This design comes from an exercise in tuning for small area and a short achievable clock period on the open sky130 flow, not from production work. Only simulation tests tie the RTL to the original design; equivalence was not proved. Not every run is shown, and edits may drop behaviour that the tests do not exercise.

## flow/design.v in outline (module list and top-level ports)
// module md5: 969 lines
// module md5_rnd0: 305 lines
// module md5_tadd0: 6 lines
// module md5_rnd1: 294 lines
// module md5_rnd2: 298 lines
// module md5_rnd3: 295 lines
// module md5_tadd3: 6 lines
// module md5_rnd4: 308 lines
// module md5_tadd4: 6 lines
// module md5_rnd5: 296 lines
// module md5_tadd5: 6 lines
// module md5_rnd6: 300 lines
// module md5_tadd6: 6 lines
// module md5_rnd7: 296 lines
// module md5_tadd7: 6 lines
// module md5_rnd8: 308 lines
// module md5_tadd8: 6 lines
// module md5_rnd9: 296 lines
// module md5_tadd9: 6 lines
// module md5_rnd10: 300 lines
// module md5_tadd10: 6 lines
// module md5_rnd11: 296 lines
// module md5_tadd11: 6 lines
// module md5_rnd12: 308 lines
// module md5_tadd12: 6 lines
// module md5_rnd13: 296 lines
// module md5_tadd13: 6 lines
// module md5_rnd14: 300 lines
// module md5_tadd14: 6 lines
// module md5_rnd15: 296 lines
// module md5_tadd15: 7 lines
// module md5_rnd16: 316 lines
// module md5_tadd16: 6 lines
// module md5_rnd17: 300 lines
// module md5_tadd17: 6 lines
// module md5_rnd18: 296 lines
// module md5_tadd18: 7 lines
// module md5_rnd19: 296 lines
// module md5_tadd19: 6 lines
// module md5_rnd20: 316 lines
// module md5_tadd20: 6 lines
// module md5_rnd21: 300 lines
// module md5_tadd21: 6 lines
// module md5_rnd22: 296 lines
// module md5_tadd22: 6 lines
// module md5_rnd23: 296 lines
// module md5_tadd23: 6 lines
// module md5_rnd24: 316 lines
// module md5_tadd24: 6 lines
// module md5_rnd25: 300 lines
// module md5_tadd25: 6 lines
// module md5_rnd26: 296 lines
// module md5_tadd26: 6 lines
// module md5_rnd27: 296 lines
// module md5_tadd27: 6 lines
// module md5_rnd28: 316 lines
// module md5_tadd28: 6 lines
// module md5_rnd29: 300 lines
// module md5_tadd29: 6 lines
// module md5_rnd30: 296 lines
// ... 67 more modules
module md5_pipe(
  input          clk,
  input          rst,
  input          in_valid,
  input  [0:63]  in_txt,
  output         out_valid,
  output [0:127] hash,
  output [0:63]  out_txt
);
  // ...
==> flow/flow/run.sh <==
#!/bin/bash
# Own layout flow: map the MD5 round modules by hand (flow/premap.py), then
# run the standard flow (standard.sh: ORFS synthesis, floorplan, place,
# CTS, route, finish) on the design with those modules pre-mapped. The
# registers and all other logic go through the standard synthesis unchanged.
set -euo pipefail
W=$PWD
python3 flow/premap.py design.v design_pm.v > premap.log 2>&1
sed "s#^export VERILOG_FILES = .*#export VERILOG_FILES = $W/design_pm.v#" config.mk > config_pm.mk
grep -q "design_pm.v" config_pm.mk
sed "s#DESIGN_CONFIG=[^ ]*#DESIGN_CONFIG=$W/config_pm.mk#" standard.sh > standard_pm.sh
grep -q "config_pm.mk" standard_pm.sh
bash standard_pm.sh "$@" > orfs.log 2>&1
[[ $# -gt 0 ]] || test -f out/final.def
==> flow/standard.sh <==
#!/bin/bash
# synth_recipe.tcl (not shown) runs the flow's synth.tcl, then flattens the netlist and writes it again
# the make line also repeats each setting of config.mk as NAME=value (left out here)
make -C /OpenROAD-flow-scripts/flow DESIGN_CONFIG=/design/flow/config.mk WORK_HOME=/design/flow/orfs CLKGATE_MAP_FILE= SYNTH_SCRIPT=/design/flow/synth_recipe.tcl "${@:-finish}"
==> flow/config.mk <==
export PLATFORM = sky130hd
export DESIGN_NAME = md5_pipe
export DESIGN_NICKNAME = md5_pipe
export VERILOG_FILES = /design/flow/design.v
export SDC_FILE = /design/flow/constraint.sdc
export NUM_CORES = 8
export LEC_CHECK = 0
export CAP_MARGIN = 20
export CORE_MARGIN = 2
export CORE_UTILIZATION = 40
export SETUP_SLACK_MARGIN = 4.7
export SLEW_MARGIN = 20
export SYNTH_HIERARCHICAL = 1
==> flow/constraint.sdc <==
create_clock -name core_clock -period 7.5 [get_ports {clk}]
set_input_delay 1.5000 -clock core_clock [delete_from_list [all_inputs] [get_ports {clk}]]
set_output_delay 1.5000 -clock core_clock [all_outputs]
set_load 0.01 [all_outputs]
Not shown: flow/flow/premap.py
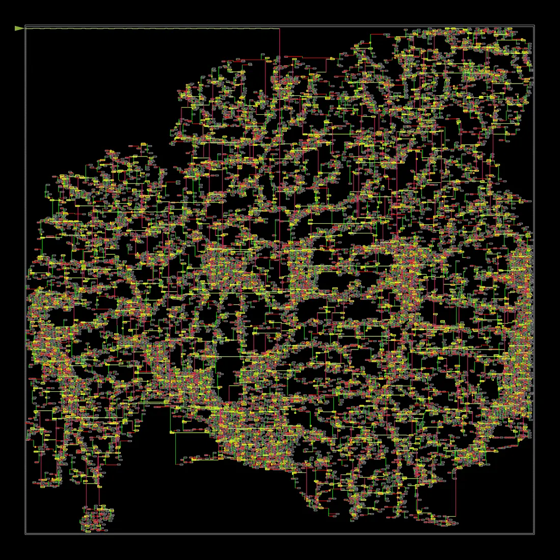
Figure 1: run 1, the clock network.
clock sink total: 12,390
clkbuf count: 1,754
Clock Skews: 127.1 ps

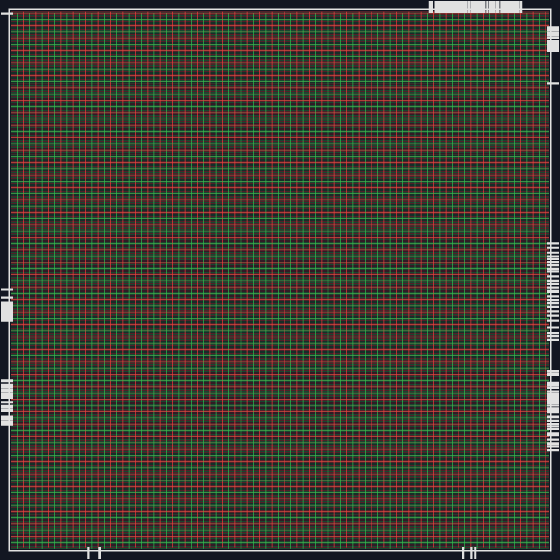
Figure 2: run 1, supply network.
Pins as bars on the die edge.
legend:
  green:
    net: VSS
  red:
    net: VDD
met1 rails: 432
met5 straps: 86
rows: 431
met4 straps: 86
core area: 1.377 sq mm
Die Ht: 1179 um
width of the die: 1179 um

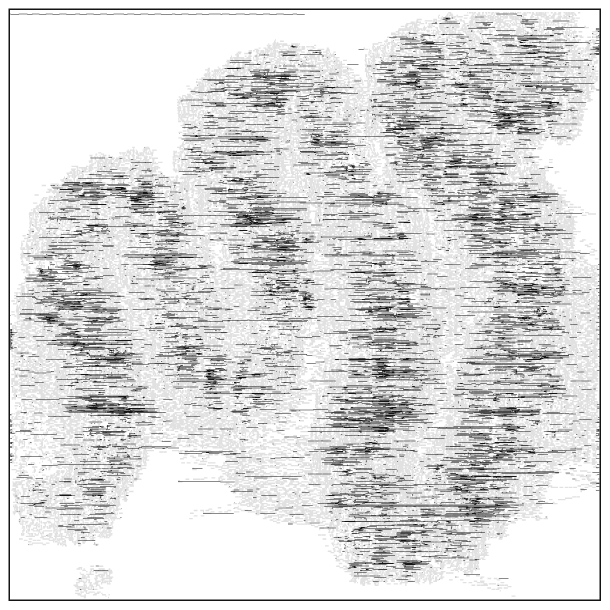
Figure 3: run 1, metal 3.
(0.5 px per um) Cells faint in the background.
main direction: horizontal
share of all routed wire: 7.9%

==> summary.txt, run 1 <==
Clock network
  • Root Driver: clkbuf_16
  • Num CTS Buffers: 1,351
  • Clock latency on the worst-skew pair: 1330 ps
  • Reg clk slew, reported paths: 60 ps
  • CTS tree: built
  • CTS H-tree depth: 7
  • # hold bufs at CTS: 0
  • Clock Path Buffers: 6

Setup path
  • Startpoint Class: flop
  • Cells along the critical path: buf_6
  • Delay-heaviest family, CP: flip-flops
  • Reg2reg path depth: 16
  • Max incr delay on CP: 440 ps
  • Critical Path RT: 6000 ps
  • WP depth: 1
  • WS Path Type: reg2out
  • Reg2reg setup slack: 4270 ps
  • Worst-path maximum fanout: 1
  • WP buf/inv: 1
  • CP Data Arrival Time: 1910 ps
  • Highest-delay cell along the critical path: dfxtp_4
  • Crit end category: output pin

Hold path
  • Worst hold path depth: 0
  • Hold crit path type: reg2reg

Placed design
  • DP Cell Count: 78,440
  • Cell area after placement: 0.5644 sq mm
  • RePlAce Congestion: 0.9865
  • Number of I/O port buffers: 259
  • Post-place setup slack: 3397 ps
  • DPL Wire Length: 1,441,000 um

GRT
  • First-pass GRT wire length: 2,637,000 um
  • Most used routing layer: met2
  • Global routing usage on met2: 0.4151
  • Largest net degree at the start of global routing: 66
  • M3 GR Usage: 0.04208
  • Initial antenna violation count: 205
  • GRT met1 Usage: 0.3267
  • GRT Residual Overflow: 0
  • Gr usage total: 0.2564
  • Vias in the first global route: 390,900

Route
  • Residual DRC count: 0
  • Wire length on met3: 150,700 um
  • WL final: 1,918,000 um
  • Wl on met1: 764,700 um
  • Met2 wire len: 866,900 um
  • DR iter-0 viols: 39,110
  • Vias: 426,100
  • Avg WL per Cell: 22.72 um
  • Highest metal used: met5
  • Vias/cell: 5.047
  • Drt pass-1 iters: 9
  • Routed Antenna Nets: 0

Cells and area
  • Layout cell share with drive strength beyond 1: 0.2796
  • Non-clk bufs: 3,721
  • Fraction of area in multi-input gates: 0.4443
  • Fill cells: 122,400
  • Inverter count: 7,718
  • Multi-input gates: 39,740
  • Seq area share: 0.3658
  • Post-route cell area: 0.6992 sq mm
  • Reg area: 0.2558 sq mm
  • Area occupied by multi-input gates: 0.3107 sq mm
  • ClkCell Share: 0.06497
  • ANT cells: 110
  • Non-clock buffering overhead: 0.04992
  • Top class by area: multi-input gates
  • Number of sequential cells: 12,390
  • Count of non-filler cells in the finished layout: 84,430
  • Synth-to-Final Area Change: 26.58%
  • NumNets Final: 67,360
  • Max reg flops: 4,160

Timing
  • Worst-Margin Slew: 1133 ps
  • Final worst slack: 4094 ps
  • Slew Limit Fails: 0
  • Final Hold Vio Count: 0
  • F_max: 293.6 MHz
  • RSZ-0062 raised after global routing: true
  • Final Setup Violations: 0
  • Total negative slack: 0 ps
  • Slew margin rel.: 0.2445
  • Post-route clock period utilization: 0.4541
  • Final Critical Period: 3406 ps

Synth
  • Most common cell in the netlist: dfxtp_1
  • Syn Area/Cell: 8.903 sq um
  • #FFs+latches synth: 12,390
  • Sequential fraction of the synthesis area: 0.4489
  • Async S/R FF share, synth: 0
  • Post-synth top flop: dfxtp_1
  • Number of synthesized flops with an enable pin: 0
  • Total number of yosys warnings: 9
  • Netlist cell types: 183
  • Synth top area cells: dfxtp_1, xnor2_1, fa_1
  • Syn nets: 64,490
  • Yosys top cell area share: 0.4489
  • Synth area leader: dfxtp_1
  • Post-synth top cells: dfxtp_1, nor2_1, inv_1
  • Syn Inst Count: 62,040
  • Mapped cell area: 0.5524 sq mm

Floorplanning
  • FP Rows: 431
  • Tap Count: 18,400
  • Initial core utilization: 0.4012
  • Die area: 1.390 sq mm
  • Ports: 260

Run
  • Max-Cap Viols: 0

Outcome
  • Status: complete, no violations
[run 1: layout by cell type (no fill, tap or decap), drive strengths merged, types with 929 or more instances in the layout]
master / instances
buf: 3579
fa: 1950
nor2: 8700
mux2: 929
o21bai: 1224
dfxtp: 12390
inv: 7773
xor2: 1896
xnor2: 5422
nand2: 6927
o21ai: 5012
clkbuf: 1830
a21oi: 3220
[run 1: cells by family after synthesis]
group | after synthesis | synth area share
and+or+nand+nor | 18030 | 0.1356
DFF | 12390 | 0.4489
AOI/OAI and AO/OA | 11000 | 0.1173
buffers and inverters | 10030 | 0.08318
xor gates and xnor gates | 7291 | 0.1157
adders and majority gates | 2375 | 0.08030
muxes | 939 | 0.01912
[run 1: repair_timing]
item | in CTS | in global routing
endpoints found under the setup margin | 1879 | 1753
gates resized for setup | 8247 | 8640
cloned | 107 | 120
pin swaps | 1737 | 3584
setup buffers | 1679 | 1621
[run 1: through the flow]
stage                     utilization  hold slack [ps]
after floorplan                     -            309.6
after global placement         0.4100            309.6
after detailed placement       0.4100            312.1
after CTS                      0.4731            253.8
after global routing           0.5077            251.5
final                          0.5078            261.0
Figure 4. Ports around the boundary (run 1).
Pins as bars across the die edge, other pins in gray.
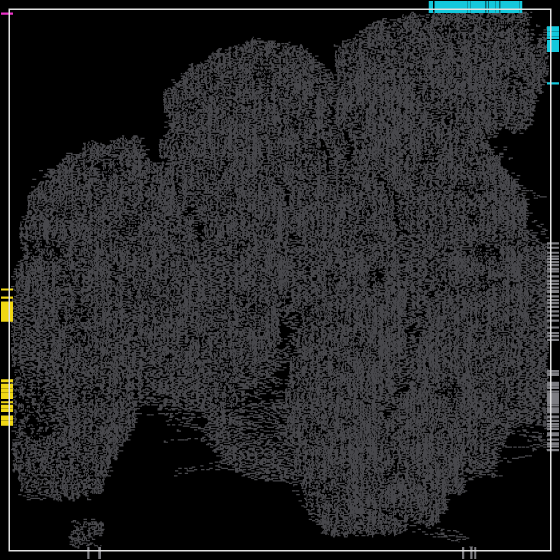

==> run 2, diff against run 1 <==
--- a/flow/flow/premap.py
+++ b/flow/flow/premap.py
@@ -277,2 +277,38 @@
 
+def brent_kung(nl, gt):
+    """all prefixes over gt with a Brent-Kung network (few nodes)"""
+    n = len(gt)
+    cur = list(gt)
+    d = 1
+    while d < n:
+        for k in range(2*d - 1, n, 2*d):
+            cur[k] = comb(nl, cur[k], cur[k-d])
+        d *= 2
+    d //= 2
+    while d >= 1:
+        for k in range(3*d - 1, n, 2*d):
+            cur[k] = comb(nl, cur[k], cur[k-d])
+        d //= 2
+    return cur
+
+def tadd_net(nl, a, b, k):
+    """a + b + k (a, b: lists of 32 Sigs, b may be None; k a constant)"""
+    kk = const_sigs(k)
+    if b is None:
+        x, y = a, kk
+    else:
+        x = []; y = [ZERO]
+        for j in range(32):
+            sm, cy = nl.fa(a[j], b[j], kk[j])
+            x.append(sm)
+            if j < 31:
+                y.append(cy)
+    gt = [(AND(nl, x[j], y[j]), OR(nl, x[j], y[j])) for j in range(32)]
+    pp = [XOR(nl, x[j], y[j]) for j in range(32)]
+    pre = brent_kung(nl, gt)
+    out = [XOR(nl, pp[0], ZERO, exact=True)]
+    for j in range(1, 32):
+        out.append(XOR(nl, pp[j], pre[j-1][0], exact=True))
+    return out
+
 def reduce_tree(nl, gt):
@@ -384,3 +420,27 @@
 
-def premap(src, kind="sklansky", csa="fa"):
+def tadd_module_body(i, ports):
+    """md5_tadd<i>: tn = d + K' or d + m + K' (round 0: m1 + K')"""
+    MC = {2: 0x80, 14: 64}
+    def g(r):
+        if r < 16: return r
+        if r < 32: return (5*r+1) % 16
+        if r < 48: return (3*r+5) % 16
+        return (7*r) % 16
+    nl = Netlist("n")
+    ins = [p for p in ports if p != "tn"]
+    if i == 0:
+        out = tadd_net(nl, var_sigs("m1"), None, (H[3] + K[1]) & MASK)
+    else:
+        w = g(i+1)
+        if w in (0, 1):
+            out = tadd_net(nl, var_sigs("d"), var_sigs(ins[1]), K[i+1] & MASK)
+        else:
+            out = tadd_net(nl, var_sigs("d"), None, (K[i+1] + MC.get(w, 0)) & MASK)
+    xs = [nl.pos(out[k]) for k in range(32)]
+    nl.prune(xs)
+    body = nl.verilog() + "\n" + "\n".join(f"assign tn[{k}] = {xs[k]};" for k in range(32))
+    return body, len(nl.cells)
+
+
+def premap(src, kind="sklansky", csa="fa", tadd=True):
     out = []
@@ -397,3 +457,17 @@
     out.append(src[pos:])
+    src = "".join(out)
     print(f"premap: {ncell} cells in the round modules")
+    if not tadd:
+        return src
+    out = []; pos = 0; ncell = 0
+    for m in re.finditer(r"module md5_tadd(\d+)\((.*?)\);(.*?)endmodule", src, re.S):
+        i = int(m.group(1))
+        ports = re.findall(r"(?:input|output)\s+\[31:0\]\s+(\w+)", m.group(2))
+        body, n = tadd_module_body(i, ports)
+        ncell += n
+        out.append(src[pos:m.start(3)])
+        out.append("\n" + body + "\n")
+        pos = m.end(3)
+    out.append(src[pos:])
+    print(f"premap: {ncell} cells in the T adder modules")
     return "".join(out)
@@ -405,3 +479,4 @@
     csa = os.environ.get("PREMAP_CSA", "fa")
+    tadd = os.environ.get("PREMAP_TADD", "1") == "1"
     src = open(sys.argv[1]).read()
-    open(sys.argv[2], "w").write(premap(src, kind, csa))
+    open(sys.argv[2], "w").write(premap(src, kind, csa, tadd))
--- a/flow/config.mk
+++ b/flow/config.mk
@@ -9,4 +9,7 @@
 export CORE_MARGIN = 2
-export CORE_UTILIZATION = 40
-export SETUP_SLACK_MARGIN = 4.7
+export CORE_UTILIZATION = 62
+export CTS_CLUSTER_DIAMETER = 80
+export CTS_CLUSTER_SIZE = 30
+export PLACE_DENSITY = 0.72
+export SETUP_SLACK_MARGIN = 4.6
 export SLEW_MARGIN = 20
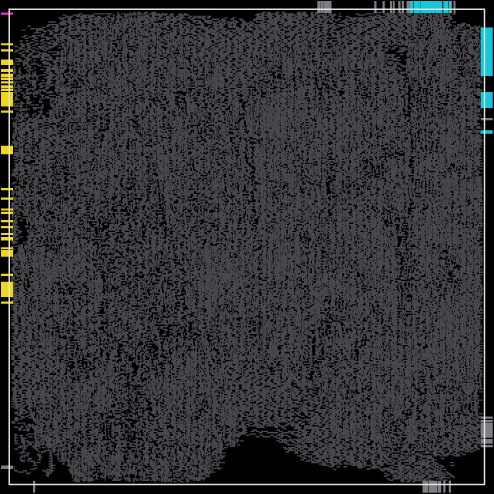
Figure 5: run 2, ports around the boundary.
(0.5 px per um) Pins as bars across the die edge, other pins in gray.
legend:
  cyan:
    port: `hash`
    pins: 128
    direction: output
    edge: 87 right, 41 top
  yellow:
    port: `in_txt`
    pins: 64
    direction: input
    edge: left
  magenta:
    port: `clk`
    pins: 1
    direction: input
    edge: left
all pins by edge: 103 right, 72 top, 67 left, 18 bottom

==> summary.txt, run 2 <==
Outcome
  • Status: complete, no violations

Setup path
  • Delay-heaviest family, CP: flip-flops
  • WP buf/inv: 1 (unchanged)
  • Reg2reg path depth: 14 (-2)
  • WS Path Type: reg2out
  • WP depth: 1 (unchanged)
  • Max incr delay on CP: 340 ps (-100 ps)
  • Crit end category: output pin
  • Highest-delay cell along the critical path: dfxtp_2
  • Startpoint Class: flop
  • Reg2reg setup slack: 4460 ps (+190 ps)
  • Cells along the critical path: buf_6
  • Worst-path maximum fanout: 1 (unchanged)
  • Critical Path RT: 6000 ps (about the same)
  • CP Data Arrival Time: 1670 ps (-240 ps)

Clock network
  • # hold bufs at CTS: 0 (unchanged)
  • Num CTS Buffers: 602 (-55%)
  • Post-CTS Resized: 4,584 (-44%)
  • CTS tree: built
  • Root Driver: clkbuf_16
  • CTS H-tree depth: 6 (-1)
  • Reg clk slew, reported paths: 110 ps (+50 ps)
  • Clock Path Buffers: 4 (-2)
  • Clock sink total: 12,390 (unchanged)
  • Clock latency on the worst-skew pair: 1200 ps (-130 ps)

Run
  • Max-Cap Viols: 0 (unchanged)

Synth
  • Netlist cell types: 74 (-60%)
  • Number of synthesized flops with an enable pin: 0 (unchanged)
  • Syn Area/Cell: 8.691 sq um (-2.4%)
  • Sequential fraction of the synthesis area: 0.4493 (+0.0004539)
  • Simple-gate share of the synthesized area: 0.1257 (-0.009819)
  • Most common cell in the netlist: dfxtp_1
  • Post-Synth Adder-Cell Area: 0.07062 (-0.009682)
  • Synth Area in Compound Gates: 0.09464 (-0.02268)
  • Syn Inst Count: 63,490 (+2.3%)
  • Synth area leader: dfxtp_1
  • Total number of yosys warnings: 9 (unchanged)
  • Post-synth top cells: dfxtp_1, nor2_1, inv_1
  • Syn nets: 65,510 (+1.6%)
  • Largest family of logic cells by synthesized area: XOR/XNOR gates
  • Async S/R FF share, synth: 0 (unchanged)
  • Post-synth top flop: dfxtp_1
  • Mapped cell area: 0.5518 sq mm (-0.10%)
  • Mux contribution to synthesized area: 0.01894 (-0.0001825)
  • #FFs+latches synth: 12,390 (unchanged)
  • Yosys top cell area share: 0.4493 (+0.0004539)
  • Synth top area cells: dfxtp_1, xnor2_1, fa_1
  • Synth Area in XOR/XNOR: 0.1260 (+0.01038)

Timing
  • RSZ-0062 raised after global routing: true
  • Final Setup Violations: 0 (unchanged)
  • Final Hold Vio Count: 0 (unchanged)
  • Total negative slack: 0 ps (unchanged)
  • Final worst slack: 4333 ps (+238.9 ps)
  • Clock Skews: 70.32 ps (-56.79 ps)
  • Slew Limit Fails: 0 (unchanged)
  • F_max: 315.8 MHz (+7.5%)
  • Post-route clock period utilization: 0.4223 (-0.03186)

Cells and area
  • Max reg flops: 4,160 (unchanged)
  • Clkbuf count: 630 (-64%)
  • ANT cells: 82 (-25%)
  • Commonest non-fill, non-tap cell in the layout: dfxtp_1
  • Non-clock buffering overhead: 0.03630 (-0.01361)
  • Seq area share: 0.4083 (+0.04255)
  • Layout cell share with drive strength beyond 1: 0.1899 (-0.08962)
  • Number of sequential cells: 12,390 (unchanged)
  • Fill cells: 67,140 (-45%)
  • Fraction of area in multi-input gates: 0.4432 (-0.001124)
  • NumNets Final: 64,640 (-4.0%)
  • Commonest non-fill, non-tap cells in the layout: dfxtp_1, inv_1, nor2_1
  • Post-route cell area: 0.6206 sq mm (-11%)
  • Synth-to-Final Area Change: 12.47%
  • Area occupied by multi-input gates: 0.2751 sq mm (-11%)
  • Inverter count: 8,847 (+15%)
  • Non-clk bufs: 2,465 (-34%)
  • Fin util: 0.6993 (+0.1915)
  • Multi-input gates: 38,320 (-3.6%)
  • Reg area: 0.2534 sq mm (-0.91%)

Route
  • Drt pass-1 iters: 8 (-1)
  • Residual DRC count: 0 (unchanged)
  • Vias/cell: 5.230 (+3.6%)
  • DR iter-0 viols: 34,170 (-13%)
  • Routed Antenna Nets: 0 (unchanged)
  • Vias: 391,800 (-8.1%)
  • Avg WL per Cell: 22.02 um (-3.1%)
  • WL final: 1,649,000 um (-14%)

Placed design
  • Post-place setup slack: 3291 ps (-106.1 ps)
  • Number of I/O port buffers: 259 (unchanged)
  • DPL Wire Length: 1,280,000 um (-11%)
  • Cell area after placement: 0.5415 sq mm (-4.1%)
  • RePlAce Congestion: 1.034 (+4.9%)

Floorplanning
  • FP Rows: 346 (-20%)
  • Tap Count: 11,830 (-36%)
  • Width of the die: 947.4 um (-20%)
  • Die Ht: 947.4 um (-20%)
  • Die area: 0.8976 sq mm (-35%)
  • Core area: 0.8875 sq mm (-36%)

GRT
  • Gr usage total: 0.3421 (+0.08566)
  • Largest net degree at the start of global routing: 66 (unchanged)
  • GRT Residual Overflow: 0 (unchanged)
  • First-pass GRT wire length: 2,275,000 um (-14%)
  • Vias in the first global route: 354,900 (-9.2%)
  • Initial antenna violation count: 146 (-29%)

Hold path
  • Worst hold path depth: 0 (unchanged)
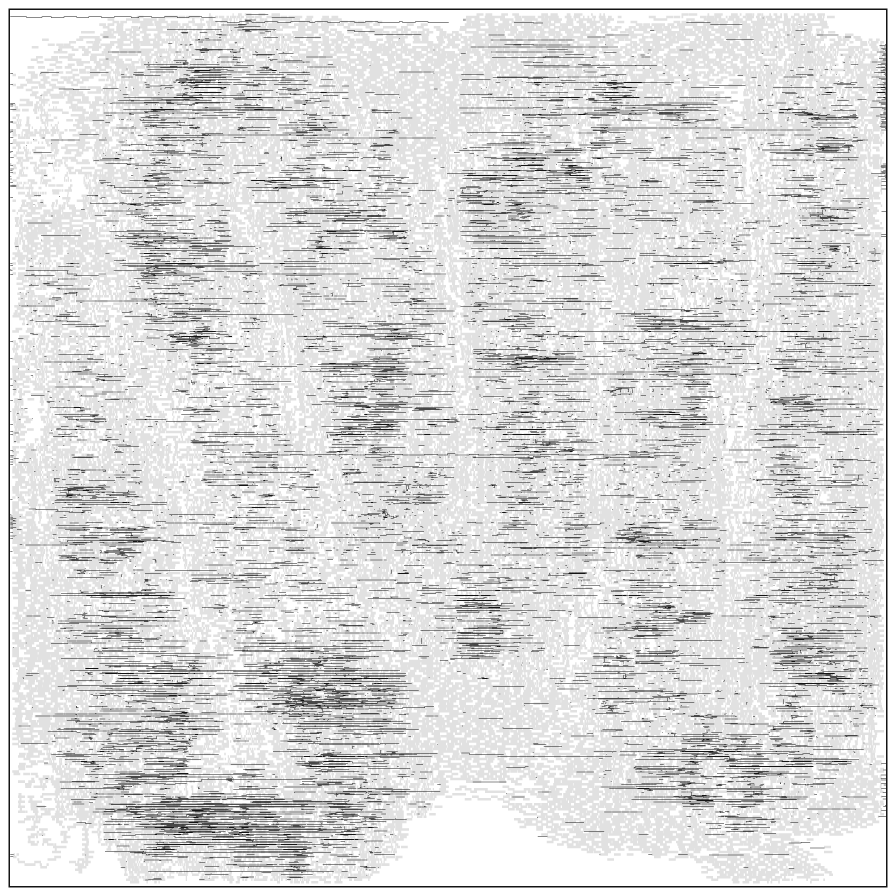
Figure 6: run 2, metal 3.
Cells faint in the background.
wire length on this layer: 122 mm
main direction: horizontal
nets with wire on the layer: 5,986
longest straight run: 357 um
share of all routed wire: 7.4%

run 2: changes by cell type in the layout (fill, tap and decap cells not counted), moves of 309 or more:
cell,previous run,this run
ha_1,345,4
nor2_1,6812,8029
dfxtp_4,1458,863
buf_4,2743,1858
dfxtp_1,9056,9728
o21ai_0,380,34
o21ai_2,727,381
nand2_1,6304,7043
o21ai_1,3663,4452
xnor2_1,4374,4992
xor2_1,1391,1700
nor2_2,1223,847
clkbuf_16,1444,656
inv_1,7423,8696
run 2: through the flow:
step	hold slack (ps)	cells
5_1_grt	296.2	74850
3_5_place_dp	312.1	71670
3_3_place_gp	309.5	71670
2_1_floorplan	309.6	63490
4_1_cts	298.7	73360
6_report	301.0	74910
run 2: per-layer routing:
metal,global-route usage,wire length (um),part of all wire,vias up
met3,0.05020,121700,0.074,5557
li1,-,-,-,188400
met4,0.2418,154200,0.093,72
met2,0.5687,756400,0.46,15870
met1,0.4092,616500,0.37,181900
met5,0,470,0.00028,-
run 2: cell families after synthesis:
logic type	after synthesis
AO/OA/AOI/OAI	9670
XOR/XNOR	7941
adder cells (fa/ha/maj)	1948
buffers and inverters	12850
flip-flops	12390
multiplexers	928
AND/OR/NAND/NOR	17770
Figure 7. Supply network (run 2).
(0.5 px per um) Pins as bars on the die edge.
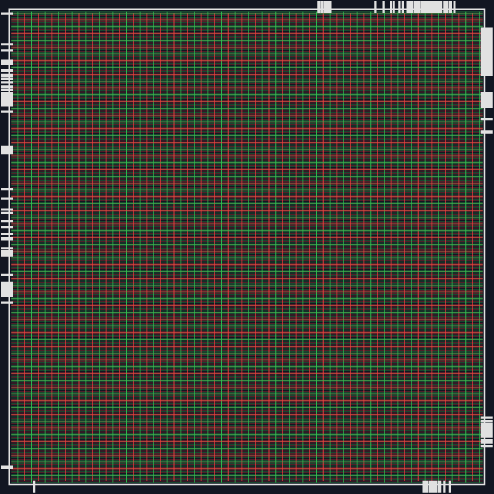

==> run 3, diff against run 2 <==
--- a/flow/config.mk
+++ b/flow/config.mk
@@ -9,7 +9,7 @@
 export CORE_MARGIN = 2
-export CORE_UTILIZATION = 62
+export CORE_UTILIZATION = 55
 export CTS_CLUSTER_DIAMETER = 80
 export CTS_CLUSTER_SIZE = 30
-export PLACE_DENSITY = 0.72
-export SETUP_SLACK_MARGIN = 4.6
+export PLACE_DENSITY = 0.68
+export SETUP_SLACK_MARGIN = 4.3
 export SLEW_MARGIN = 20
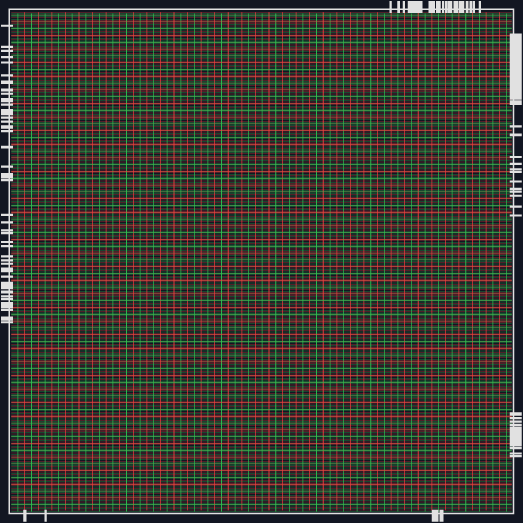
Figure 8: run 3, supply network.
(0.5 px per um) Pins as bars on the die edge.
legend:
  red:
    net: VDD
  green:
    net: VSS
met5 straps: 73
rows: 367
met4 straps: 73
Die Ht: 1006 um
core area: 0.9992 sq mm
width of the die: 1006 um

==> summary.txt, run 3 <==
Outcome
  • Status: complete, no violations

Placed design
  • Cell area after placement: 0.5427 sq mm (+0.22%)
  • DP Cell Count: 73,160 (+2.1%)
  • RePlAce Congestion: 1.025 (-0.92%)
  • DPL Wire Length: 1,299,000 um (+1.5%)
  • Post-place setup slack: 3097 ps (-193.2 ps)
  • Number of I/O port buffers: 259 (unchanged)

Synth
  • Syn Inst Count: 63,490 (unchanged)
  • Post-Synth Adder-Cell Area: 0.07062 (unchanged)
  • Synth Area in Compound Gates: 0.09464 (unchanged)
  • Synth area leader: dfxtp_1
  • Number of synthesized flops with an enable pin: 0 (unchanged)
  • Synth Area in XOR/XNOR: 0.1260 (unchanged)
  • Post-synth top cells: dfxtp_1, nor2_1, inv_1
  • Syn nets: 65,510 (unchanged)
  • Largest family of logic cells by synthesized area: XOR/XNOR gates
  • Yosys top cell area share: 0.4493 (unchanged)
  • #FFs+latches synth: 12,390 (unchanged)
  • Mapped cell area: 0.5518 sq mm (unchanged)
  • Total number of yosys warnings: 9 (unchanged)
  • Sequential fraction of the synthesis area: 0.4493 (unchanged)
  • Mux contribution to synthesized area: 0.01894 (unchanged)
  • Synth top area cells: dfxtp_1, xnor2_1, fa_1
  • Async S/R FF share, synth: 0 (unchanged)
  • Netlist cell types: 74 (unchanged)
  • Syn Area/Cell: 8.691 sq um (unchanged)
  • Most common cell in the netlist: dfxtp_1
  • Simple-gate share of the synthesized area: 0.1257 (unchanged)
  • Post-synth top flop: dfxtp_1

Clock network
  • Clock sink total: 12,390 (unchanged)
  • Root Driver: clkbuf_16
  • Clock Path Buffers: 5 (+1)
  • Post-CTS setup repair buffer count: 122
  • # hold bufs at CTS: 0 (unchanged)
  • CTS H-tree depth: 6 (unchanged)
  • Post-CTS Resized: 1,952 (-57%)
  • Clock latency on the worst-skew pair: 1180 ps (-20 ps)
  • CTS tree: built
  • Reg clk slew, reported paths: 110 ps (about the same)

Route
  • DR iter-0 viols: 32,060 (-6.2%)
  • Routed Antenna Nets: 0 (unchanged)
  • WL final: 1,588,000 um (-3.7%)
  • Vias/cell: 5.037 (-3.7%)
  • Drt pass-1 iters: 7 (-1)
  • Vias: 375,900 (-4.1%)
  • Avg WL per Cell: 21.28 um (-3.4%)
  • Residual DRC count: 0 (unchanged)

Timing
  • Worst-Margin Slew: 1048 ps
  • Slew margin rel.: 0.2969
  • F_max: 312.1 MHz (-1.2%)
  • Final Hold Vio Count: 0 (unchanged)
  • Total negative slack: 0 ps (unchanged)
  • Final Setup Violations: 0 (unchanged)
  • Post-route clock period utilization: 0.4273 (+0.005005)
  • RSZ-0062 raised after global routing: true
  • Final Critical Period: 3205 ps
  • Final worst slack: 4295 ps (-37.54 ps)
  • Final Hold Slack: 285.6 ps (-15.34 ps)
  • Slew Limit Fails: 0 (unchanged)
  • Clock Skews: 104.0 ps (+33.63 ps)

Cells and area
  • Count of non-filler cells in the finished layout: 74,620 (-0.39%)
  • Synth-to-Final Area Change: 4.805%
  • Max reg flops: 4,160 (unchanged)
  • Commonest non-fill, non-tap cell in the layout: dfxtp_1
  • Post-route cell area: 0.5783 sq mm (-6.8%)
  • NumNets Final: 62,930 (-2.6%)
  • Layout cell share with drive strength beyond 1: 0.06895 (-0.1210)
  • Fin util: 0.5788 (-0.1205)
  • Commonest non-fill, non-tap cells in the layout: dfxtp_1, nor2_1, inv_1

Setup path
  • WS Path Type: reg2reg
  • Delay-heaviest family, CP: simple AND/OR/NAND/NOR gates
  • Reg2reg setup slack: 4300 ps (-160 ps)
  • Worst-path maximum fanout: 11 (+10)
  • Max incr delay on CP: 590 ps (+250 ps)
  • Startpoint Class: flop
  • Reg2reg path depth: 14 (unchanged)
  • Critical Path RT: 8520 ps (+2520 ps)
  • CP Data Arrival Time: 4230 ps (+2560 ps)
  • WP depth: 14 (+13)
  • Crit end category: flop
  • Cells along the critical path: nand2b_1, xor2_1, fa_1, nand2_1, inv_1, nand2_1, nor2_1, buf_4, nand2_2, nor2_1, inv_1, o21bai_4, a21oi_1, xor2_1
  • Highest-delay cell along the critical path: dfxtp_1
  • WP buf/inv: 3 (+2)

GRT
  • GRT Residual Overflow: 0 (unchanged)
  • Vias in the first global route: 348,400 (-1.8%)
  • Largest net degree at the start of global routing: 66 (unchanged)
  • Gr usage total: 0.3036 (-0.03853)
  • First-pass GRT wire length: 2,267,000 um (-0.36%)
  • Initial antenna violation count: 145 (-0.68%)

Hold path
  • Worst hold path depth: 0 (unchanged)
  • Hold crit path type: reg2reg

Floorplanning
  • Die area: 1.011 sq mm (+13%)
  • Ports: 260
  • FP Rows: 367 (+6.1%)
  • Initial core utilization: 0.5523

Run
  • Max-Cap Viols: 0 (unchanged)
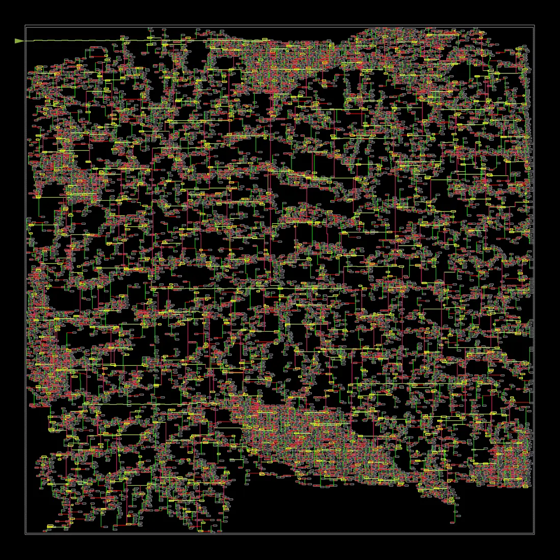
Figure 9: run 3, the clock network.
Num CTS Buffers: 615

run 3: changes by cell type in the layout (fill, tap and decap cells not counted), sizes merged, moves of 5 or more:
cell           delta
buf            -1635
clkinv           -29
clkbuf           -24
diode            -23
nand2            -17
a21boi            -6
xnor2             -6
clkdlybuf4s50     +5
dlymetal6s2s      -5
run 3: final cells by class:
class | instances | area (sq um)
antenna | 59 | 147.6
clock buffer | 657 | 15980
clock inverter | 322 | 4881
fill | 88270 | 420900
inverter | 8838 | 33180
multi-input combinational | 38290 | 251200
sequential | 12390 | 249300
tap | 13280 | 16620
timing repair buffer | 779 | 7008
timing repair inverter | 2 | 15.01
run 3: worst register-to-register path, stage by stage (launching register included):
cell and delay (ps):
dfxtp_1 590, nand2b_1 190, xor2_1 290, fa_1 520
nand2_1 120, inv_1 50, nand2_1 120, nor2_1 60
buf_4 160, nand2_2 210, nor2_1 70, inv_1 190
o21bai_4 120, a21oi_1 200, xor2_1 230
run 3: metal layers:
layer	global-route usage	routed length (um)	vias up
met5	0	430	-
met3	0.04132	101800	4203
met2	0.5135	742000	12760
met4	0.1937	125600	64
li1	-	-	185100
met1	0.3651	617800	173800
Figure 10. Nets reached from selected ports (run 3).
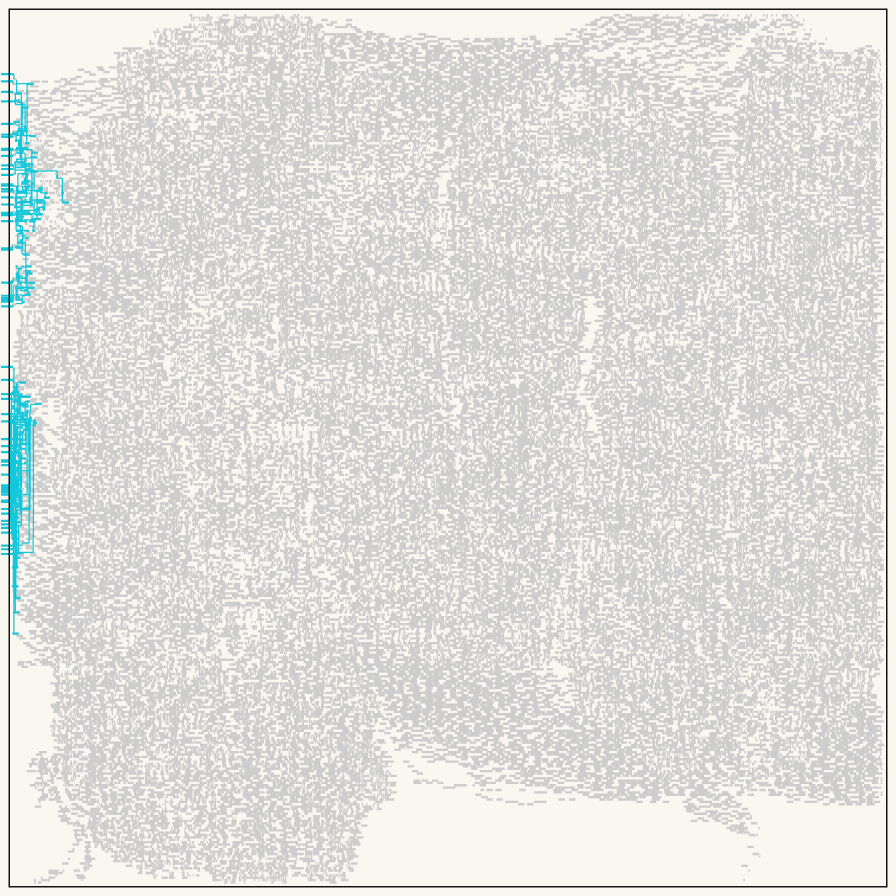

==> run 4, diff against run 3 <==
--- a/flow/flow/run.sh
+++ b/flow/flow/run.sh
@@ -7,2 +7,4 @@
 W=$PWD
+# premap.py settings: prefix network of the round adders, carry-save style
+export PREMAP_PREFIX=bk PREMAP_CSA=fa
 python3 flow/premap.py design.v design_pm.v > premap.log 2>&1
--- a/flow/flow/premap.py
+++ b/flow/flow/premap.py
@@ -113,2 +113,3 @@
         self.invcache = {}
+        self.level = {}
     def newnet(self):
@@ -118,2 +119,4 @@
         return w
+    def lev(self, s):
+        return 0 if s.const() else self.level.get(s.net, 0)
     def inst(self, cell, conns, outpin):
@@ -121,2 +124,4 @@
         self.cells.append((cell, conns + [(outpin, o)]))
+        lv = max([self.level.get(n, 0) for _, n in conns] + [0])
+        self.level[o] = lv + (0.5 if cell.endswith("inv_1") else 1)
         return o
@@ -248,3 +253,4 @@
 
-ALIGN = True
+import os
+ALIGN = os.environ.get("PREMAP_ALIGN", "late")
 
@@ -254,3 +260,8 @@
     if ALIGN:
-        ref = lo[0] if not lo[0].const() else lo[1]
+        # bring the earlier pair to the polarity of the later one
+        lh = max(nl.lev(hi[0]), nl.lev(hi[1])); ll = max(nl.lev(lo[0]), nl.lev(lo[1]))
+        late, early = (hi, lo) if (lh > ll or ALIGN == "lo") else (lo, hi)
+        if ALIGN == "lo":
+            late = lo
+        ref = late[0] if not late[0].const() else late[1]
         if not ref.const():
@@ -263,2 +274,4 @@
     def comb_(hi, lo): return comb(nl, hi, lo)
+    if kind == "bk":
+        return brent_kung(nl, gt)
     if kind == "sklansky":
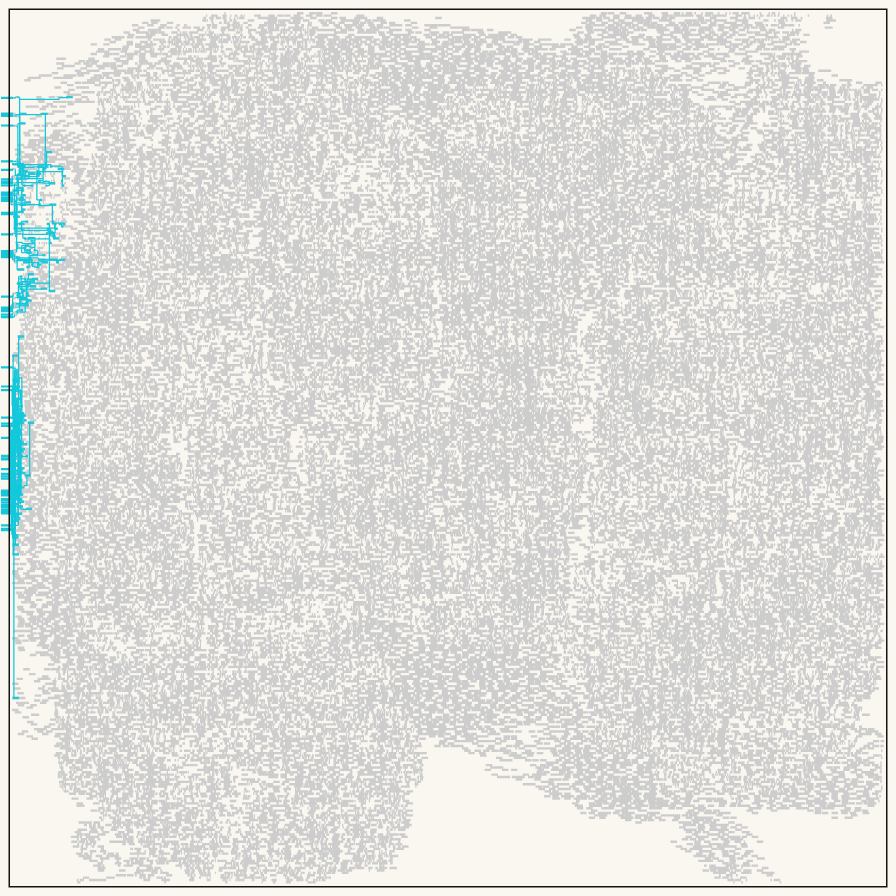
Figure 11: run 4, nets reached from selected ports.
legend:
  cyan:
    port: `in_txt`
    direction: input
    edge: left
    end_cells: 241
    wire: 6,150 um

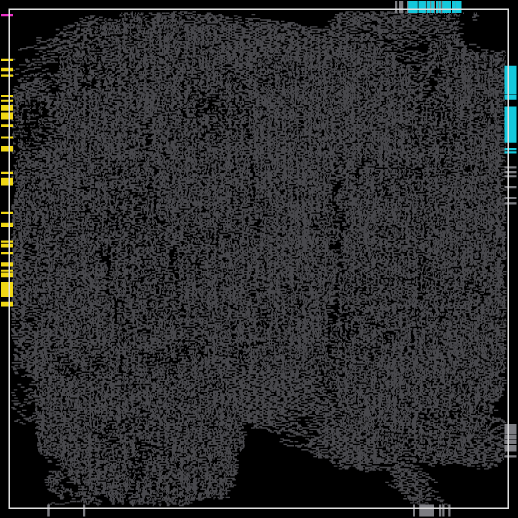
Figure 12: run 4, ports around the boundary.
(0.5 px per um) Pins as bars across the die edge, other pins in gray.
legend:
  cyan:
    port: `hash`
    pins: 128
    direction: output
    edge: 94 right, 34 top
  magenta:
    port: `clk`
    pins: 1
    direction: input
    edge: left
  yellow:
    port: `in_txt`
    pins: 64
    direction: input
    edge: left
all pins by edge: 117 right, 65 left, 60 top, 18 bottom

==> summary.txt, run 4 <==
Outcome
  • Status: complete, no violations

Setup path
  • Worst-path maximum fanout: 5 (-6)
  • Delay-heaviest family, CP: compound AO/OA/AOI/OAI gates
  • Highest-delay cell along the critical path: fa_1
  • WP depth: 16 (+2)
  • Reg2reg path depth: 16 (+2)
  • Reg2reg setup slack: 4180 ps (-120 ps)
  • WS Path Type: reg2reg
  • WP buf/inv: 2 (-1)
  • Startpoint Class: flop
  • Crit end category: flop

GRT
  • Largest net degree at the start of global routing: 66 (unchanged)
  • Vias in the first global route: 336,200 (-3.5%)
  • Most used routing layer: met2
  • First-pass GRT wire length: 2,215,000 um (-2.3%)
  • GRT Residual Overflow: 0 (unchanged)
  • Gr usage total: 0.3038 (about the same)
  • Initial antenna violation count: 160 (+10%)
  • Global routing usage on met2: 0.5176 (+0.004047)

Floorplanning
  • Core area: 0.9810 sq mm (-1.8%)
  • Die Ht: 995.2 um (-1.0%)
  • FP Rows: 364 (-0.82%)
  • Ports: 260 (unchanged)
  • Width of the die: 995.2 um (-1.0%)
  • Die area: 0.9903 sq mm (-2.1%)

Cells and area
  • Count of non-filler cells in the finished layout: 71,790 (-3.8%)
  • NumNets Final: 60,350 (-4.1%)
  • Commonest non-fill, non-tap cell in the layout: dfxtp_1
  • Synth-to-Final Area Change: 6.126%
  • Layout cell share with drive strength beyond 1: 0.1000 (+0.03108)
  • Max reg flops: 4,160 (unchanged)

Synth
  • Mux contribution to synthesized area: 0.01934 (+0.0004030)
  • Synth area leader: dfxtp_1
  • Total number of yosys warnings: 9 (unchanged)
  • #FFs+latches synth: 12,390 (unchanged)
  • Post-synth top cells: dfxtp_1, nor2_1, inv_1
  • Most common cell in the netlist: dfxtp_1
  • Largest family of logic cells by synthesized area: XOR/XNOR gates
  • Number of synthesized flops with an enable pin: 0 (unchanged)
  • Netlist cell types: 74 (unchanged)
  • Sequential fraction of the synthesis area: 0.4589 (+0.009561)
  • Syn nets: 62,720 (-4.3%)
  • Synth Area in XOR/XNOR: 0.1287 (+0.002682)
  • Mapped cell area: 0.5403 sq mm (-2.1%)
  • Syn Area/Cell: 8.901 sq um (+2.4%)
  • Synth Area in Compound Gates: 0.09047 (-0.004169)
  • Post-Synth Adder-Cell Area: 0.07212 (+0.001503)
  • Async S/R FF share, synth: 0 (unchanged)
  • Simple-gate share of the synthesized area: 0.1241 (-0.001639)
  • Syn Inst Count: 60,700 (-4.4%)
  • Synth top area cells: dfxtp_1, xnor2_1, fa_1

Clock network
  • Clock sink total: 12,390 (unchanged)
  • Root Driver: clkbuf_16
  • Num CTS Buffers: 624 (+1.5%)
  • Clock Path Buffers: 5 (unchanged)
  • CTS tree: built
  • CTS H-tree depth: 6 (unchanged)
  • Reg clk slew, reported paths: 110 ps (about the same)
  • Clock latency on the worst-skew pair: 1160 ps (-20 ps)

Timing
  • Slew Limit Fails: 0 (unchanged)
  • Slew margin rel.: 0.3025 (+0.005657)
  • RSZ-0062 raised after global routing: true
  • Final Hold Vio Count: 0 (unchanged)
  • F_max: 301.1 MHz (-3.5%)
  • Clock Skews: 88.62 ps (-15.33 ps)
  • Final Setup Violations: 0 (unchanged)
  • Post-route clock period utilization: 0.4428 (+0.01552)
  • Final worst slack: 4179 ps (-116.4 ps)
  • Worst-Margin Slew: 1045 ps (-2.886 ps)

Placed design
  • DP Cell Count: 70,040 (-4.3%)
  • RePlAce Congestion: 1.013 (-1.1%)
  • Number of I/O port buffers: 259 (unchanged)
  • Post-place setup slack: 3052 ps (-45.60 ps)
  • DPL Wire Length: 1,282,000 um (-1.4%)

Route
  • WL final: 1,564,000 um (-1.5%)
  • Drt pass-1 iters: 6 (-1)
  • Met2 wire len: 736,900 um (-0.69%)
  • Vias/cell: 5.049 (+0.24%)
  • Wire length on met3: 95,700 um (-6.0%)
  • DR iter-0 viols: 30,480 (-4.9%)
  • Highest metal used: met5
  • Vias: 362,500 (-3.6%)
  • Wl on met1: 613,700 um (-0.67%)
  • Avg WL per Cell: 21.78 um (+2.4%)
  • Routed Antenna Nets: 0 (unchanged)

Hold path
  • Worst hold path depth: 0 (unchanged)
  • Hold crit path type: reg2reg

Run
  • Max-Cap Viols: 0 (unchanged)
==> run 4: changes by cell type after synthesis <==
cell / before / now
xor2_1: 2178 / 2196
o21ai_1: 5002 / 4813
inv_1: 8838 / 7286
xnor2_1: 5763 / 5745
o21bai_1: 1158 / 1097
a21boi_0: 273 / 241
nand2_1: 7455 / 6976
a21oi_1: 3141 / 2802
nor2_1: 9286 / 9144
==> run 4: per-stage QoR <==
step / hold WS (ps) / instance area (sq um)
finish: 270.8 / 573400
global route: 282.7 / 573300
CTS: 283.8 / 558600
detailed placement: 312.1 / 530500
global placement: 309.6 / 530400
floorplan: 309.6 / 540700
==> run 4: layout make-up <==
cell class / instances / area, sq um
antenna: 71 / 177.7
inverter: 7286 / 27360
multi-input combinational: 37050 / 249500
fill: 85240 / 407600
tap: 12990 / 16260
clock buffer: 667 / 16130
timing repair inverter: 2 / 15.01
timing repair buffer: 990 / 8347
sequential: 12390 / 250400
clock inverter: 345 / 5306
==> run 4: timing repair <==
item | in CTS | in global routing
endpoints found under the setup margin | 1542 | 1269
cloned | 25 | 17
gates resized for setup | 2328 | 3167
hold buffers | 0 | 0
pin swaps | 156 | 569
buffers inserted | 172 | 449
Figure 13. Metal 3 (run 4).
Cells faint in the background.
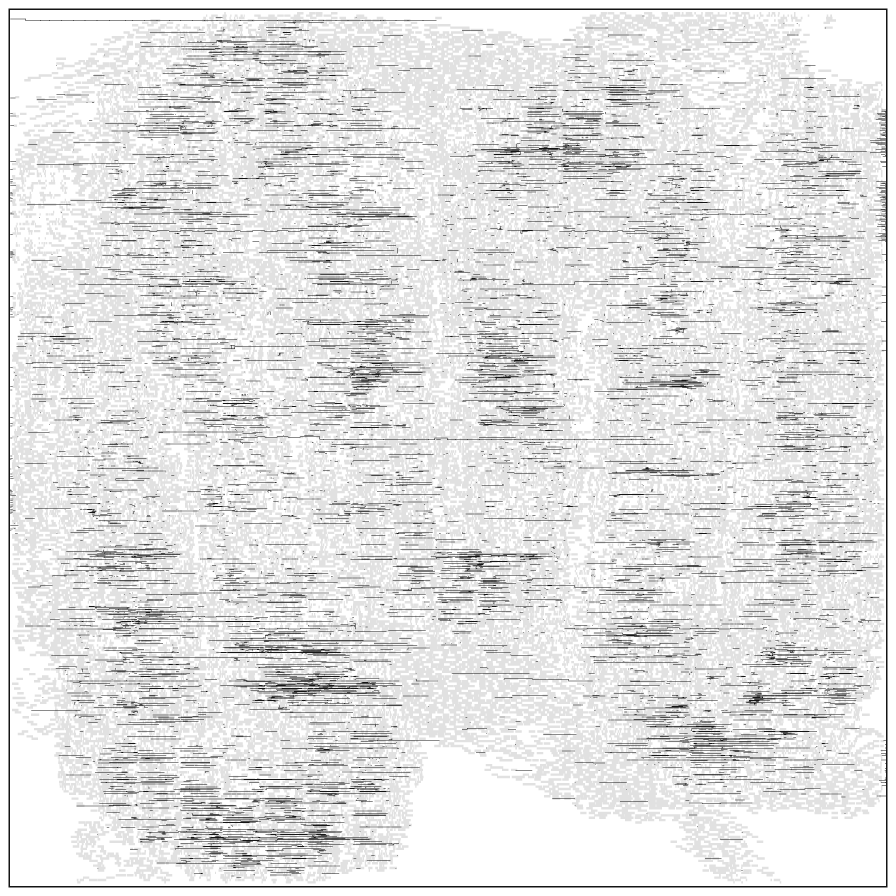

==> run 5, diff against run 4 <==
--- a/flow/design.v
+++ b/flow/design.v
@@ -1133,3 +1133,3 @@
 wire cl = l_17 | (l_18 & c1);
-wire ch = c0[6] ^ cl ^ c2;
+wire ch = (c0[6] & ~c2) | (~(c0[6] ^ c2) & cl);
 wire h_1 = ag[8] | (ap[8] & ag[7]);
@@ -1461,3 +1461,3 @@
 wire cl = l_39 | (l_40 & c1);
-wire ch = c0[11] ^ cl ^ c2;
+wire ch = (c0[11] & ~c2) | (~(c0[11] ^ c2) & cl);
 wire h_1 = ag[13] | (ap[13] & ag[12]);
@@ -1783,3 +1783,3 @@
 wire cl = l_65 | (l_66 & c1);
-wire ch = c0[16] ^ cl ^ c2;
+wire ch = (c0[16] & ~c2) | (~(c0[16] ^ c2) & cl);
 wire h_1 = ag[18] | (ap[18] & ag[17]);
@@ -2104,3 +2104,3 @@
 wire cl = l_89 | (l_90 & c1);
-wire ch = c0[21] ^ cl ^ c2;
+wire ch = (c0[21] & ~c2) | (~(c0[21] ^ c2) & cl);
 wire h_1 = ag[23] | (ap[23] & ag[22]);
@@ -2340,3 +2340,3 @@
 wire cl = l_17 | (l_18 & c1);
-wire ch = c0[6] ^ cl ^ c2;
+wire ch = (c0[6] & ~c2) | (~(c0[6] ^ c2) & cl);
 wire h_1 = ag[8] | (ap[8] & ag[7]);
@@ -2670,3 +2670,3 @@
 wire cl = l_39 | (l_40 & c1);
-wire ch = c0[11] ^ cl ^ c2;
+wire ch = (c0[11] & ~c2) | (~(c0[11] ^ c2) & cl);
 wire h_1 = ag[13] | (ap[13] & ag[12]);
@@ -3000,3 +3000,3 @@
 wire cl = l_65 | (l_66 & c1);
-wire ch = c0[16] ^ cl ^ c2;
+wire ch = (c0[16] & ~c2) | (~(c0[16] ^ c2) & cl);
 wire h_1 = ag[18] | (ap[18] & ag[17]);
@@ -3328,3 +3328,3 @@
 wire cl = l_89 | (l_90 & c1);
-wire ch = c0[21] ^ cl ^ c2;
+wire ch = (c0[21] & ~c2) | (~(c0[21] ^ c2) & cl);
 wire h_1 = ag[23] | (ap[23] & ag[22]);
@@ -3564,3 +3564,3 @@
 wire cl = l_17 | (l_18 & c1);
-wire ch = c0[6] ^ cl ^ c2;
+wire ch = (c0[6] & ~c2) | (~(c0[6] ^ c2) & cl);
 wire h_1 = ag[8] | (ap[8] & ag[7]);
@@ -3894,3 +3894,3 @@
 wire cl = l_39 | (l_40 & c1);
-wire ch = c0[11] ^ cl ^ c2;
+wire ch = (c0[11] & ~c2) | (~(c0[11] ^ c2) & cl);
 wire h_1 = ag[13] | (ap[13] & ag[12]);
@@ -4224,3 +4224,3 @@
 wire cl = l_65 | (l_66 & c1);
-wire ch = c0[16] ^ cl ^ c2;
+wire ch = (c0[16] & ~c2) | (~(c0[16] ^ c2) & cl);
 wire h_1 = ag[18] | (ap[18] & ag[17]);
@@ -4552,3 +4552,3 @@
 wire cl = l_89 | (l_90 & c1);
-wire ch = c0[21] ^ cl ^ c2;
+wire ch = (c0[21] & ~c2) | (~(c0[21] ^ c2) & cl);
 wire h_1 = ag[23] | (ap[23] & ag[22]);
@@ -4788,3 +4788,3 @@
 wire cl = l_17 | (l_18 & c1);
-wire ch = c0[6] ^ cl ^ c2;
+wire ch = (c0[6] & ~c2) | (~(c0[6] ^ c2) & cl);
 wire h_1 = ag[8] | (ap[8] & ag[7]);
@@ -5118,3 +5118,3 @@
 wire cl = l_39 | (l_40 & c1);
-wire ch = c0[11] ^ cl ^ c2;
+wire ch = (c0[11] & ~c2) | (~(c0[11] ^ c2) & cl);
 wire h_1 = ag[13] | (ap[13] & ag[12]);
@@ -5448,3 +5448,3 @@
 wire cl = l_65 | (l_66 & c1);
-wire ch = c0[16] ^ cl ^ c2;
+wire ch = (c0[16] & ~c2) | (~(c0[16] ^ c2) & cl);
 wire h_1 = ag[18] | (ap[18] & ag[17]);
@@ -5776,3 +5776,3 @@
 wire cl = l_89 | (l_90 & c1);
-wire ch = c0[21] ^ cl ^ c2;
+wire ch = (c0[21] & ~c2) | (~(c0[21] ^ c2) & cl);
 wire h_1 = ag[23] | (ap[23] & ag[22]);
@@ -6009,3 +6009,3 @@
 wire cl = l_9 | (l_10 & c1);
-wire ch = c0[4] ^ cl ^ c2;
+wire ch = (c0[4] & ~c2) | (~(c0[4] ^ c2) & cl);
 wire h_1 = ag[6] | (ap[6] & ag[5]);
@@ -6339,3 +6339,3 @@
 wire cl = l_25 | (l_26 & c1);
-wire ch = c0[8] ^ cl ^ c2;
+wire ch = (c0[8] & ~c2) | (~(c0[8] ^ c2) & cl);
 wire h_1 = ag[10] | (ap[10] & ag[9]);
@@ -6667,3 +6667,3 @@
 wire cl = l_49 | (l_50 & c1);
-wire ch = c0[13] ^ cl ^ c2;
+wire ch = (c0[13] & ~c2) | (~(c0[13] ^ c2) & cl);
 wire h_1 = ag[15] | (ap[15] & ag[14]);
@@ -7000,3 +7000,3 @@
 wire cl = l_79 | (l_80 & c1);
-wire ch = c0[19] ^ cl ^ c2;
+wire ch = (c0[19] & ~c2) | (~(c0[19] ^ c2) & cl);
 wire h_1 = ag[21] | (ap[21] & ag[20]);
@@ -7242,3 +7242,3 @@
 wire cl = l_9 | (l_10 & c1);
-wire ch = c0[4] ^ cl ^ c2;
+wire ch = (c0[4] & ~c2) | (~(c0[4] ^ c2) & cl);
 wire h_1 = ag[6] | (ap[6] & ag[5]);
@@ -7572,3 +7572,3 @@
 wire cl = l_25 | (l_26 & c1);
-wire ch = c0[8] ^ cl ^ c2;
+wire ch = (c0[8] & ~c2) | (~(c0[8] ^ c2) & cl);
 wire h_1 = ag[10] | (ap[10] & ag[9]);
@@ -7900,3 +7900,3 @@
 wire cl = l_49 | (l_50 & c1);
-wire ch = c0[13] ^ cl ^ c2;
+wire ch = (c0[13] & ~c2) | (~(c0[13] ^ c2) & cl);
 wire h_1 = ag[15] | (ap[15] & ag[14]);
@@ -8232,3 +8232,3 @@
 wire cl = l_79 | (l_80 & c1);
-wire ch = c0[19] ^ cl ^ c2;
+wire ch = (c0[19] & ~c2) | (~(c0[19] ^ c2) & cl);
 wire h_1 = ag[21] | (ap[21] & ag[20]);
@@ -8474,3 +8474,3 @@
 wire cl = l_9 | (l_10 & c1);
-wire ch = c0[4] ^ cl ^ c2;
+wire ch = (c0[4] & ~c2) | (~(c0[4] ^ c2) & cl);
 wire h_1 = ag[6] | (ap[6] & ag[5]);
@@ -8804,3 +8804,3 @@
 wire cl = l_25 | (l_26 & c1);
-wire ch = c0[8] ^ cl ^ c2;
+wire ch = (c0[8] & ~c2) | (~(c0[8] ^ c2) & cl);
 wire h_1 = ag[10] | (ap[10] & ag[9]);
@@ -9132,3 +9132,3 @@
 wire cl = l_49 | (l_50 & c1);
-wire ch = c0[13] ^ cl ^ c2;
+wire ch = (c0[13] & ~c2) | (~(c0[13] ^ c2) & cl);
 wire h_1 = ag[15] | (ap[15] & ag[14]);
@@ -9464,3 +9464,3 @@
 wire cl = l_79 | (l_80 & c1);
-wire ch = c0[19] ^ cl ^ c2;
+wire ch = (c0[19] & ~c2) | (~(c0[19] ^ c2) & cl);
 wire h_1 = ag[21] | (ap[21] & ag[20]);
@@ -9706,3 +9706,3 @@
 wire cl = l_9 | (l_10 & c1);
-wire ch = c0[4] ^ cl ^ c2;
+wire ch = (c0[4] & ~c2) | (~(c0[4] ^ c2) & cl);
 wire h_1 = ag[6] | (ap[6] & ag[5]);
@@ -10036,3 +10036,3 @@
 wire cl = l_25 | (l_26 & c1);
-wire ch = c0[8] ^ cl ^ c2;
+wire ch = (c0[8] & ~c2) | (~(c0[8] ^ c2) & cl);
 wire h_1 = ag[10] | (ap[10] & ag[9]);
@@ -10364,3 +10364,3 @@
 wire cl = l_49 | (l_50 & c1);
-wire ch = c0[13] ^ cl ^ c2;
+wire ch = (c0[13] & ~c2) | (~(c0[13] ^ c2) & cl);
 wire h_1 = ag[15] | (ap[15] & ag[14]);
@@ -10696,3 +10696,3 @@
 wire cl = l_79 | (l_80 & c1);
-wire ch = c0[19] ^ cl ^ c2;
+wire ch = (c0[19] & ~c2) | (~(c0[19] ^ c2) & cl);
 wire h_1 = ag[21] | (ap[21] & ag[20]);
@@ -10942,3 +10942,3 @@
 wire cl = l_7 | (l_8 & c1);
-wire ch = c0[3] ^ cl ^ c2;
+wire ch = (c0[3] & ~c2) | (~(c0[3] ^ c2) & cl);
 wire h_1 = ag[5] | (ap[5] & ag[4]);
@@ -11284,3 +11284,3 @@
 wire cl = l_33 | (l_34 & c1);
-wire ch = c0[10] ^ cl ^ c2;
+wire ch = (c0[10] & ~c2) | (~(c0[10] ^ c2) & cl);
 wire h_1 = ag[12] | (ap[12] & ag[11]);
@@ -11622,3 +11622,3 @@
 wire cl = l_63 | (l_64 & c1);
-wire ch = c0[15] ^ cl ^ c2;
+wire ch = (c0[15] & ~c2) | (~(c0[15] ^ c2) & cl);
 wire h_1 = ag[17] | (ap[17] & ag[16]);
@@ -11966,3 +11966,3 @@
 wire cl = l_95 | (l_96 & c1);
-wire ch = c0[22] ^ cl ^ c2;
+wire ch = (c0[22] & ~c2) | (~(c0[22] ^ c2) & cl);
 wire h_1 = ag[24] | (ap[24] & ag[23]);
@@ -12199,3 +12199,3 @@
 wire cl = l_7 | (l_8 & c1);
-wire ch = c0[3] ^ cl ^ c2;
+wire ch = (c0[3] & ~c2) | (~(c0[3] ^ c2) & cl);
 wire h_1 = ag[5] | (ap[5] & ag[4]);
@@ -12541,3 +12541,3 @@
 wire cl = l_33 | (l_34 & c1);
-wire ch = c0[10] ^ cl ^ c2;
+wire ch = (c0[10] & ~c2) | (~(c0[10] ^ c2) & cl);
 wire h_1 = ag[12] | (ap[12] & ag[11]);
@@ -12879,3 +12879,3 @@
 wire cl = l_63 | (l_64 & c1);
-wire ch = c0[15] ^ cl ^ c2;
+wire ch = (c0[15] & ~c2) | (~(c0[15] ^ c2) & cl);
 wire h_1 = ag[17] | (ap[17] & ag[16]);
@@ -13223,3 +13223,3 @@
 wire cl = l_95 | (l_96 & c1);
-wire ch = c0[22] ^ cl ^ c2;
+wire ch = (c0[22] & ~c2) | (~(c0[22] ^ c2) & cl);
 wire h_1 = ag[24] | (ap[24] & ag[23]);
@@ -13455,3 +13455,3 @@
 wire cl = l_7 | (l_8 & c1);
-wire ch = c0[3] ^ cl ^ c2;
+wire ch = (c0[3] & ~c2) | (~(c0[3] ^ c2) & cl);
 wire h_1 = ag[5] | (ap[5] & ag[4]);
@@ -13798,3 +13798,3 @@
 wire cl = l_33 | (l_34 & c1);
-wire ch = c0[10] ^ cl ^ c2;
+wire ch = (c0[10] & ~c2) | (~(c0[10] ^ c2) & cl);
 wire h_1 = ag[12] | (ap[12] & ag[11]);
@@ -14136,3 +14136,3 @@
 wire cl = l_63 | (l_64 & c1);
-wire ch = c0[15] ^ cl ^ c2;
+wire ch = (c0[15] & ~c2) | (~(c0[15] ^ c2) & cl);
 wire h_1 = ag[17] | (ap[17] & ag[16]);
@@ -14480,3 +14480,3 @@
 wire cl = l_95 | (l_96 & c1);
-wire ch = c0[22] ^ cl ^ c2;
+wire ch = (c0[22] & ~c2) | (~(c0[22] ^ c2) & cl);
 wire h_1 = ag[24] | (ap[24] & ag[23]);
@@ -14712,3 +14712,3 @@
 wire cl = l_7 | (l_8 & c1);
-wire ch = c0[3] ^ cl ^ c2;
+wire ch = (c0[3] & ~c2) | (~(c0[3] ^ c2) & cl);
 wire h_1 = ag[5] | (ap[5] & ag[4]);
@@ -15054,3 +15054,3 @@
 wire cl = l_33 | (l_34 & c1);
-wire ch = c0[10] ^ cl ^ c2;
+wire ch = (c0[10] & ~c2) | (~(c0[10] ^ c2) & cl);
 wire h_1 = ag[12] | (ap[12] & ag[11]);
@@ -15392,3 +15392,3 @@
 wire cl = l_63 | (l_64 & c1);
-wire ch = c0[15] ^ cl ^ c2;
+wire ch = (c0[15] & ~c2) | (~(c0[15] ^ c2) & cl);
 wire h_1 = ag[17] | (ap[17] & ag[16]);
@@ -15736,3 +15736,3 @@
 wire cl = l_95 | (l_96 & c1);
-wire ch = c0[22] ^ cl ^ c2;
+wire ch = (c0[22] & ~c2) | (~(c0[22] ^ c2) & cl);
 wire h_1 = ag[24] | (ap[24] & ag[23]);
@@ -15967,3 +15967,3 @@
 wire cl = l_13 | (l_14 & c1);
-wire ch = c0[5] ^ cl ^ c2;
+wire ch = (c0[5] & ~c2) | (~(c0[5] ^ c2) & cl);
 wire h_1 = ag[7] | (ap[7] & ag[6]);
@@ -16293,3 +16293,3 @@
 wire cl = l_29 | (l_30 & c1);
-wire ch = c0[9] ^ cl ^ c2;
+wire ch = (c0[9] & ~c2) | (~(c0[9] ^ c2) & cl);
 wire h_1 = ag[11] | (ap[11] & ag[10]);
@@ -16623,3 +16623,3 @@
 wire cl = l_55 | (l_56 & c1);
-wire ch = c0[14] ^ cl ^ c2;
+wire ch = (c0[14] & ~c2) | (~(c0[14] ^ c2) & cl);
 wire h_1 = ag[16] | (ap[16] & ag[15]);
@@ -16953,3 +16953,3 @@
 wire cl = l_83 | (l_84 & c1);
-wire ch = c0[20] ^ cl ^ c2;
+wire ch = (c0[20] & ~c2) | (~(c0[20] ^ c2) & cl);
 wire h_1 = ag[22] | (ap[22] & ag[21]);
@@ -17191,3 +17191,3 @@
 wire cl = l_13 | (l_14 & c1);
-wire ch = c0[5] ^ cl ^ c2;
+wire ch = (c0[5] & ~c2) | (~(c0[5] ^ c2) & cl);
 wire h_1 = ag[7] | (ap[7] & ag[6]);
@@ -17517,3 +17517,3 @@
 wire cl = l_29 | (l_30 & c1);
-wire ch = c0[9] ^ cl ^ c2;
+wire ch = (c0[9] & ~c2) | (~(c0[9] ^ c2) & cl);
 wire h_1 = ag[11] | (ap[11] & ag[10]);
@@ -17847,3 +17847,3 @@
 wire cl = l_55 | (l_56 & c1);
-wire ch = c0[14] ^ cl ^ c2;
+wire ch = (c0[14] & ~c2) | (~(c0[14] ^ c2) & cl);
 wire h_1 = ag[16] | (ap[16] & ag[15]);
@@ -18178,3 +18178,3 @@
 wire cl = l_83 | (l_84 & c1);
-wire ch = c0[20] ^ cl ^ c2;
+wire ch = (c0[20] & ~c2) | (~(c0[20] ^ c2) & cl);
 wire h_1 = ag[22] | (ap[22] & ag[21]);
@@ -18416,3 +18416,3 @@
 wire cl = l_13 | (l_14 & c1);
-wire ch = c0[5] ^ cl ^ c2;
+wire ch = (c0[5] & ~c2) | (~(c0[5] ^ c2) & cl);
 wire h_1 = ag[7] | (ap[7] & ag[6]);
@@ -18742,3 +18742,3 @@
 wire cl = l_29 | (l_30 & c1);
-wire ch = c0[9] ^ cl ^ c2;
+wire ch = (c0[9] & ~c2) | (~(c0[9] ^ c2) & cl);
 wire h_1 = ag[11] | (ap[11] & ag[10]);
@@ -19072,3 +19072,3 @@
 wire cl = l_55 | (l_56 & c1);
-wire ch = c0[14] ^ cl ^ c2;
+wire ch = (c0[14] & ~c2) | (~(c0[14] ^ c2) & cl);
 wire h_1 = ag[16] | (ap[16] & ag[15]);
@@ -19402,3 +19402,3 @@
 wire cl = l_83 | (l_84 & c1);
-wire ch = c0[20] ^ cl ^ c2;
+wire ch = (c0[20] & ~c2) | (~(c0[20] ^ c2) & cl);
 wire h_1 = ag[22] | (ap[22] & ag[21]);
@@ -19640,3 +19640,3 @@
 wire cl = l_13 | (l_14 & c1);
-wire ch = c0[5] ^ cl ^ c2;
+wire ch = (c0[5] & ~c2) | (~(c0[5] ^ c2) & cl);
 wire h_1 = ag[7] | (ap[7] & ag[6]);
@@ -19966,3 +19966,3 @@
 wire cl = l_29 | (l_30 & c1);
-wire ch = c0[9] ^ cl ^ c2;
+wire ch = (c0[9] & ~c2) | (~(c0[9] ^ c2) & cl);
 wire h_1 = ag[11] | (ap[11] & ag[10]);
@@ -20296,3 +20296,3 @@
 wire cl = l_55 | (l_56 & c1);
-wire ch = c0[14] ^ cl ^ c2;
+wire ch = (c0[14] & ~c2) | (~(c0[14] ^ c2) & cl);
 wire h_1 = ag[16] | (ap[16] & ag[15]);
@@ -20626,3 +20626,3 @@
 wire cl = l_83 | (l_84 & c1);
-wire ch = c0[20] ^ cl ^ c2;
+wire ch = (c0[20] & ~c2) | (~(c0[20] ^ c2) & cl);
 wire h_1 = ag[22] | (ap[22] & ag[21]);
--- a/flow/flow/premap.py
+++ b/flow/flow/premap.py
@@ -236,2 +236,16 @@
         self.wires = [w for w in self.wires if w in used]
+    def bind_outputs(self, port, nets):
+        """drive port[k] straight from the cell that makes nets[k] (no assign,
+        which synthesis would turn into a buffer); returns the assigns left"""
+        drv = set(n for _, conns in self.cells for p_, n in conns if p_ in ("Y", "X", "SUM", "COUT"))
+        ren = {}
+        left = []
+        for k, n in enumerate(nets):
+            if n in drv and n not in ren:
+                ren[n] = f"{port}[{k}]"
+            else:
+                left.append(f"assign {port}[{k}] = {ren.get(n, n)};")
+        self.cells = [(c, [(p_, ren.get(n, n)) for p_, n in conns]) for c, conns in self.cells]
+        self.wires = [w for w in self.wires if w not in ren]
+        return left
     def verilog(self):
@@ -256,6 +270,6 @@
 
-def comb(nl, hi, lo):
-    """(G, T) of hi over lo. The inputs are brought to lo's polarity first, so
+def comb(nl, hi, lo, align=True):
+    """(G, T) of hi over lo. The inputs are brought to one polarity first, so
     each level is one inverting gate (a21oi/nand2, then o21ai/nor2, ...)."""
-    if ALIGN:
+    if ALIGN and align:
         # bring the earlier pair to the polarity of the later one
@@ -290,3 +304,3 @@
 
-def brent_kung(nl, gt):
+def brent_kung(nl, gt, align=True):
     """all prefixes over gt with a Brent-Kung network (few nodes)"""
@@ -297,3 +311,3 @@
         for k in range(2*d - 1, n, 2*d):
-            cur[k] = comb(nl, cur[k], cur[k-d])
+            cur[k] = comb(nl, cur[k], cur[k-d], align)
         d *= 2
@@ -302,3 +316,3 @@
         for k in range(3*d - 1, n, 2*d):
-            cur[k] = comb(nl, cur[k], cur[k-d])
+            cur[k] = comb(nl, cur[k], cur[k-d], align)
         d //= 2
@@ -306,2 +320,4 @@
 
+TADD_ALIGN = os.environ.get("PREMAP_TADD_ALIGN", "0") == "1"
+
 def tadd_net(nl, a, b, k):
@@ -320,3 +336,3 @@
     pp = [XOR(nl, x[j], y[j]) for j in range(32)]
-    pre = brent_kung(nl, gt)
+    pre = brent_kung(nl, gt, TADD_ALIGN)
     out = [XOR(nl, pp[0], ZERO, exact=True)]
@@ -326,2 +342,5 @@
 
+MATCH_CIN = os.environ.get("PREMAP_MATCH_CIN", "1") == "1"
+TREE_ALIGN = os.environ.get("PREMAP_TREE_ALIGN", "1") == "1"
+
 def reduce_tree(nl, gt):
@@ -332,3 +351,3 @@
     lo = reduce_tree(nl, gt[:h]); hi = reduce_tree(nl, gt[h:])
-    return comb(nl, hi, lo)
+    return comb(nl, hi, lo, TREE_ALIGN)
 
@@ -375,3 +394,4 @@
         G, T = L[k-1]
-        x[k] = XOR(nl, pp[k], nl.gate(lambda g_, t_, c_: g_ | (t_ & c_), [G, T, c1], late=(2,)), exact=True)
+        cx = nl.as_pol(c1, T.inv) if MATCH_CIN else c1
+        x[k] = XOR(nl, pp[k], nl.gate(lambda g_, t_, c_: g_ | (t_ & c_), [G, T, cx], late=(2,)), exact=True)
     G, T = L[s-1]
@@ -386,3 +406,4 @@
         G2, T2 = comb(nl, Hh[k-s-1], (gb, pb))
-        x[k] = XOR(nl, pp[k], nl.gate(lambda g_, t_, c_: g_ | (t_ & c_), [G2, T2, cl], late=(2,)), exact=True)
+        cx = nl.as_pol(cl, T2.inv) if MATCH_CIN else cl
+        x[k] = XOR(nl, pp[k], nl.gate(lambda g_, t_, c_: g_ | (t_ & c_), [G2, T2, cx], late=(2,)), exact=True)
     return x
@@ -429,3 +450,4 @@
     nl.prune(xs)
-    body = nl.verilog() + "\n" + "\n".join(f"assign x[{k}] = {xs[k]};" for k in range(32))
+    left = nl.bind_outputs("x", xs)
+    body = nl.verilog() + "\n" + "\n".join(left)
     return body, len(nl.cells)
@@ -453,3 +475,4 @@
     nl.prune(xs)
-    body = nl.verilog() + "\n" + "\n".join(f"assign tn[{k}] = {xs[k]};" for k in range(32))
+    left = nl.bind_outputs("tn", xs)
+    body = nl.verilog() + "\n" + "\n".join(left)
     return body, len(nl.cells)
--- a/flow/config.mk
+++ b/flow/config.mk
@@ -13,3 +13,3 @@
 export PLACE_DENSITY = 0.68
-export SETUP_SLACK_MARGIN = 4.3
+export SETUP_SLACK_MARGIN = 4.45
 export SLEW_MARGIN = 20
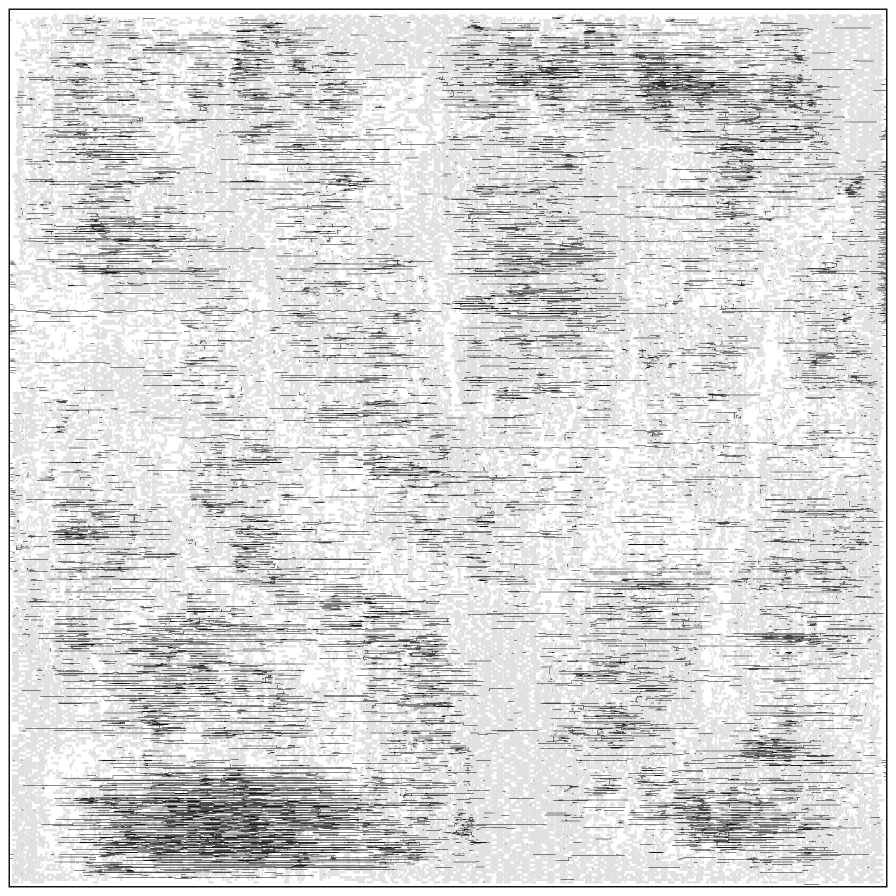
Figure 14: run 5, metal 3.
Cells faint in the background.
share of all routed wire: 8.9%
nets with wire on the layer: 6,961
longest straight run: 319 um
WL final: 1,803,000 um
vias: 384,600
M3 GR Usage: 0.07377

==> summary.txt, run 5 <==
Timing
  • Final Critical Period: 3391 ps
  • Slew Limit Fails: 0 (unchanged)
  • Final Hold Slack: 279.5 ps (+8.693 ps)
  • Clock Skews: 90.06 ps (+1.440 ps)
  • Final Hold Vio Count: 0 (unchanged)
  • F_max: 294.9 MHz (-2.1%)
  • Post-route clock period utilization: 0.4521 (+0.009324)
  • Slew margin rel.: 0.2290 (-0.07353)
  • Final worst slack: 4109 ps (-69.93 ps)
  • Final Setup Violations: 0 (unchanged)
  • Total negative slack: 0 ps
  • Worst-Margin Slew: 1157 ps (+111.7 ps)
  • RSZ-0062 raised after global routing: true

Floorplanning
  • Die Ht: 959.3 um (-3.6%)
  • FP Rows: 350 (-3.8%)
  • Core area: 0.9091 sq mm (-7.3%)
  • Tap Count: 12,140 (-6.5%)
  • Width of the die: 959.3 um (-3.6%)
  • Die area: 0.9202 sq mm (-7.1%)

Cells and area
  • Area occupied by multi-input gates: 0.2655 sq mm (+6.4%)
  • Layout cell share with drive strength beyond 1: 0.2015 (+0.1015)
  • NumNets Final: 59,540 (-1.4%)
  • Clkbuf count: 673 (+0.90%)
  • Multi-input gates: 37,030 (-0.046%)
  • Count of non-filler cells in the finished layout: 70,130 (-2.3%)
  • Commonest non-fill, non-tap cell in the layout: dfxtp_1
  • Reg area: 0.2536 sq mm (+1.3%)
  • Commonest non-fill, non-tap cells in the layout: dfxtp_1, nor2_1, nand2_1
  • ClkCell Share: 0.03641 (-0.0009718)
  • Non-clk bufs: 2,447 (+150%)
  • Top class by area: multi-input gates
  • Non-clock buffering overhead: 0.03528 (+0.02072)
  • Max reg flops: 4,160 (unchanged)
  • Number of sequential cells: 12,390 (unchanged)
  • Fraction of area in multi-input gates: 0.4451 (+0.01005)
  • Inverter count: 5,026 (-31%)
  • ANT cells: 88 (+24%)
  • Fill cells: 70,700 (-17%)
  • Synth-to-Final Area Change: 18.85%
  • Seq area share: 0.4251 (-0.01153)

Synth
  • Synth Area in Compound Gates: 0.09398 (+0.003515)
  • Post-synth top cells: dfxtp_1, nor2_1, nand2_1
  • Mux contribution to synthesized area: 0.02082 (+0.001481)
  • Total number of yosys warnings: 9 (unchanged)
  • Syn nets: 56,470 (-10%)
  • Post-synth top flop: dfxtp_1
  • Synth top area cells: dfxtp_1, xnor2_1, fa_1
  • #FFs+latches synth: 12,390 (unchanged)
  • Largest family of logic cells by synthesized area: XOR/XNOR gates
  • Mapped cell area: 0.5019 sq mm (-7.1%)
  • Netlist cell types: 74 (unchanged)
  • Number of synthesized flops with an enable pin: 0 (unchanged)
  • Synth area leader: dfxtp_1
  • Yosys top cell area share: 0.4940
  • Post-Synth Adder-Cell Area: 0.07764 (+0.005521)
  • Async S/R FF share, synth: 0 (unchanged)
  • Sequential fraction of the synthesis area: 0.4940 (+0.03513)
  • Syn Inst Count: 54,450 (-10%)
  • Simple-gate share of the synthesized area: 0.1367 (+0.01263)
  • Syn Area/Cell: 9.217 sq um (+3.5%)
  • Most common cell in the netlist: dfxtp_1
  • Synth Area in XOR/XNOR: 0.1386 (+0.009854)

Setup path
  • CP Data Arrival Time: 4370 ps
  • WS Path Type: reg2reg
  • Reg2reg setup slack: 4110 ps (-70 ps)
  • Reg2reg path depth: 17 (+1)
  • Worst-path maximum fanout: 5 (unchanged)
  • Crit end category: flop
  • Critical Path RT: 8480 ps
  • Startpoint Class: flop

Clock network
  • CTS tree: built
  • Post-CTS Resized: 5,844 (+150%)
  • Clock Path Buffers: 5 (unchanged)
  • Post-CTS setup repair buffer count: 873 (+410%)
  • # hold bufs at CTS: 0 (unchanged)
  • Reg clk slew, reported paths: 110 ps (about the same)
  • Root Driver: clkbuf_16
  • CTS H-tree depth: 6 (unchanged)
  • Clock latency on the worst-skew pair: 1190 ps (+30 ps)
  • Clock sink total: 12,390 (unchanged)
  • Num CTS Buffers: 630 (+0.96%)

Outcome
  • Status: complete, no violations

Run
  • Max-Cap Viols: 0 (unchanged)

GRT
  • GRT Residual Overflow: 0 (unchanged)
  • Global routing usage on met2: 0.5885 (+0.07089)
  • Most used routing layer: met2
  • Vias in the first global route: 361,900 (+7.7%)
  • Largest net degree at the start of global routing: 66 (unchanged)
  • Gr usage total: 0.3694 (+0.06555)
  • First-pass GRT wire length: 2,477,000 um (+12%)
  • GRT met1 Usage: 0.4642
  • Initial antenna violation count: 228 (+43%)

Hold path
  • Hold crit path type: reg2reg
  • Worst hold path depth: 0 (unchanged)

Route
  • Residual DRC count: 0
  • Wl on met1: 691,600 um (+13%)
  • Met2 wire len: 805,100 um (+9.3%)
  • DR iter-0 viols: 38,160 (+25%)
  • Vias/cell: 5.484 (+8.6%)
  • Avg WL per Cell: 25.71 um (+18%)
  • Highest metal used: met5
  • Routed Antenna Nets: 0 (unchanged)
  • Wire length on met3: 160,600 um (+68%)
  • Drt pass-1 iters: 9 (+3)

Placed design
  • DP Cell Count: 66,900 (-4.5%)
  • RePlAce Congestion: 1.071 (+5.7%)
  • DPL Wire Length: 1,424,000 um (+11%)
  • Post-place setup slack: 2972 ps (-80.11 ps)
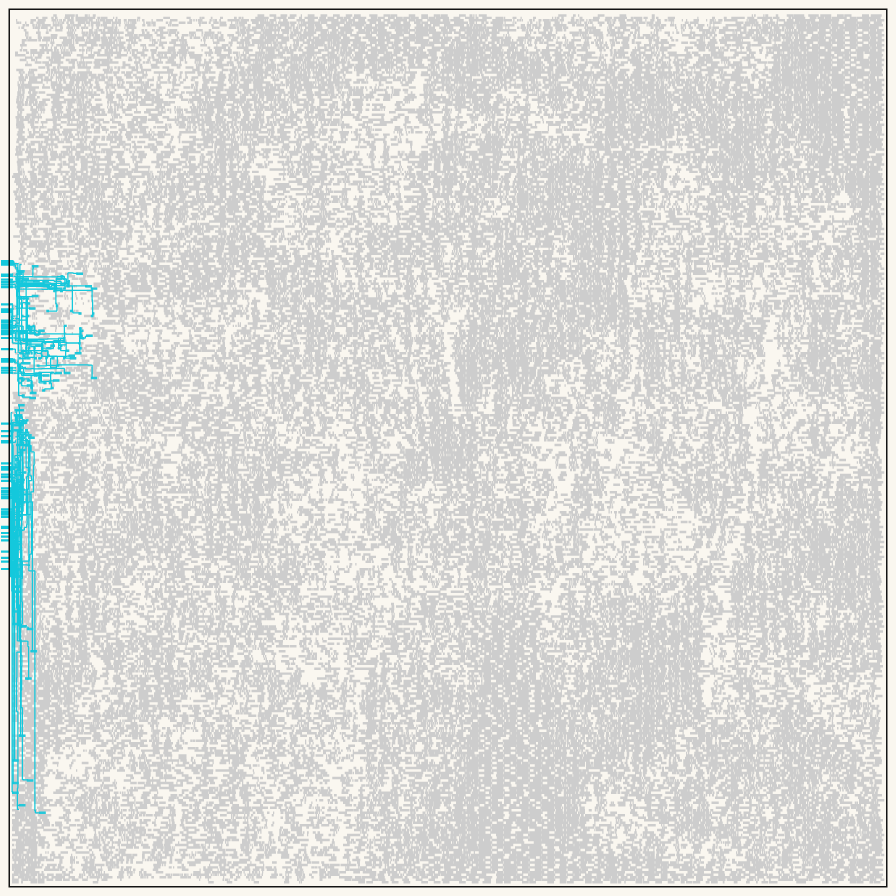
Figure 15: run 5, nets reached from selected ports.
legend:
  cyan:
    port: `in_txt`
    direction: input
    edge: left
    end_cells: 246
    wire: 9,110 um
Ports: 260
number of I/O port buffers: 259

[run 5: changes by cell type in the layout (fill, tap and decap cells not counted), sizes merged, moves of 20 or more]
cell      previous run  this run
buf                920      2365
xnor2             5758      4817
nand2             6976      6724
a21boi             246       355
o21bai            1101       301
clkbuf             670       690
clkinvlp            19        59
inv               7480      5150
nand2b             858      1486
xor2              2196      3134
a21oi             2812      3642
nor2              9144      8768
o21ai             4851      4698
[run 5: critical path: stages (launching register included)]
cell	delay [ps]
dfxtp_4	400
xnor2_4	170
xnor2_2	130
buf_4	170
fa_2	590
nor2_4	50
nor2_2	130
nand2_1	100
inv_2	110
nand2_4	110
nor2_4	170
nand2_1	120
nor2_1	240
nand2_2	170
o21ai_4	180
buf_12	160
a21oi_4	50
xor2_1	140
[run 5: per-stage QoR]
stage / cell area, sq um / util
floorplan: 502100 / -
global placement: 520400 / 0.5724
detailed placement: 520400 / 0.5725
CTS: 565300 / 0.6218
global route: 596300 / 0.6559
finish: 596500 / 0.6562
Figure 16. Supply network (run 5).
(0.5 px per um) Pins as bars on the die edge.
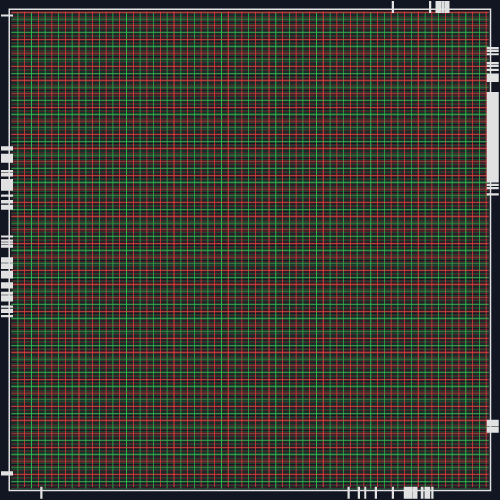

==> run 6, diff against run 5 <==
--- a/flow/flow/run.sh
+++ b/flow/flow/run.sh
@@ -8,3 +8,3 @@
 # premap.py settings: prefix network of the round adders, carry-save style
-export PREMAP_PREFIX=bk PREMAP_CSA=fa
+export PREMAP_PREFIX=sklansky PREMAP_CSA=fa
 python3 flow/premap.py design.v design_pm.v > premap.log 2>&1
--- a/flow/config.mk
+++ b/flow/config.mk
@@ -13,3 +13,3 @@
 export PLACE_DENSITY = 0.68
-export SETUP_SLACK_MARGIN = 4.45
+export SETUP_SLACK_MARGIN = 4.4
 export SLEW_MARGIN = 20
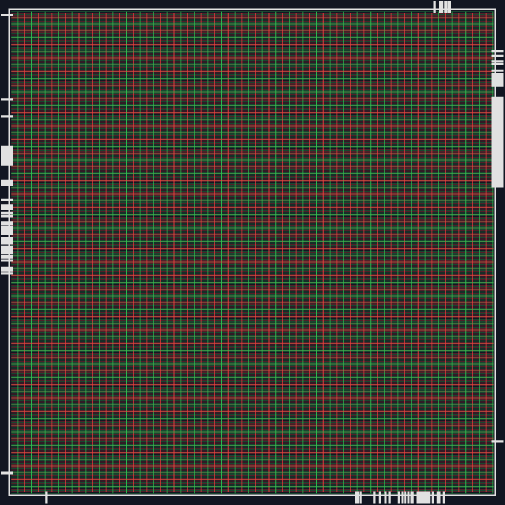
Figure 17: run 6, supply network.
(0.5 px per um) Pins as bars on the die edge.
legend:
  green:
    net: VSS
  red:
    net: VDD
signal pins: 260
met1 rails: 355
met4 straps: 71
rows: 354
met5 straps: 70
Die Ht: 969.2 um
width of the die: 969.2 um

==> summary.txt, run 6 <==
Route
  • Residual DRC count: 0 (unchanged)
  • DR iter-0 viols: 34,220 (-10%)
  • Vias/cell: 5.209 (-5.0%)
  • Met2 wire len: 744,200 um (-7.6%)
  • Wire length on met3: 107,900 um (-33%)
  • Vias: 373,100 (-3.0%)
  • Avg WL per Cell: 22.12 um (-14%)
  • WL final: 1,585,000 um (-12%)
  • Highest metal used: met5
  • Routed Antenna Nets: 0 (unchanged)
  • Drt pass-1 iters: 10 (+1)
  • Wl on met1: 621,100 um (-10%)

Timing
  • Slew Limit Fails: 0 (unchanged)
  • Worst-Margin Slew: 1100 ps (-56.48 ps)
  • Final Critical Period: 3110 ps (-281.1 ps)
  • RSZ-0062 raised after global routing: true
  • Post-route clock period utilization: 0.4146 (-0.03748)
  • F_max: 321.6 MHz (+9.0%)
  • Total negative slack: 0 ps (unchanged)
  • Final Hold Vio Count: 0 (unchanged)
  • Slew margin rel.: 0.2601 (+0.03107)
  • Final Setup Violations: 0 (unchanged)

Floorplanning
  • Core area: 0.9288 sq mm (+2.2%)
  • Die area: 0.9393 sq mm (+2.1%)
  • Ports: 260 (unchanged)
  • Initial core utilization: 0.5516
  • FP Rows: 354 (+1.1%)

Synth
  • Yosys top cell area share: 0.4839 (-0.01008)
  • Most common cell in the netlist: dfxtp_1
  • Total number of yosys warnings: 9 (unchanged)
  • Mapped cell area: 0.5123 sq mm (+2.1%)
  • Post-synth top cells: dfxtp_1, nor2_1, nand2_1
  • Post-synth top flop: dfxtp_1
  • Sequential fraction of the synthesis area: 0.4839 (-0.01008)
  • Synth top area cells: dfxtp_1, xnor2_1, fa_1
  • Netlist cell types: 74 (unchanged)
  • Syn Area/Cell: 8.983 sq um (-2.5%)
  • Syn Inst Count: 57,040 (+4.7%)
  • Syn nets: 59,050 (+4.6%)
  • Async S/R FF share, synth: 0 (unchanged)
  • Number of synthesized flops with an enable pin: 0 (unchanged)
  • Synth area leader: dfxtp_1
  • #FFs+latches synth: 12,390 (unchanged)

Hold path
  • Worst hold path depth: 0 (unchanged)
  • Hold crit path type: reg2reg

Clock network
  • # hold bufs at CTS: 0 (unchanged)
  • CTS tree: built
  • Reg clk slew, reported paths: 110 ps (about the same)
  • Clock sink total: 12,390 (unchanged)
  • CTS H-tree depth: 6 (unchanged)
  • Post-CTS Resized: 2,941 (-50%)
  • Clock latency on the worst-skew pair: 1170 ps (-20 ps)
  • Root Driver: clkbuf_16
  • Post-CTS setup repair buffer count: 311 (-64%)
  • Clock Path Buffers: 5 (unchanged)

Cells and area
  • Post-route cell area: 0.5797 sq mm (-2.8%)
  • Reg area: 0.2509 sq mm (-1.0%)
  • Fill cells: 78,090 (+10%)
  • Max reg flops: 4,160 (unchanged)
  • Commonest non-fill, non-tap cell in the layout: dfxtp_1
  • Fin util: 0.6241 (-0.03207)
  • Count of non-filler cells in the finished layout: 71,630 (+2.1%)
  • Layout cell share with drive strength beyond 1: 0.1147 (-0.08675)
  • NumNets Final: 60,960 (+2.4%)
  • Area occupied by multi-input gates: 0.2564 sq mm (-3.4%)
  • Commonest non-fill, non-tap cells in the layout: dfxtp_1, nor2_1, nand2_1
  • Synth-to-Final Area Change: 13.14%

GRT
  • Gr usage total: 0.3223 (-0.04702)
  • GRT met1 Usage: 0.3983 (-0.06591)
  • GRT Residual Overflow: 0 (unchanged)
  • Largest net degree at the start of global routing: 59 (-11%)
  • Global routing usage on met2: 0.5445 (-0.04392)
  • Vias in the first global route: 342,300 (-5.4%)
  • First-pass GRT wire length: 2,236,000 um (-9.7%)
  • Initial antenna violation count: 112 (-51%)
  • M3 GR Usage: 0.04278 (-0.03098)
  • Most used routing layer: met2

Setup path
  • Startpoint Class: flop
  • Reg2reg path depth: 15 (-2)
  • Worst-path maximum fanout: 5 (unchanged)
  • Highest-delay cell along the critical path: fa_1
  • Cells along the critical path: nand2b_1, xor2_2, fa_1, nor2_2, o21ai_2, a21oi_2, o21ai_1, inv_1, o21ai_1, a21oi_4, buf_4, buf_6, clkinvlp_4, a21oi_2, xor2_1
  • WS Path Type: reg2reg
  • Max incr delay on CP: 510 ps (-80 ps)
  • Critical Path RT: 8570 ps (+90 ps)
  • WP buf/inv: 4 (+1)
  • Delay-heaviest family, CP: compound AO/OA/AOI/OAI gates
  • WP depth: 15 (-2)
  • CP Data Arrival Time: 4180 ps (-190 ps)
  • Crit end category: flop
  • Reg2reg setup slack: 4390 ps (+280 ps)

Outcome
  • Status: complete, no violations

Placed design
  • DP Cell Count: 69,640 (+4.1%)
  • RePlAce Congestion: 1.012 (-5.4%)
  • DPL Wire Length: 1,280,000 um (-10%)
  • Cell area after placement: 0.5312 sq mm (+2.1%)
  • Number of I/O port buffers: 259 (unchanged)

Run
  • Max-Cap Viols: 0 (unchanged)
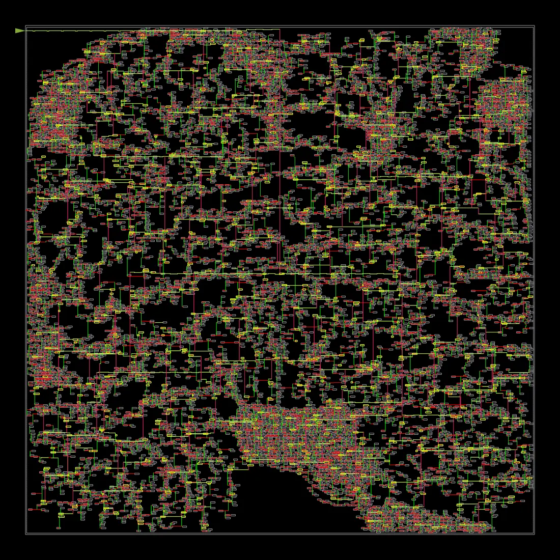
Figure 18: run 6, the clock network.
Clock Skews: 92.75 ps
Num CTS Buffers: 613
number of sequential cells: 12,390

## run 6: changes by cell type after synthesis, sizes merged
cell,previous run,this run
nand2,6724,7270
xnor2,4807,4836
xor2,3134,3105
a21boi,355,351
o21bai,299,293
o21ai,4694,4819
nor2,8768,8843
a21oi,3642,4148
inv,4987,6329
## run 6: kinds of logic after synthesis
logic type	share of synthesized area
buf+inv	0.04729
simple gates	0.1385
flops	0.4839
compound gates	0.09808
xor+xnor	0.1357
mux	0.02040
fa+ha+maj	0.07606
## run 6: cell type report
type,instances,share of cell area
inverters,6329,0.04125
repair buffers,1285,0.02035
well taps,12280,0.02651
multi-input cells,38300,0.4424
clock buffers,656,0.02749
flip-flops and latches,12390,0.4329
repair inverters,32,0.0004080
diodes,47,0.0002029
clock inverters,316,0.008494
## run 6: through the flow
stage,hold slack [ps],setup slack (ps)
floorplan,309.6,4436
global placement,309.5,3172
detailed placement,312.1,3299
CTS,280.3,4199
global route,307.1,4288
finish,293.5,4390
==> run 7, diff against run 6 <==
--- a/flow/config.mk
+++ b/flow/config.mk
@@ -12,3 +12,3 @@
 export CTS_CLUSTER_SIZE = 30
-export PLACE_DENSITY = 0.68
+export PLACE_DENSITY = 0.82
 export SETUP_SLACK_MARGIN = 4.4
==> summary.txt, run 7 <==
Synth
  • Most common cell in the netlist: dfxtp_1
  • #FFs+latches synth: 12,390 (unchanged)
  • Async S/R FF share, synth: 0 (unchanged)
  • Post-synth top cells: dfxtp_1, nor2_1, nand2_1
  • Post-synth top flop: dfxtp_1
  • Sequential fraction of the synthesis area: 0.4839 (unchanged)
  • Total number of yosys warnings: 9 (unchanged)
  • Yosys top cell area share: 0.4839 (unchanged)
  • Syn nets: 59,050 (unchanged)
  • Synth top area cells: dfxtp_1, xnor2_1, fa_1
  • Number of synthesized flops with an enable pin: 0 (unchanged)
  • Netlist cell types: 74 (unchanged)
  • Syn Area/Cell: 8.983 sq um (unchanged)
  • Mapped cell area: 0.5123 sq mm (unchanged)
  • Synth area leader: dfxtp_1
  • Syn Inst Count: 57,040 (unchanged)

Placed design
  • DPL Wire Length: 1,242,000 um (-3.0%)
  • Number of I/O port buffers: 259 (unchanged)
  • RePlAce Congestion: 1.035 (+2.2%)

Clock network
  • Clock sink total: 12,390 (unchanged)
  • Num CTS Buffers: 593 (-3.3%)
  • # hold bufs at CTS: 0 (unchanged)
  • Clock Path Buffers: 5 (unchanged)
  • Post-CTS Resized: 2,816 (-4.3%)
  • Root Driver: clkbuf_16
  • CTS H-tree depth: 6 (unchanged)
  • Post-CTS setup repair buffer count: 241 (-23%)

Floorplanning
  • FP Rows: 354 (unchanged)
  • Initial core utilization: 0.5516 (unchanged)
  • Ports: 260 (unchanged)
  • Die Ht: 969.2 um (unchanged)
  • Width of the die: 969.2 um (unchanged)

Outcome
  • Status: stopped before the end
  • First Error: Error: m0.r14.n112 1 pin not visited #guides = 20
  • Failing step: detailed routing

Timing
  • Worst endpoint type: register data pin

GRT
  • Largest net degree at the start of global routing: 66 (+12%)
## run 7: cell counts after synthesis
No cell type changed its count.
## run 7: kinds of logic after synthesis
| logic type | synth area share |
|---|---|
| buffers and inverters | 0.04729 |
| AND/OR/NAND/NOR | 0.1385 |
| adder cells (fa/ha/maj) | 0.07606 |
| XOR/XNOR | 0.1357 |
| AO/OA/AOI/OAI | 0.09808 |
| flip-flops | 0.4839 |
| multiplexers | 0.02040 |
## run 7: per-stage QoR
| step | setup WS (ps) | instance area [sq um] | utilization | hold WS [ps] | instances |
|---|---|---|---|---|---|
| after floorplan | 4436 | 512500 | - | 309.6 | 57040 |
| after global placement | 3257 | 531000 | 0.5717 | 309.5 | 69630 |
| after detailed placement | 3311 | 531000 | 0.5717 | 312.1 | 69630 |
| after CTS | 4246 | 559400 | 0.6022 | 255.3 | 70820 |
==> run 8, diff against run 7 <==
--- a/flow/config.mk
+++ b/flow/config.mk
@@ -12,3 +12,3 @@
 export CTS_CLUSTER_SIZE = 30
-export PLACE_DENSITY = 0.82
+export PLACE_DENSITY = 0.75
 export SETUP_SLACK_MARGIN = 4.4
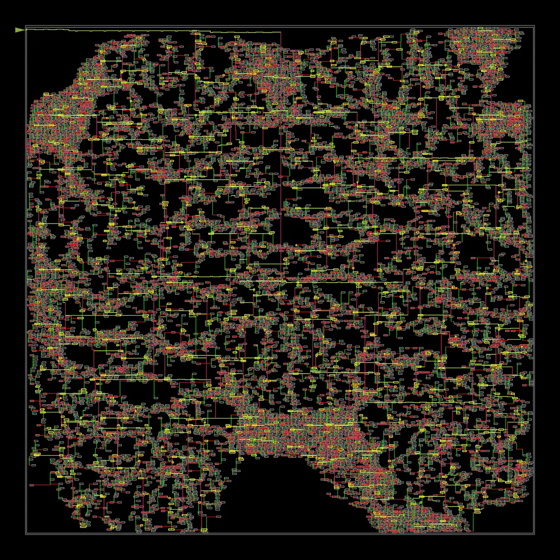
Figure 19: run 8, the clock network.
clock latency on the worst-skew pair: 1150 ps
Clock Skews: 74.86 ps
clkbuf count: 642
Num CTS Buffers: 604

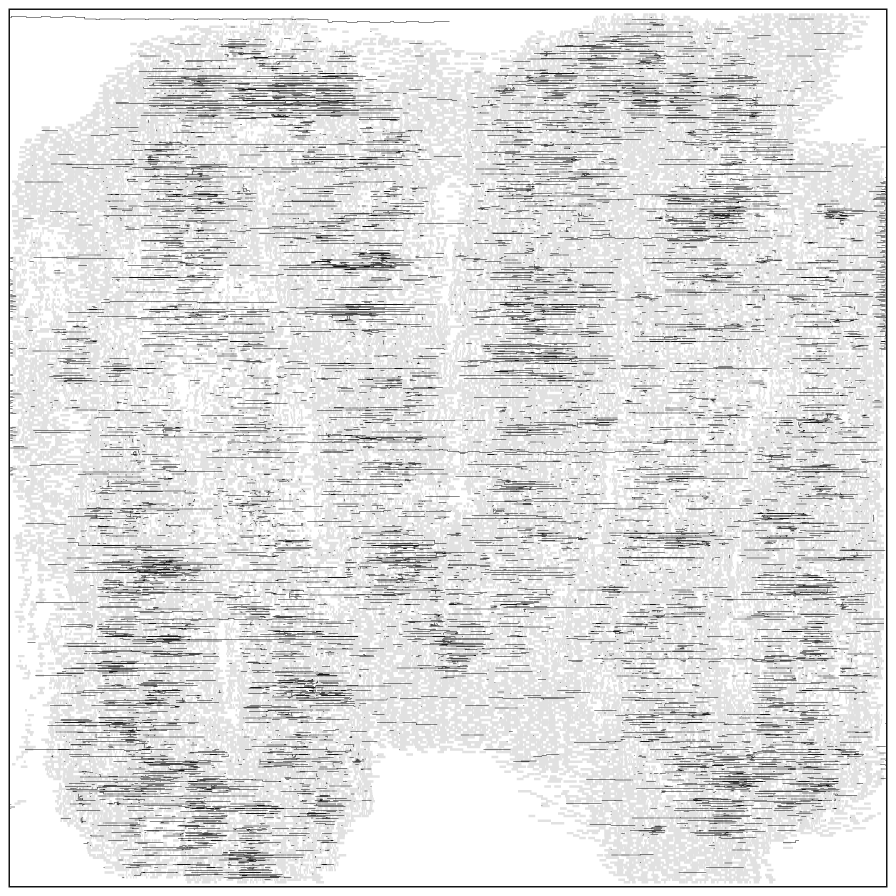
Figure 20: run 8, metal 3.
Cells faint in the background.
wire length on this layer: 117 mm
share of all routed wire: 7.4%
nets with wire on the layer: 5,669
longest straight run: 299 um
main direction: horizontal
WL final: 1,577,000 um
vias: 375,800
M3 GR Usage: 0.04833

==> summary.txt, run 8 <==
GRT
  • Initial antenna violation count: 135
  • First-pass GRT wire length: 2,238,000 um
  • Largest net degree at the start of global routing: 66 (unchanged)
  • Vias in the first global route: 347,700
  • GRT Residual Overflow: 0
  • Gr usage total: 0.3212

Route
  • Highest metal used: met5
  • Wl on met1: 599,100 um
  • Residual DRC count: 0
  • Drt pass-1 iters: 8
  • Vias/cell: 5.251
  • Wire length on met3: 116,800 um
  • DR iter-0 viols: 34,070
  • Met2 wire len: 734,200 um
  • Routed Antenna Nets: 0
  • Avg WL per Cell: 22.04 um

Synth
  • Post-synth top cells: dfxtp_1, nor2_1, nand2_1
  • Syn nets: 59,050 (unchanged)
  • Syn Area/Cell: 8.983 sq um (unchanged)
  • Yosys top cell area share: 0.4839 (unchanged)
  • Synth top area cells: dfxtp_1, xnor2_1, fa_1
  • #FFs+latches synth: 12,390 (unchanged)
  • Sequential fraction of the synthesis area: 0.4839 (unchanged)
  • Number of synthesized flops with an enable pin: 0 (unchanged)
  • Synth area leader: dfxtp_1
  • Syn Inst Count: 57,040 (unchanged)
  • Most common cell in the netlist: dfxtp_1
  • Netlist cell types: 74 (unchanged)
  • Mapped cell area: 0.5123 sq mm (unchanged)
  • Total number of yosys warnings: 9 (unchanged)
  • Post-synth top flop: dfxtp_1
  • Async S/R FF share, synth: 0 (unchanged)

Timing
  • Final Critical Period: 3112 ps
  • F_max: 321.4 MHz
  • Slew margin rel.: 0.4467
  • Worst-Margin Slew: 824.1 ps
  • Final worst slack: 4388 ps
  • Final Setup Violations: 0
  • Post-route clock period utilization: 0.4149
  • Final Hold Vio Count: 0
  • Total negative slack: 0 ps
  • Final Hold Slack: 295.1 ps
  • Slew Limit Fails: 0
  • RSZ-0062 raised after global routing: true

Cells and area
  • Multi-input gates: 38,290
  • Fin util: 0.6223
  • ANT cells: 63
  • Synth-to-Final Area Change: 12.81%
  • Max reg flops: 4,160
  • Fill cells: 76,710
  • Non-clk bufs: 1,237
  • Area occupied by multi-input gates: 0.2560 sq mm
  • Fraction of area in multi-input gates: 0.4429
  • Top class by area: multi-input gates
  • Reg area: 0.2508 sq mm
  • Post-route cell area: 0.5780 sq mm
  • Non-clock buffering overhead: 0.01947
  • Inverter count: 6,358
  • Layout cell share with drive strength beyond 1: 0.1124
  • NumNets Final: 60,890
  • Commonest non-fill, non-tap cell in the layout: dfxtp_1
  • Number of sequential cells: 12,390
  • Commonest non-fill, non-tap cells in the layout: dfxtp_1, nor2_1, nand2_1
  • ClkCell Share: 0.03510
  • Count of non-filler cells in the finished layout: 71,560
  • Seq area share: 0.4340

Setup path
  • Max incr delay on CP: 510 ps
  • WS Path Type: reg2reg
  • Worst-path maximum fanout: 6
  • Crit end category: flop
  • WP depth: 12
  • Reg2reg path depth: 12
  • WP buf/inv: 2
  • Startpoint Class: flop
  • Cells along the critical path: mux2_1, fa_1, nor2_1, o21ai_1, a21oi_2, o21ai_1, a21oi_4, o21ai_4, buf_12, buf_4, a21oi_2, xor2_2
  • Delay-heaviest family, CP: compound AO/OA/AOI/OAI gates
  • Reg2reg setup slack: 4390 ps
  • Highest-delay cell along the critical path: fa_1
  • Critical Path RT: 8510 ps
  • CP Data Arrival Time: 4120 ps

Placed design
  • Post-place setup slack: 3276 ps (-35.57 ps)
  • RePlAce Congestion: 1.029 (-0.53%)
  • Number of I/O port buffers: 259 (unchanged)
  • DPL Wire Length: 1,273,000 um (+2.5%)
  • Cell area after placement: 0.5311 sq mm (about the same)
  • DP Cell Count: 69,640 (+0.016%)

Hold path
  • Worst hold path depth: 0
  • Hold crit path type: reg2reg

Run
  • Max-Cap Viols: 0

Clock network
  • Clock sink total: 12,390 (unchanged)
  • # hold bufs at CTS: 0 (unchanged)
  • Clock Path Buffers: 5 (unchanged)
  • CTS H-tree depth: 6 (unchanged)
  • Reg clk slew, reported paths: 110 ps
  • CTS tree: built
  • Root Driver: clkbuf_16

Floorplanning
  • Die Ht: 969.2 um (unchanged)
  • Initial core utilization: 0.5516 (unchanged)
  • Ports: 260 (unchanged)
  • FP Rows: 354 (unchanged)
  • Die area: 0.9393 sq mm
  • Tap Count: 12,280
  • Width of the die: 969.2 um (unchanged)
  • Core area: 0.9288 sq mm

Outcome
  • Status: complete, no violations
run 8: cell counts after synthesis:
No cell type changed its count.
run 8: kinds of logic (layout without fill, tap and decap cells):
logic type / count (synthesis) / count (layout) / synth area share
other: 0 / 63 / 0
DFF: 12390 / 12390 / 0.4839
muxes: 928 / 928 / 0.02040
adders and majority gates: 1948 / 1948 / 0.07606
and+or+nand+nor: 17770 / 17780 / 0.1385
buffers and inverters: 6393 / 8539 / 0.04729
xor gates and xnor gates: 7941 / 7953 / 0.1357
AOI/OAI and AO/OA: 9670 / 9684 / 0.09808
run 8: layer usage:
layer	GRT usage	up-vias
li1	-	180900
met1	0.3883	175100
met2	0.5394	14890
met3	0.04833	4803
met4	0.2032	56
met5	0	-
run 8: repair_timing:
item	CTS	global route
gates resized for setup	2937	3493
setup endpoints to repair	1649	1482
cloned	44	34
buffers inserted	284	551
pin swaps	179	561
Figure 21. Ports around the boundary (run 8).
(0.5 px per um) Pins as bars across the die edge, other pins in gray.
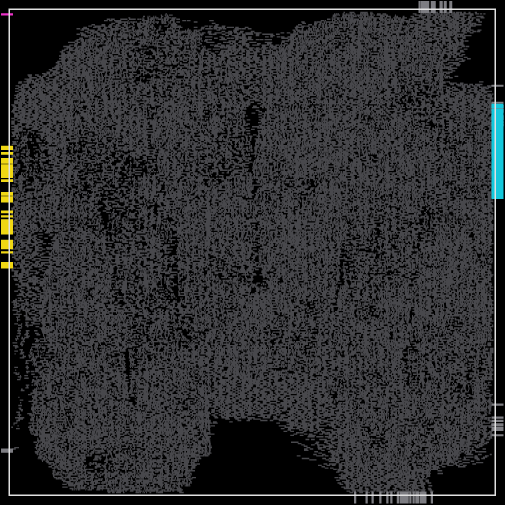

==> run 9, diff against run 8 <==
--- a/flow/config.mk
+++ b/flow/config.mk
@@ -9,6 +9,6 @@
 export CORE_MARGIN = 2
-export CORE_UTILIZATION = 55
+export CORE_UTILIZATION = 58
 export CTS_CLUSTER_DIAMETER = 80
 export CTS_CLUSTER_SIZE = 30
-export PLACE_DENSITY = 0.75
+export PLACE_DENSITY = 0.78
 export SETUP_SLACK_MARGIN = 4.4
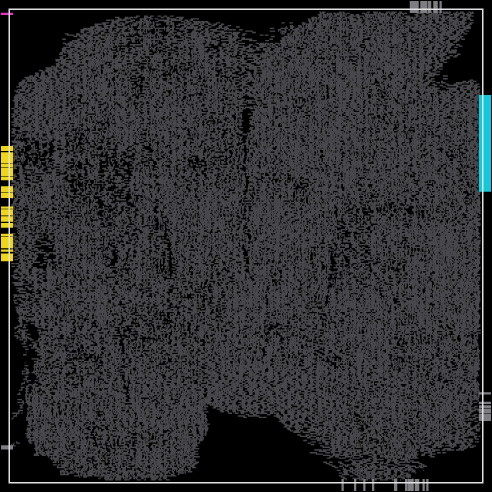
Figure 22: run 9, ports around the boundary.
(0.5 px per um) Pins as bars across the die edge, other pins in gray.
legend:
  magenta:
    port: `clk`
    pins: 1
    direction: input
    edge: left
  cyan:
    port: `hash`
    pins: 128
    direction: output
    edge: right
  yellow:
    port: `in_txt`
    pins: 64
    direction: input
    edge: left
Die Ht: 943.9 um
width of the die: 943.9 um

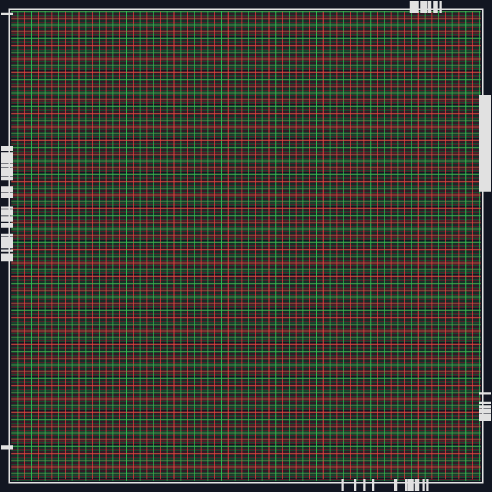
Figure 23: run 9, supply network.
(0.5 px per um) Pins as bars on the die edge.
legend:
  red:
    net: VDD
  green:
    net: VSS
rows: 345
met4 straps: 69
met1 rails: 346
met5 straps: 69

==> summary.txt, run 9 <==
Synth
  • Synth top area cells: dfxtp_1, xnor2_1, fa_1
  • Async S/R FF share, synth: 0 (unchanged)
  • Post-Synth Adder-Cell Area: 0.07606 (unchanged)
  • Post-synth top flop: dfxtp_1
  • Synth Area in Compound Gates: 0.09808 (unchanged)
  • Mux contribution to synthesized area: 0.02040 (unchanged)
  • Syn nets: 59,050 (unchanged)
  • Most common cell in the netlist: dfxtp_1
  • Total number of yosys warnings: 9 (unchanged)
  • Mapped cell area: 0.5123 sq mm (unchanged)
  • Simple-gate share of the synthesized area: 0.1385 (unchanged)
  • Number of synthesized flops with an enable pin: 0 (unchanged)
  • #FFs+latches synth: 12,390 (unchanged)
  • Syn Inst Count: 57,040 (unchanged)
  • Netlist cell types: 74 (unchanged)

Timing
  • Final Hold Vio Count: 0 (unchanged)
  • Post-route clock period utilization: 0.4252 (+0.01028)
  • Slew margin rel.: 0.2764 (-0.1703)
  • Final Hold Slack: 278.6 ps (-16.53 ps)
  • Final Setup Violations: 0 (unchanged)
  • Clock Skews: 98.03 ps (+23.18 ps)

Route
  • Routed Antenna Nets: 0 (unchanged)
  • WL final: 1,559,000 um (-1.1%)
  • Vias: 378,700 (+0.77%)
  • Avg WL per Cell: 21.95 um (-0.39%)
  • Drt pass-1 iters: 12 (+4)
  • DR iter-0 viols: 36,160 (+6.1%)
  • Vias/cell: 5.332 (+1.5%)
  • Residual DRC count: 0 (unchanged)

Floorplanning
  • FP Rows: 345 (-2.5%)
  • Core area: 0.8815 sq mm (-5.1%)
  • Die area: 0.8909 sq mm (-5.2%)

Cells and area
  • Commonest non-fill, non-tap cells in the layout: dfxtp_1, nor2_1, nand2_1
  • Layout cell share with drive strength beyond 1: 0.1092 (-0.003253)
  • NumNets Final: 60,790 (-0.16%)
  • Post-route cell area: 0.5764 sq mm (-0.27%)
  • Commonest non-fill, non-tap cell in the layout: dfxtp_1
  • Synth-to-Final Area Change: 12.50%

Placed design
  • Number of I/O port buffers: 259 (unchanged)
  • DP Cell Count: 69,140 (-0.72%)
  • DPL Wire Length: 1,247,000 um (-2.1%)

Clock network
  • Num CTS Buffers: 589 (-2.5%)
  • Clock latency on the worst-skew pair: 1230 ps (+80 ps)
  • Reg clk slew, reported paths: 100 ps (about the same)
  • Root Driver: clkbuf_16
  • Post-CTS Resized: 2,778 (-5.4%)
  • Clock sink total: 12,390 (unchanged)

GRT
  • GRT Residual Overflow: 0 (unchanged)
  • First-pass GRT wire length: 2,210,000 um (-1.3%)
  • Gr usage total: 0.3327 (+0.01154)

Setup path
  • Delay-heaviest family, CP: flip-flops
  • Reg2reg path depth: 14 (+2)
  • CP Data Arrival Time: 1690 ps (-2430 ps)
  • Startpoint Class: flop
  • Worst-path maximum fanout: 1 (-5)
  • Highest-delay cell along the critical path: dfxtp_4
  • Crit end category: output pin
  • Critical Path RT: 6000 ps (-2510 ps)

Hold path
  • Hold crit path type: reg2reg

Outcome
  • Status: complete, no violations
## run 9: cell counts after synthesis
No cell type changed its count.
## run 9: metal layers
metal  GRT usage  up-vias  part of all wire
met1      0.3997   175800              0.37
met4      0.2230       74             0.086
met3     0.05341     5298             0.081
met5           0        -           0.00030
li1            -   180800                 -
met2      0.5532    16630              0.46
## run 9: kinds of logic (layout without fill, tap and decap cells)
group	count (synthesis)	count (layout)
AOI/OAI and AO/OA	9670	9686
other	0	79
buffers and inverters	6393	8455
muxes	928	928
adders and majority gates	1948	1948
DFF	12390	12390
xor gates and xnor gates	7941	7953
and+or+nand+nor	17770	17780
## run 9: layout make-up
| class | instances | area (sq um) | share of cell area |
|---|---|---|---|
| Timing Repair Buffer | 1140 | 10530 | 0.01827 |
| Tap cell | 11800 | 14760 | 0.02561 |
| Antenna cell | 79 | 197.7 | 0.0003430 |
| Sequential cell | 12390 | 250800 | 0.4351 |
| Multi-Input combinational cell | 38300 | 255600 | 0.4435 |
| Clock buffer | 618 | 15060 | 0.02613 |
| Timing Repair inverter | 35 | 256.5 | 0.0004450 |
| Clock inverter | 333 | 5290 | 0.009178 |
| Inverter | 6329 | 23890 | 0.04144 |

==> notes/layouts.md <==
Pictures saved along the way, in no particular order.

Ports around the boundary.
(0.5 px per um) Pins as bars across the die edge, other pins in gray.
picture 1
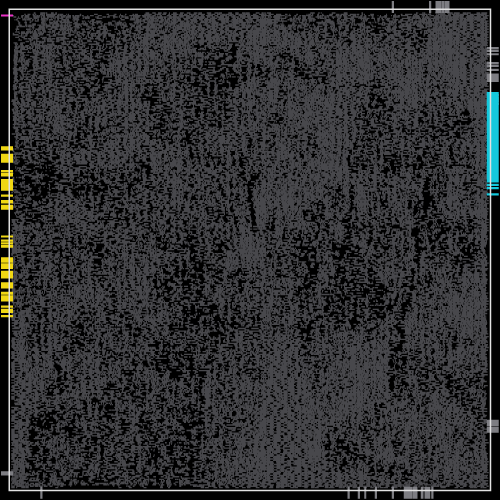
picture 2
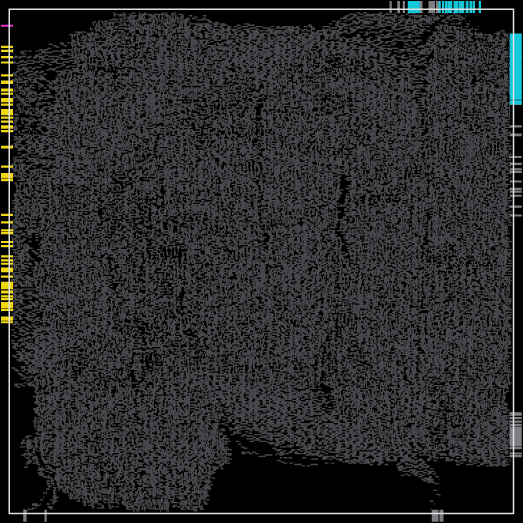
Picture 2 is run 3.
Picture 1 is run 5.

Key to picture 2:
legend:
  yellow:
    port: `in_txt`
    pins: 64
    direction: input
    edge: left
  magenta:
    port: `clk`
    pins: 1
    direction: input
    edge: left
  cyan:
    port: `hash`
    pins: 128
    direction: output
    edge: 94 right, 34 top
all pins by edge: 136 right, 65 left, 49 top, 10 bottom


==> screenshots <==
The clock network.
image #1
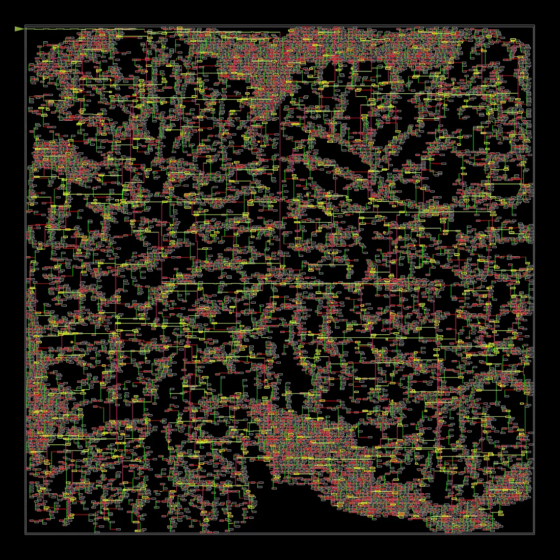
image #2
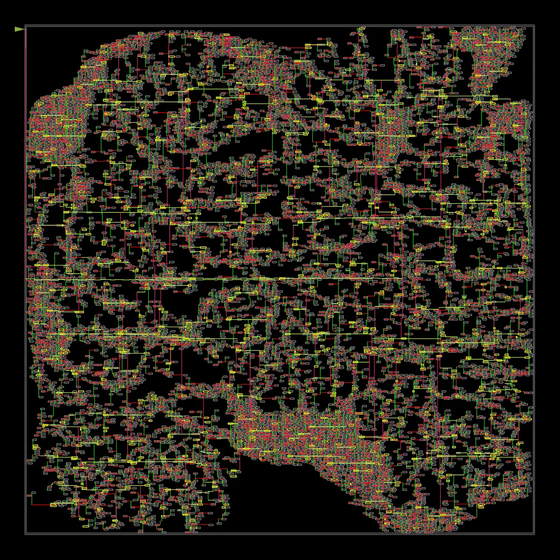
image #3
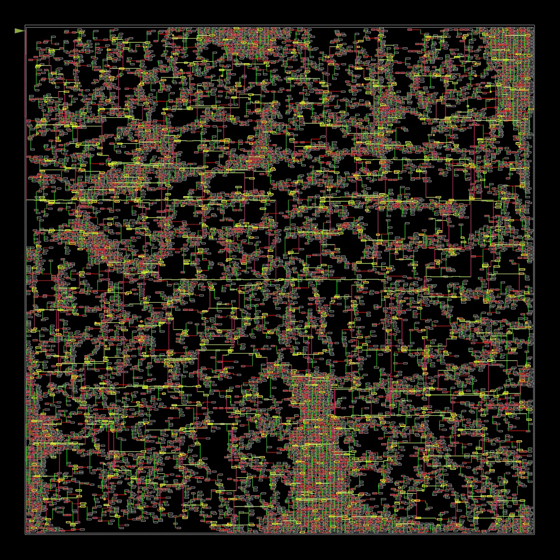
run 9 -> image #2
run 2 -> image #1
run 5 -> image #3

-- re-timing with driven ports --
No port has a modelled driver above. Below, the same layouts with a new extraction and two added sets of constraints.
Step 1 assumes that a clkbuf_16 drives the clock port and a buf_2 every other input.
Step 2 moves the port delays by t, midway between the first and last clock arrival at a register: inputs arrive t later, outputs are due t later. That takes back most of the time a late clock gives input paths.
Three values: no drivers, after step 1, after step 2; two values: the first two.
run	t (ns)	slack for setup (ns)	cell pins on the clock port's net
run 1	1.458	4.094 / 3.909 / 3.502	1
run 2	1.338	4.333 / 4.179 / 3.633	1
run 3	1.285	4.295 / 4.210 / 3.314	1
run 4	1.275	4.179 / 4.179 / 3.331	1
run 5	1.291	4.109 / 4.109 / 3.399	1
run 6	1.278	4.390 / 4.239 / 3.470	1
run 8	1.258	4.388 / 4.245 / 3.466	1
run 9	1.330	4.311 / 4.160 / 3.372	1
After both steps setup and hold are still met in every run listed. The setup slack of run 3, which loses most, moves by -0.085 ns with the drivers and by -0.981 ns with both steps.
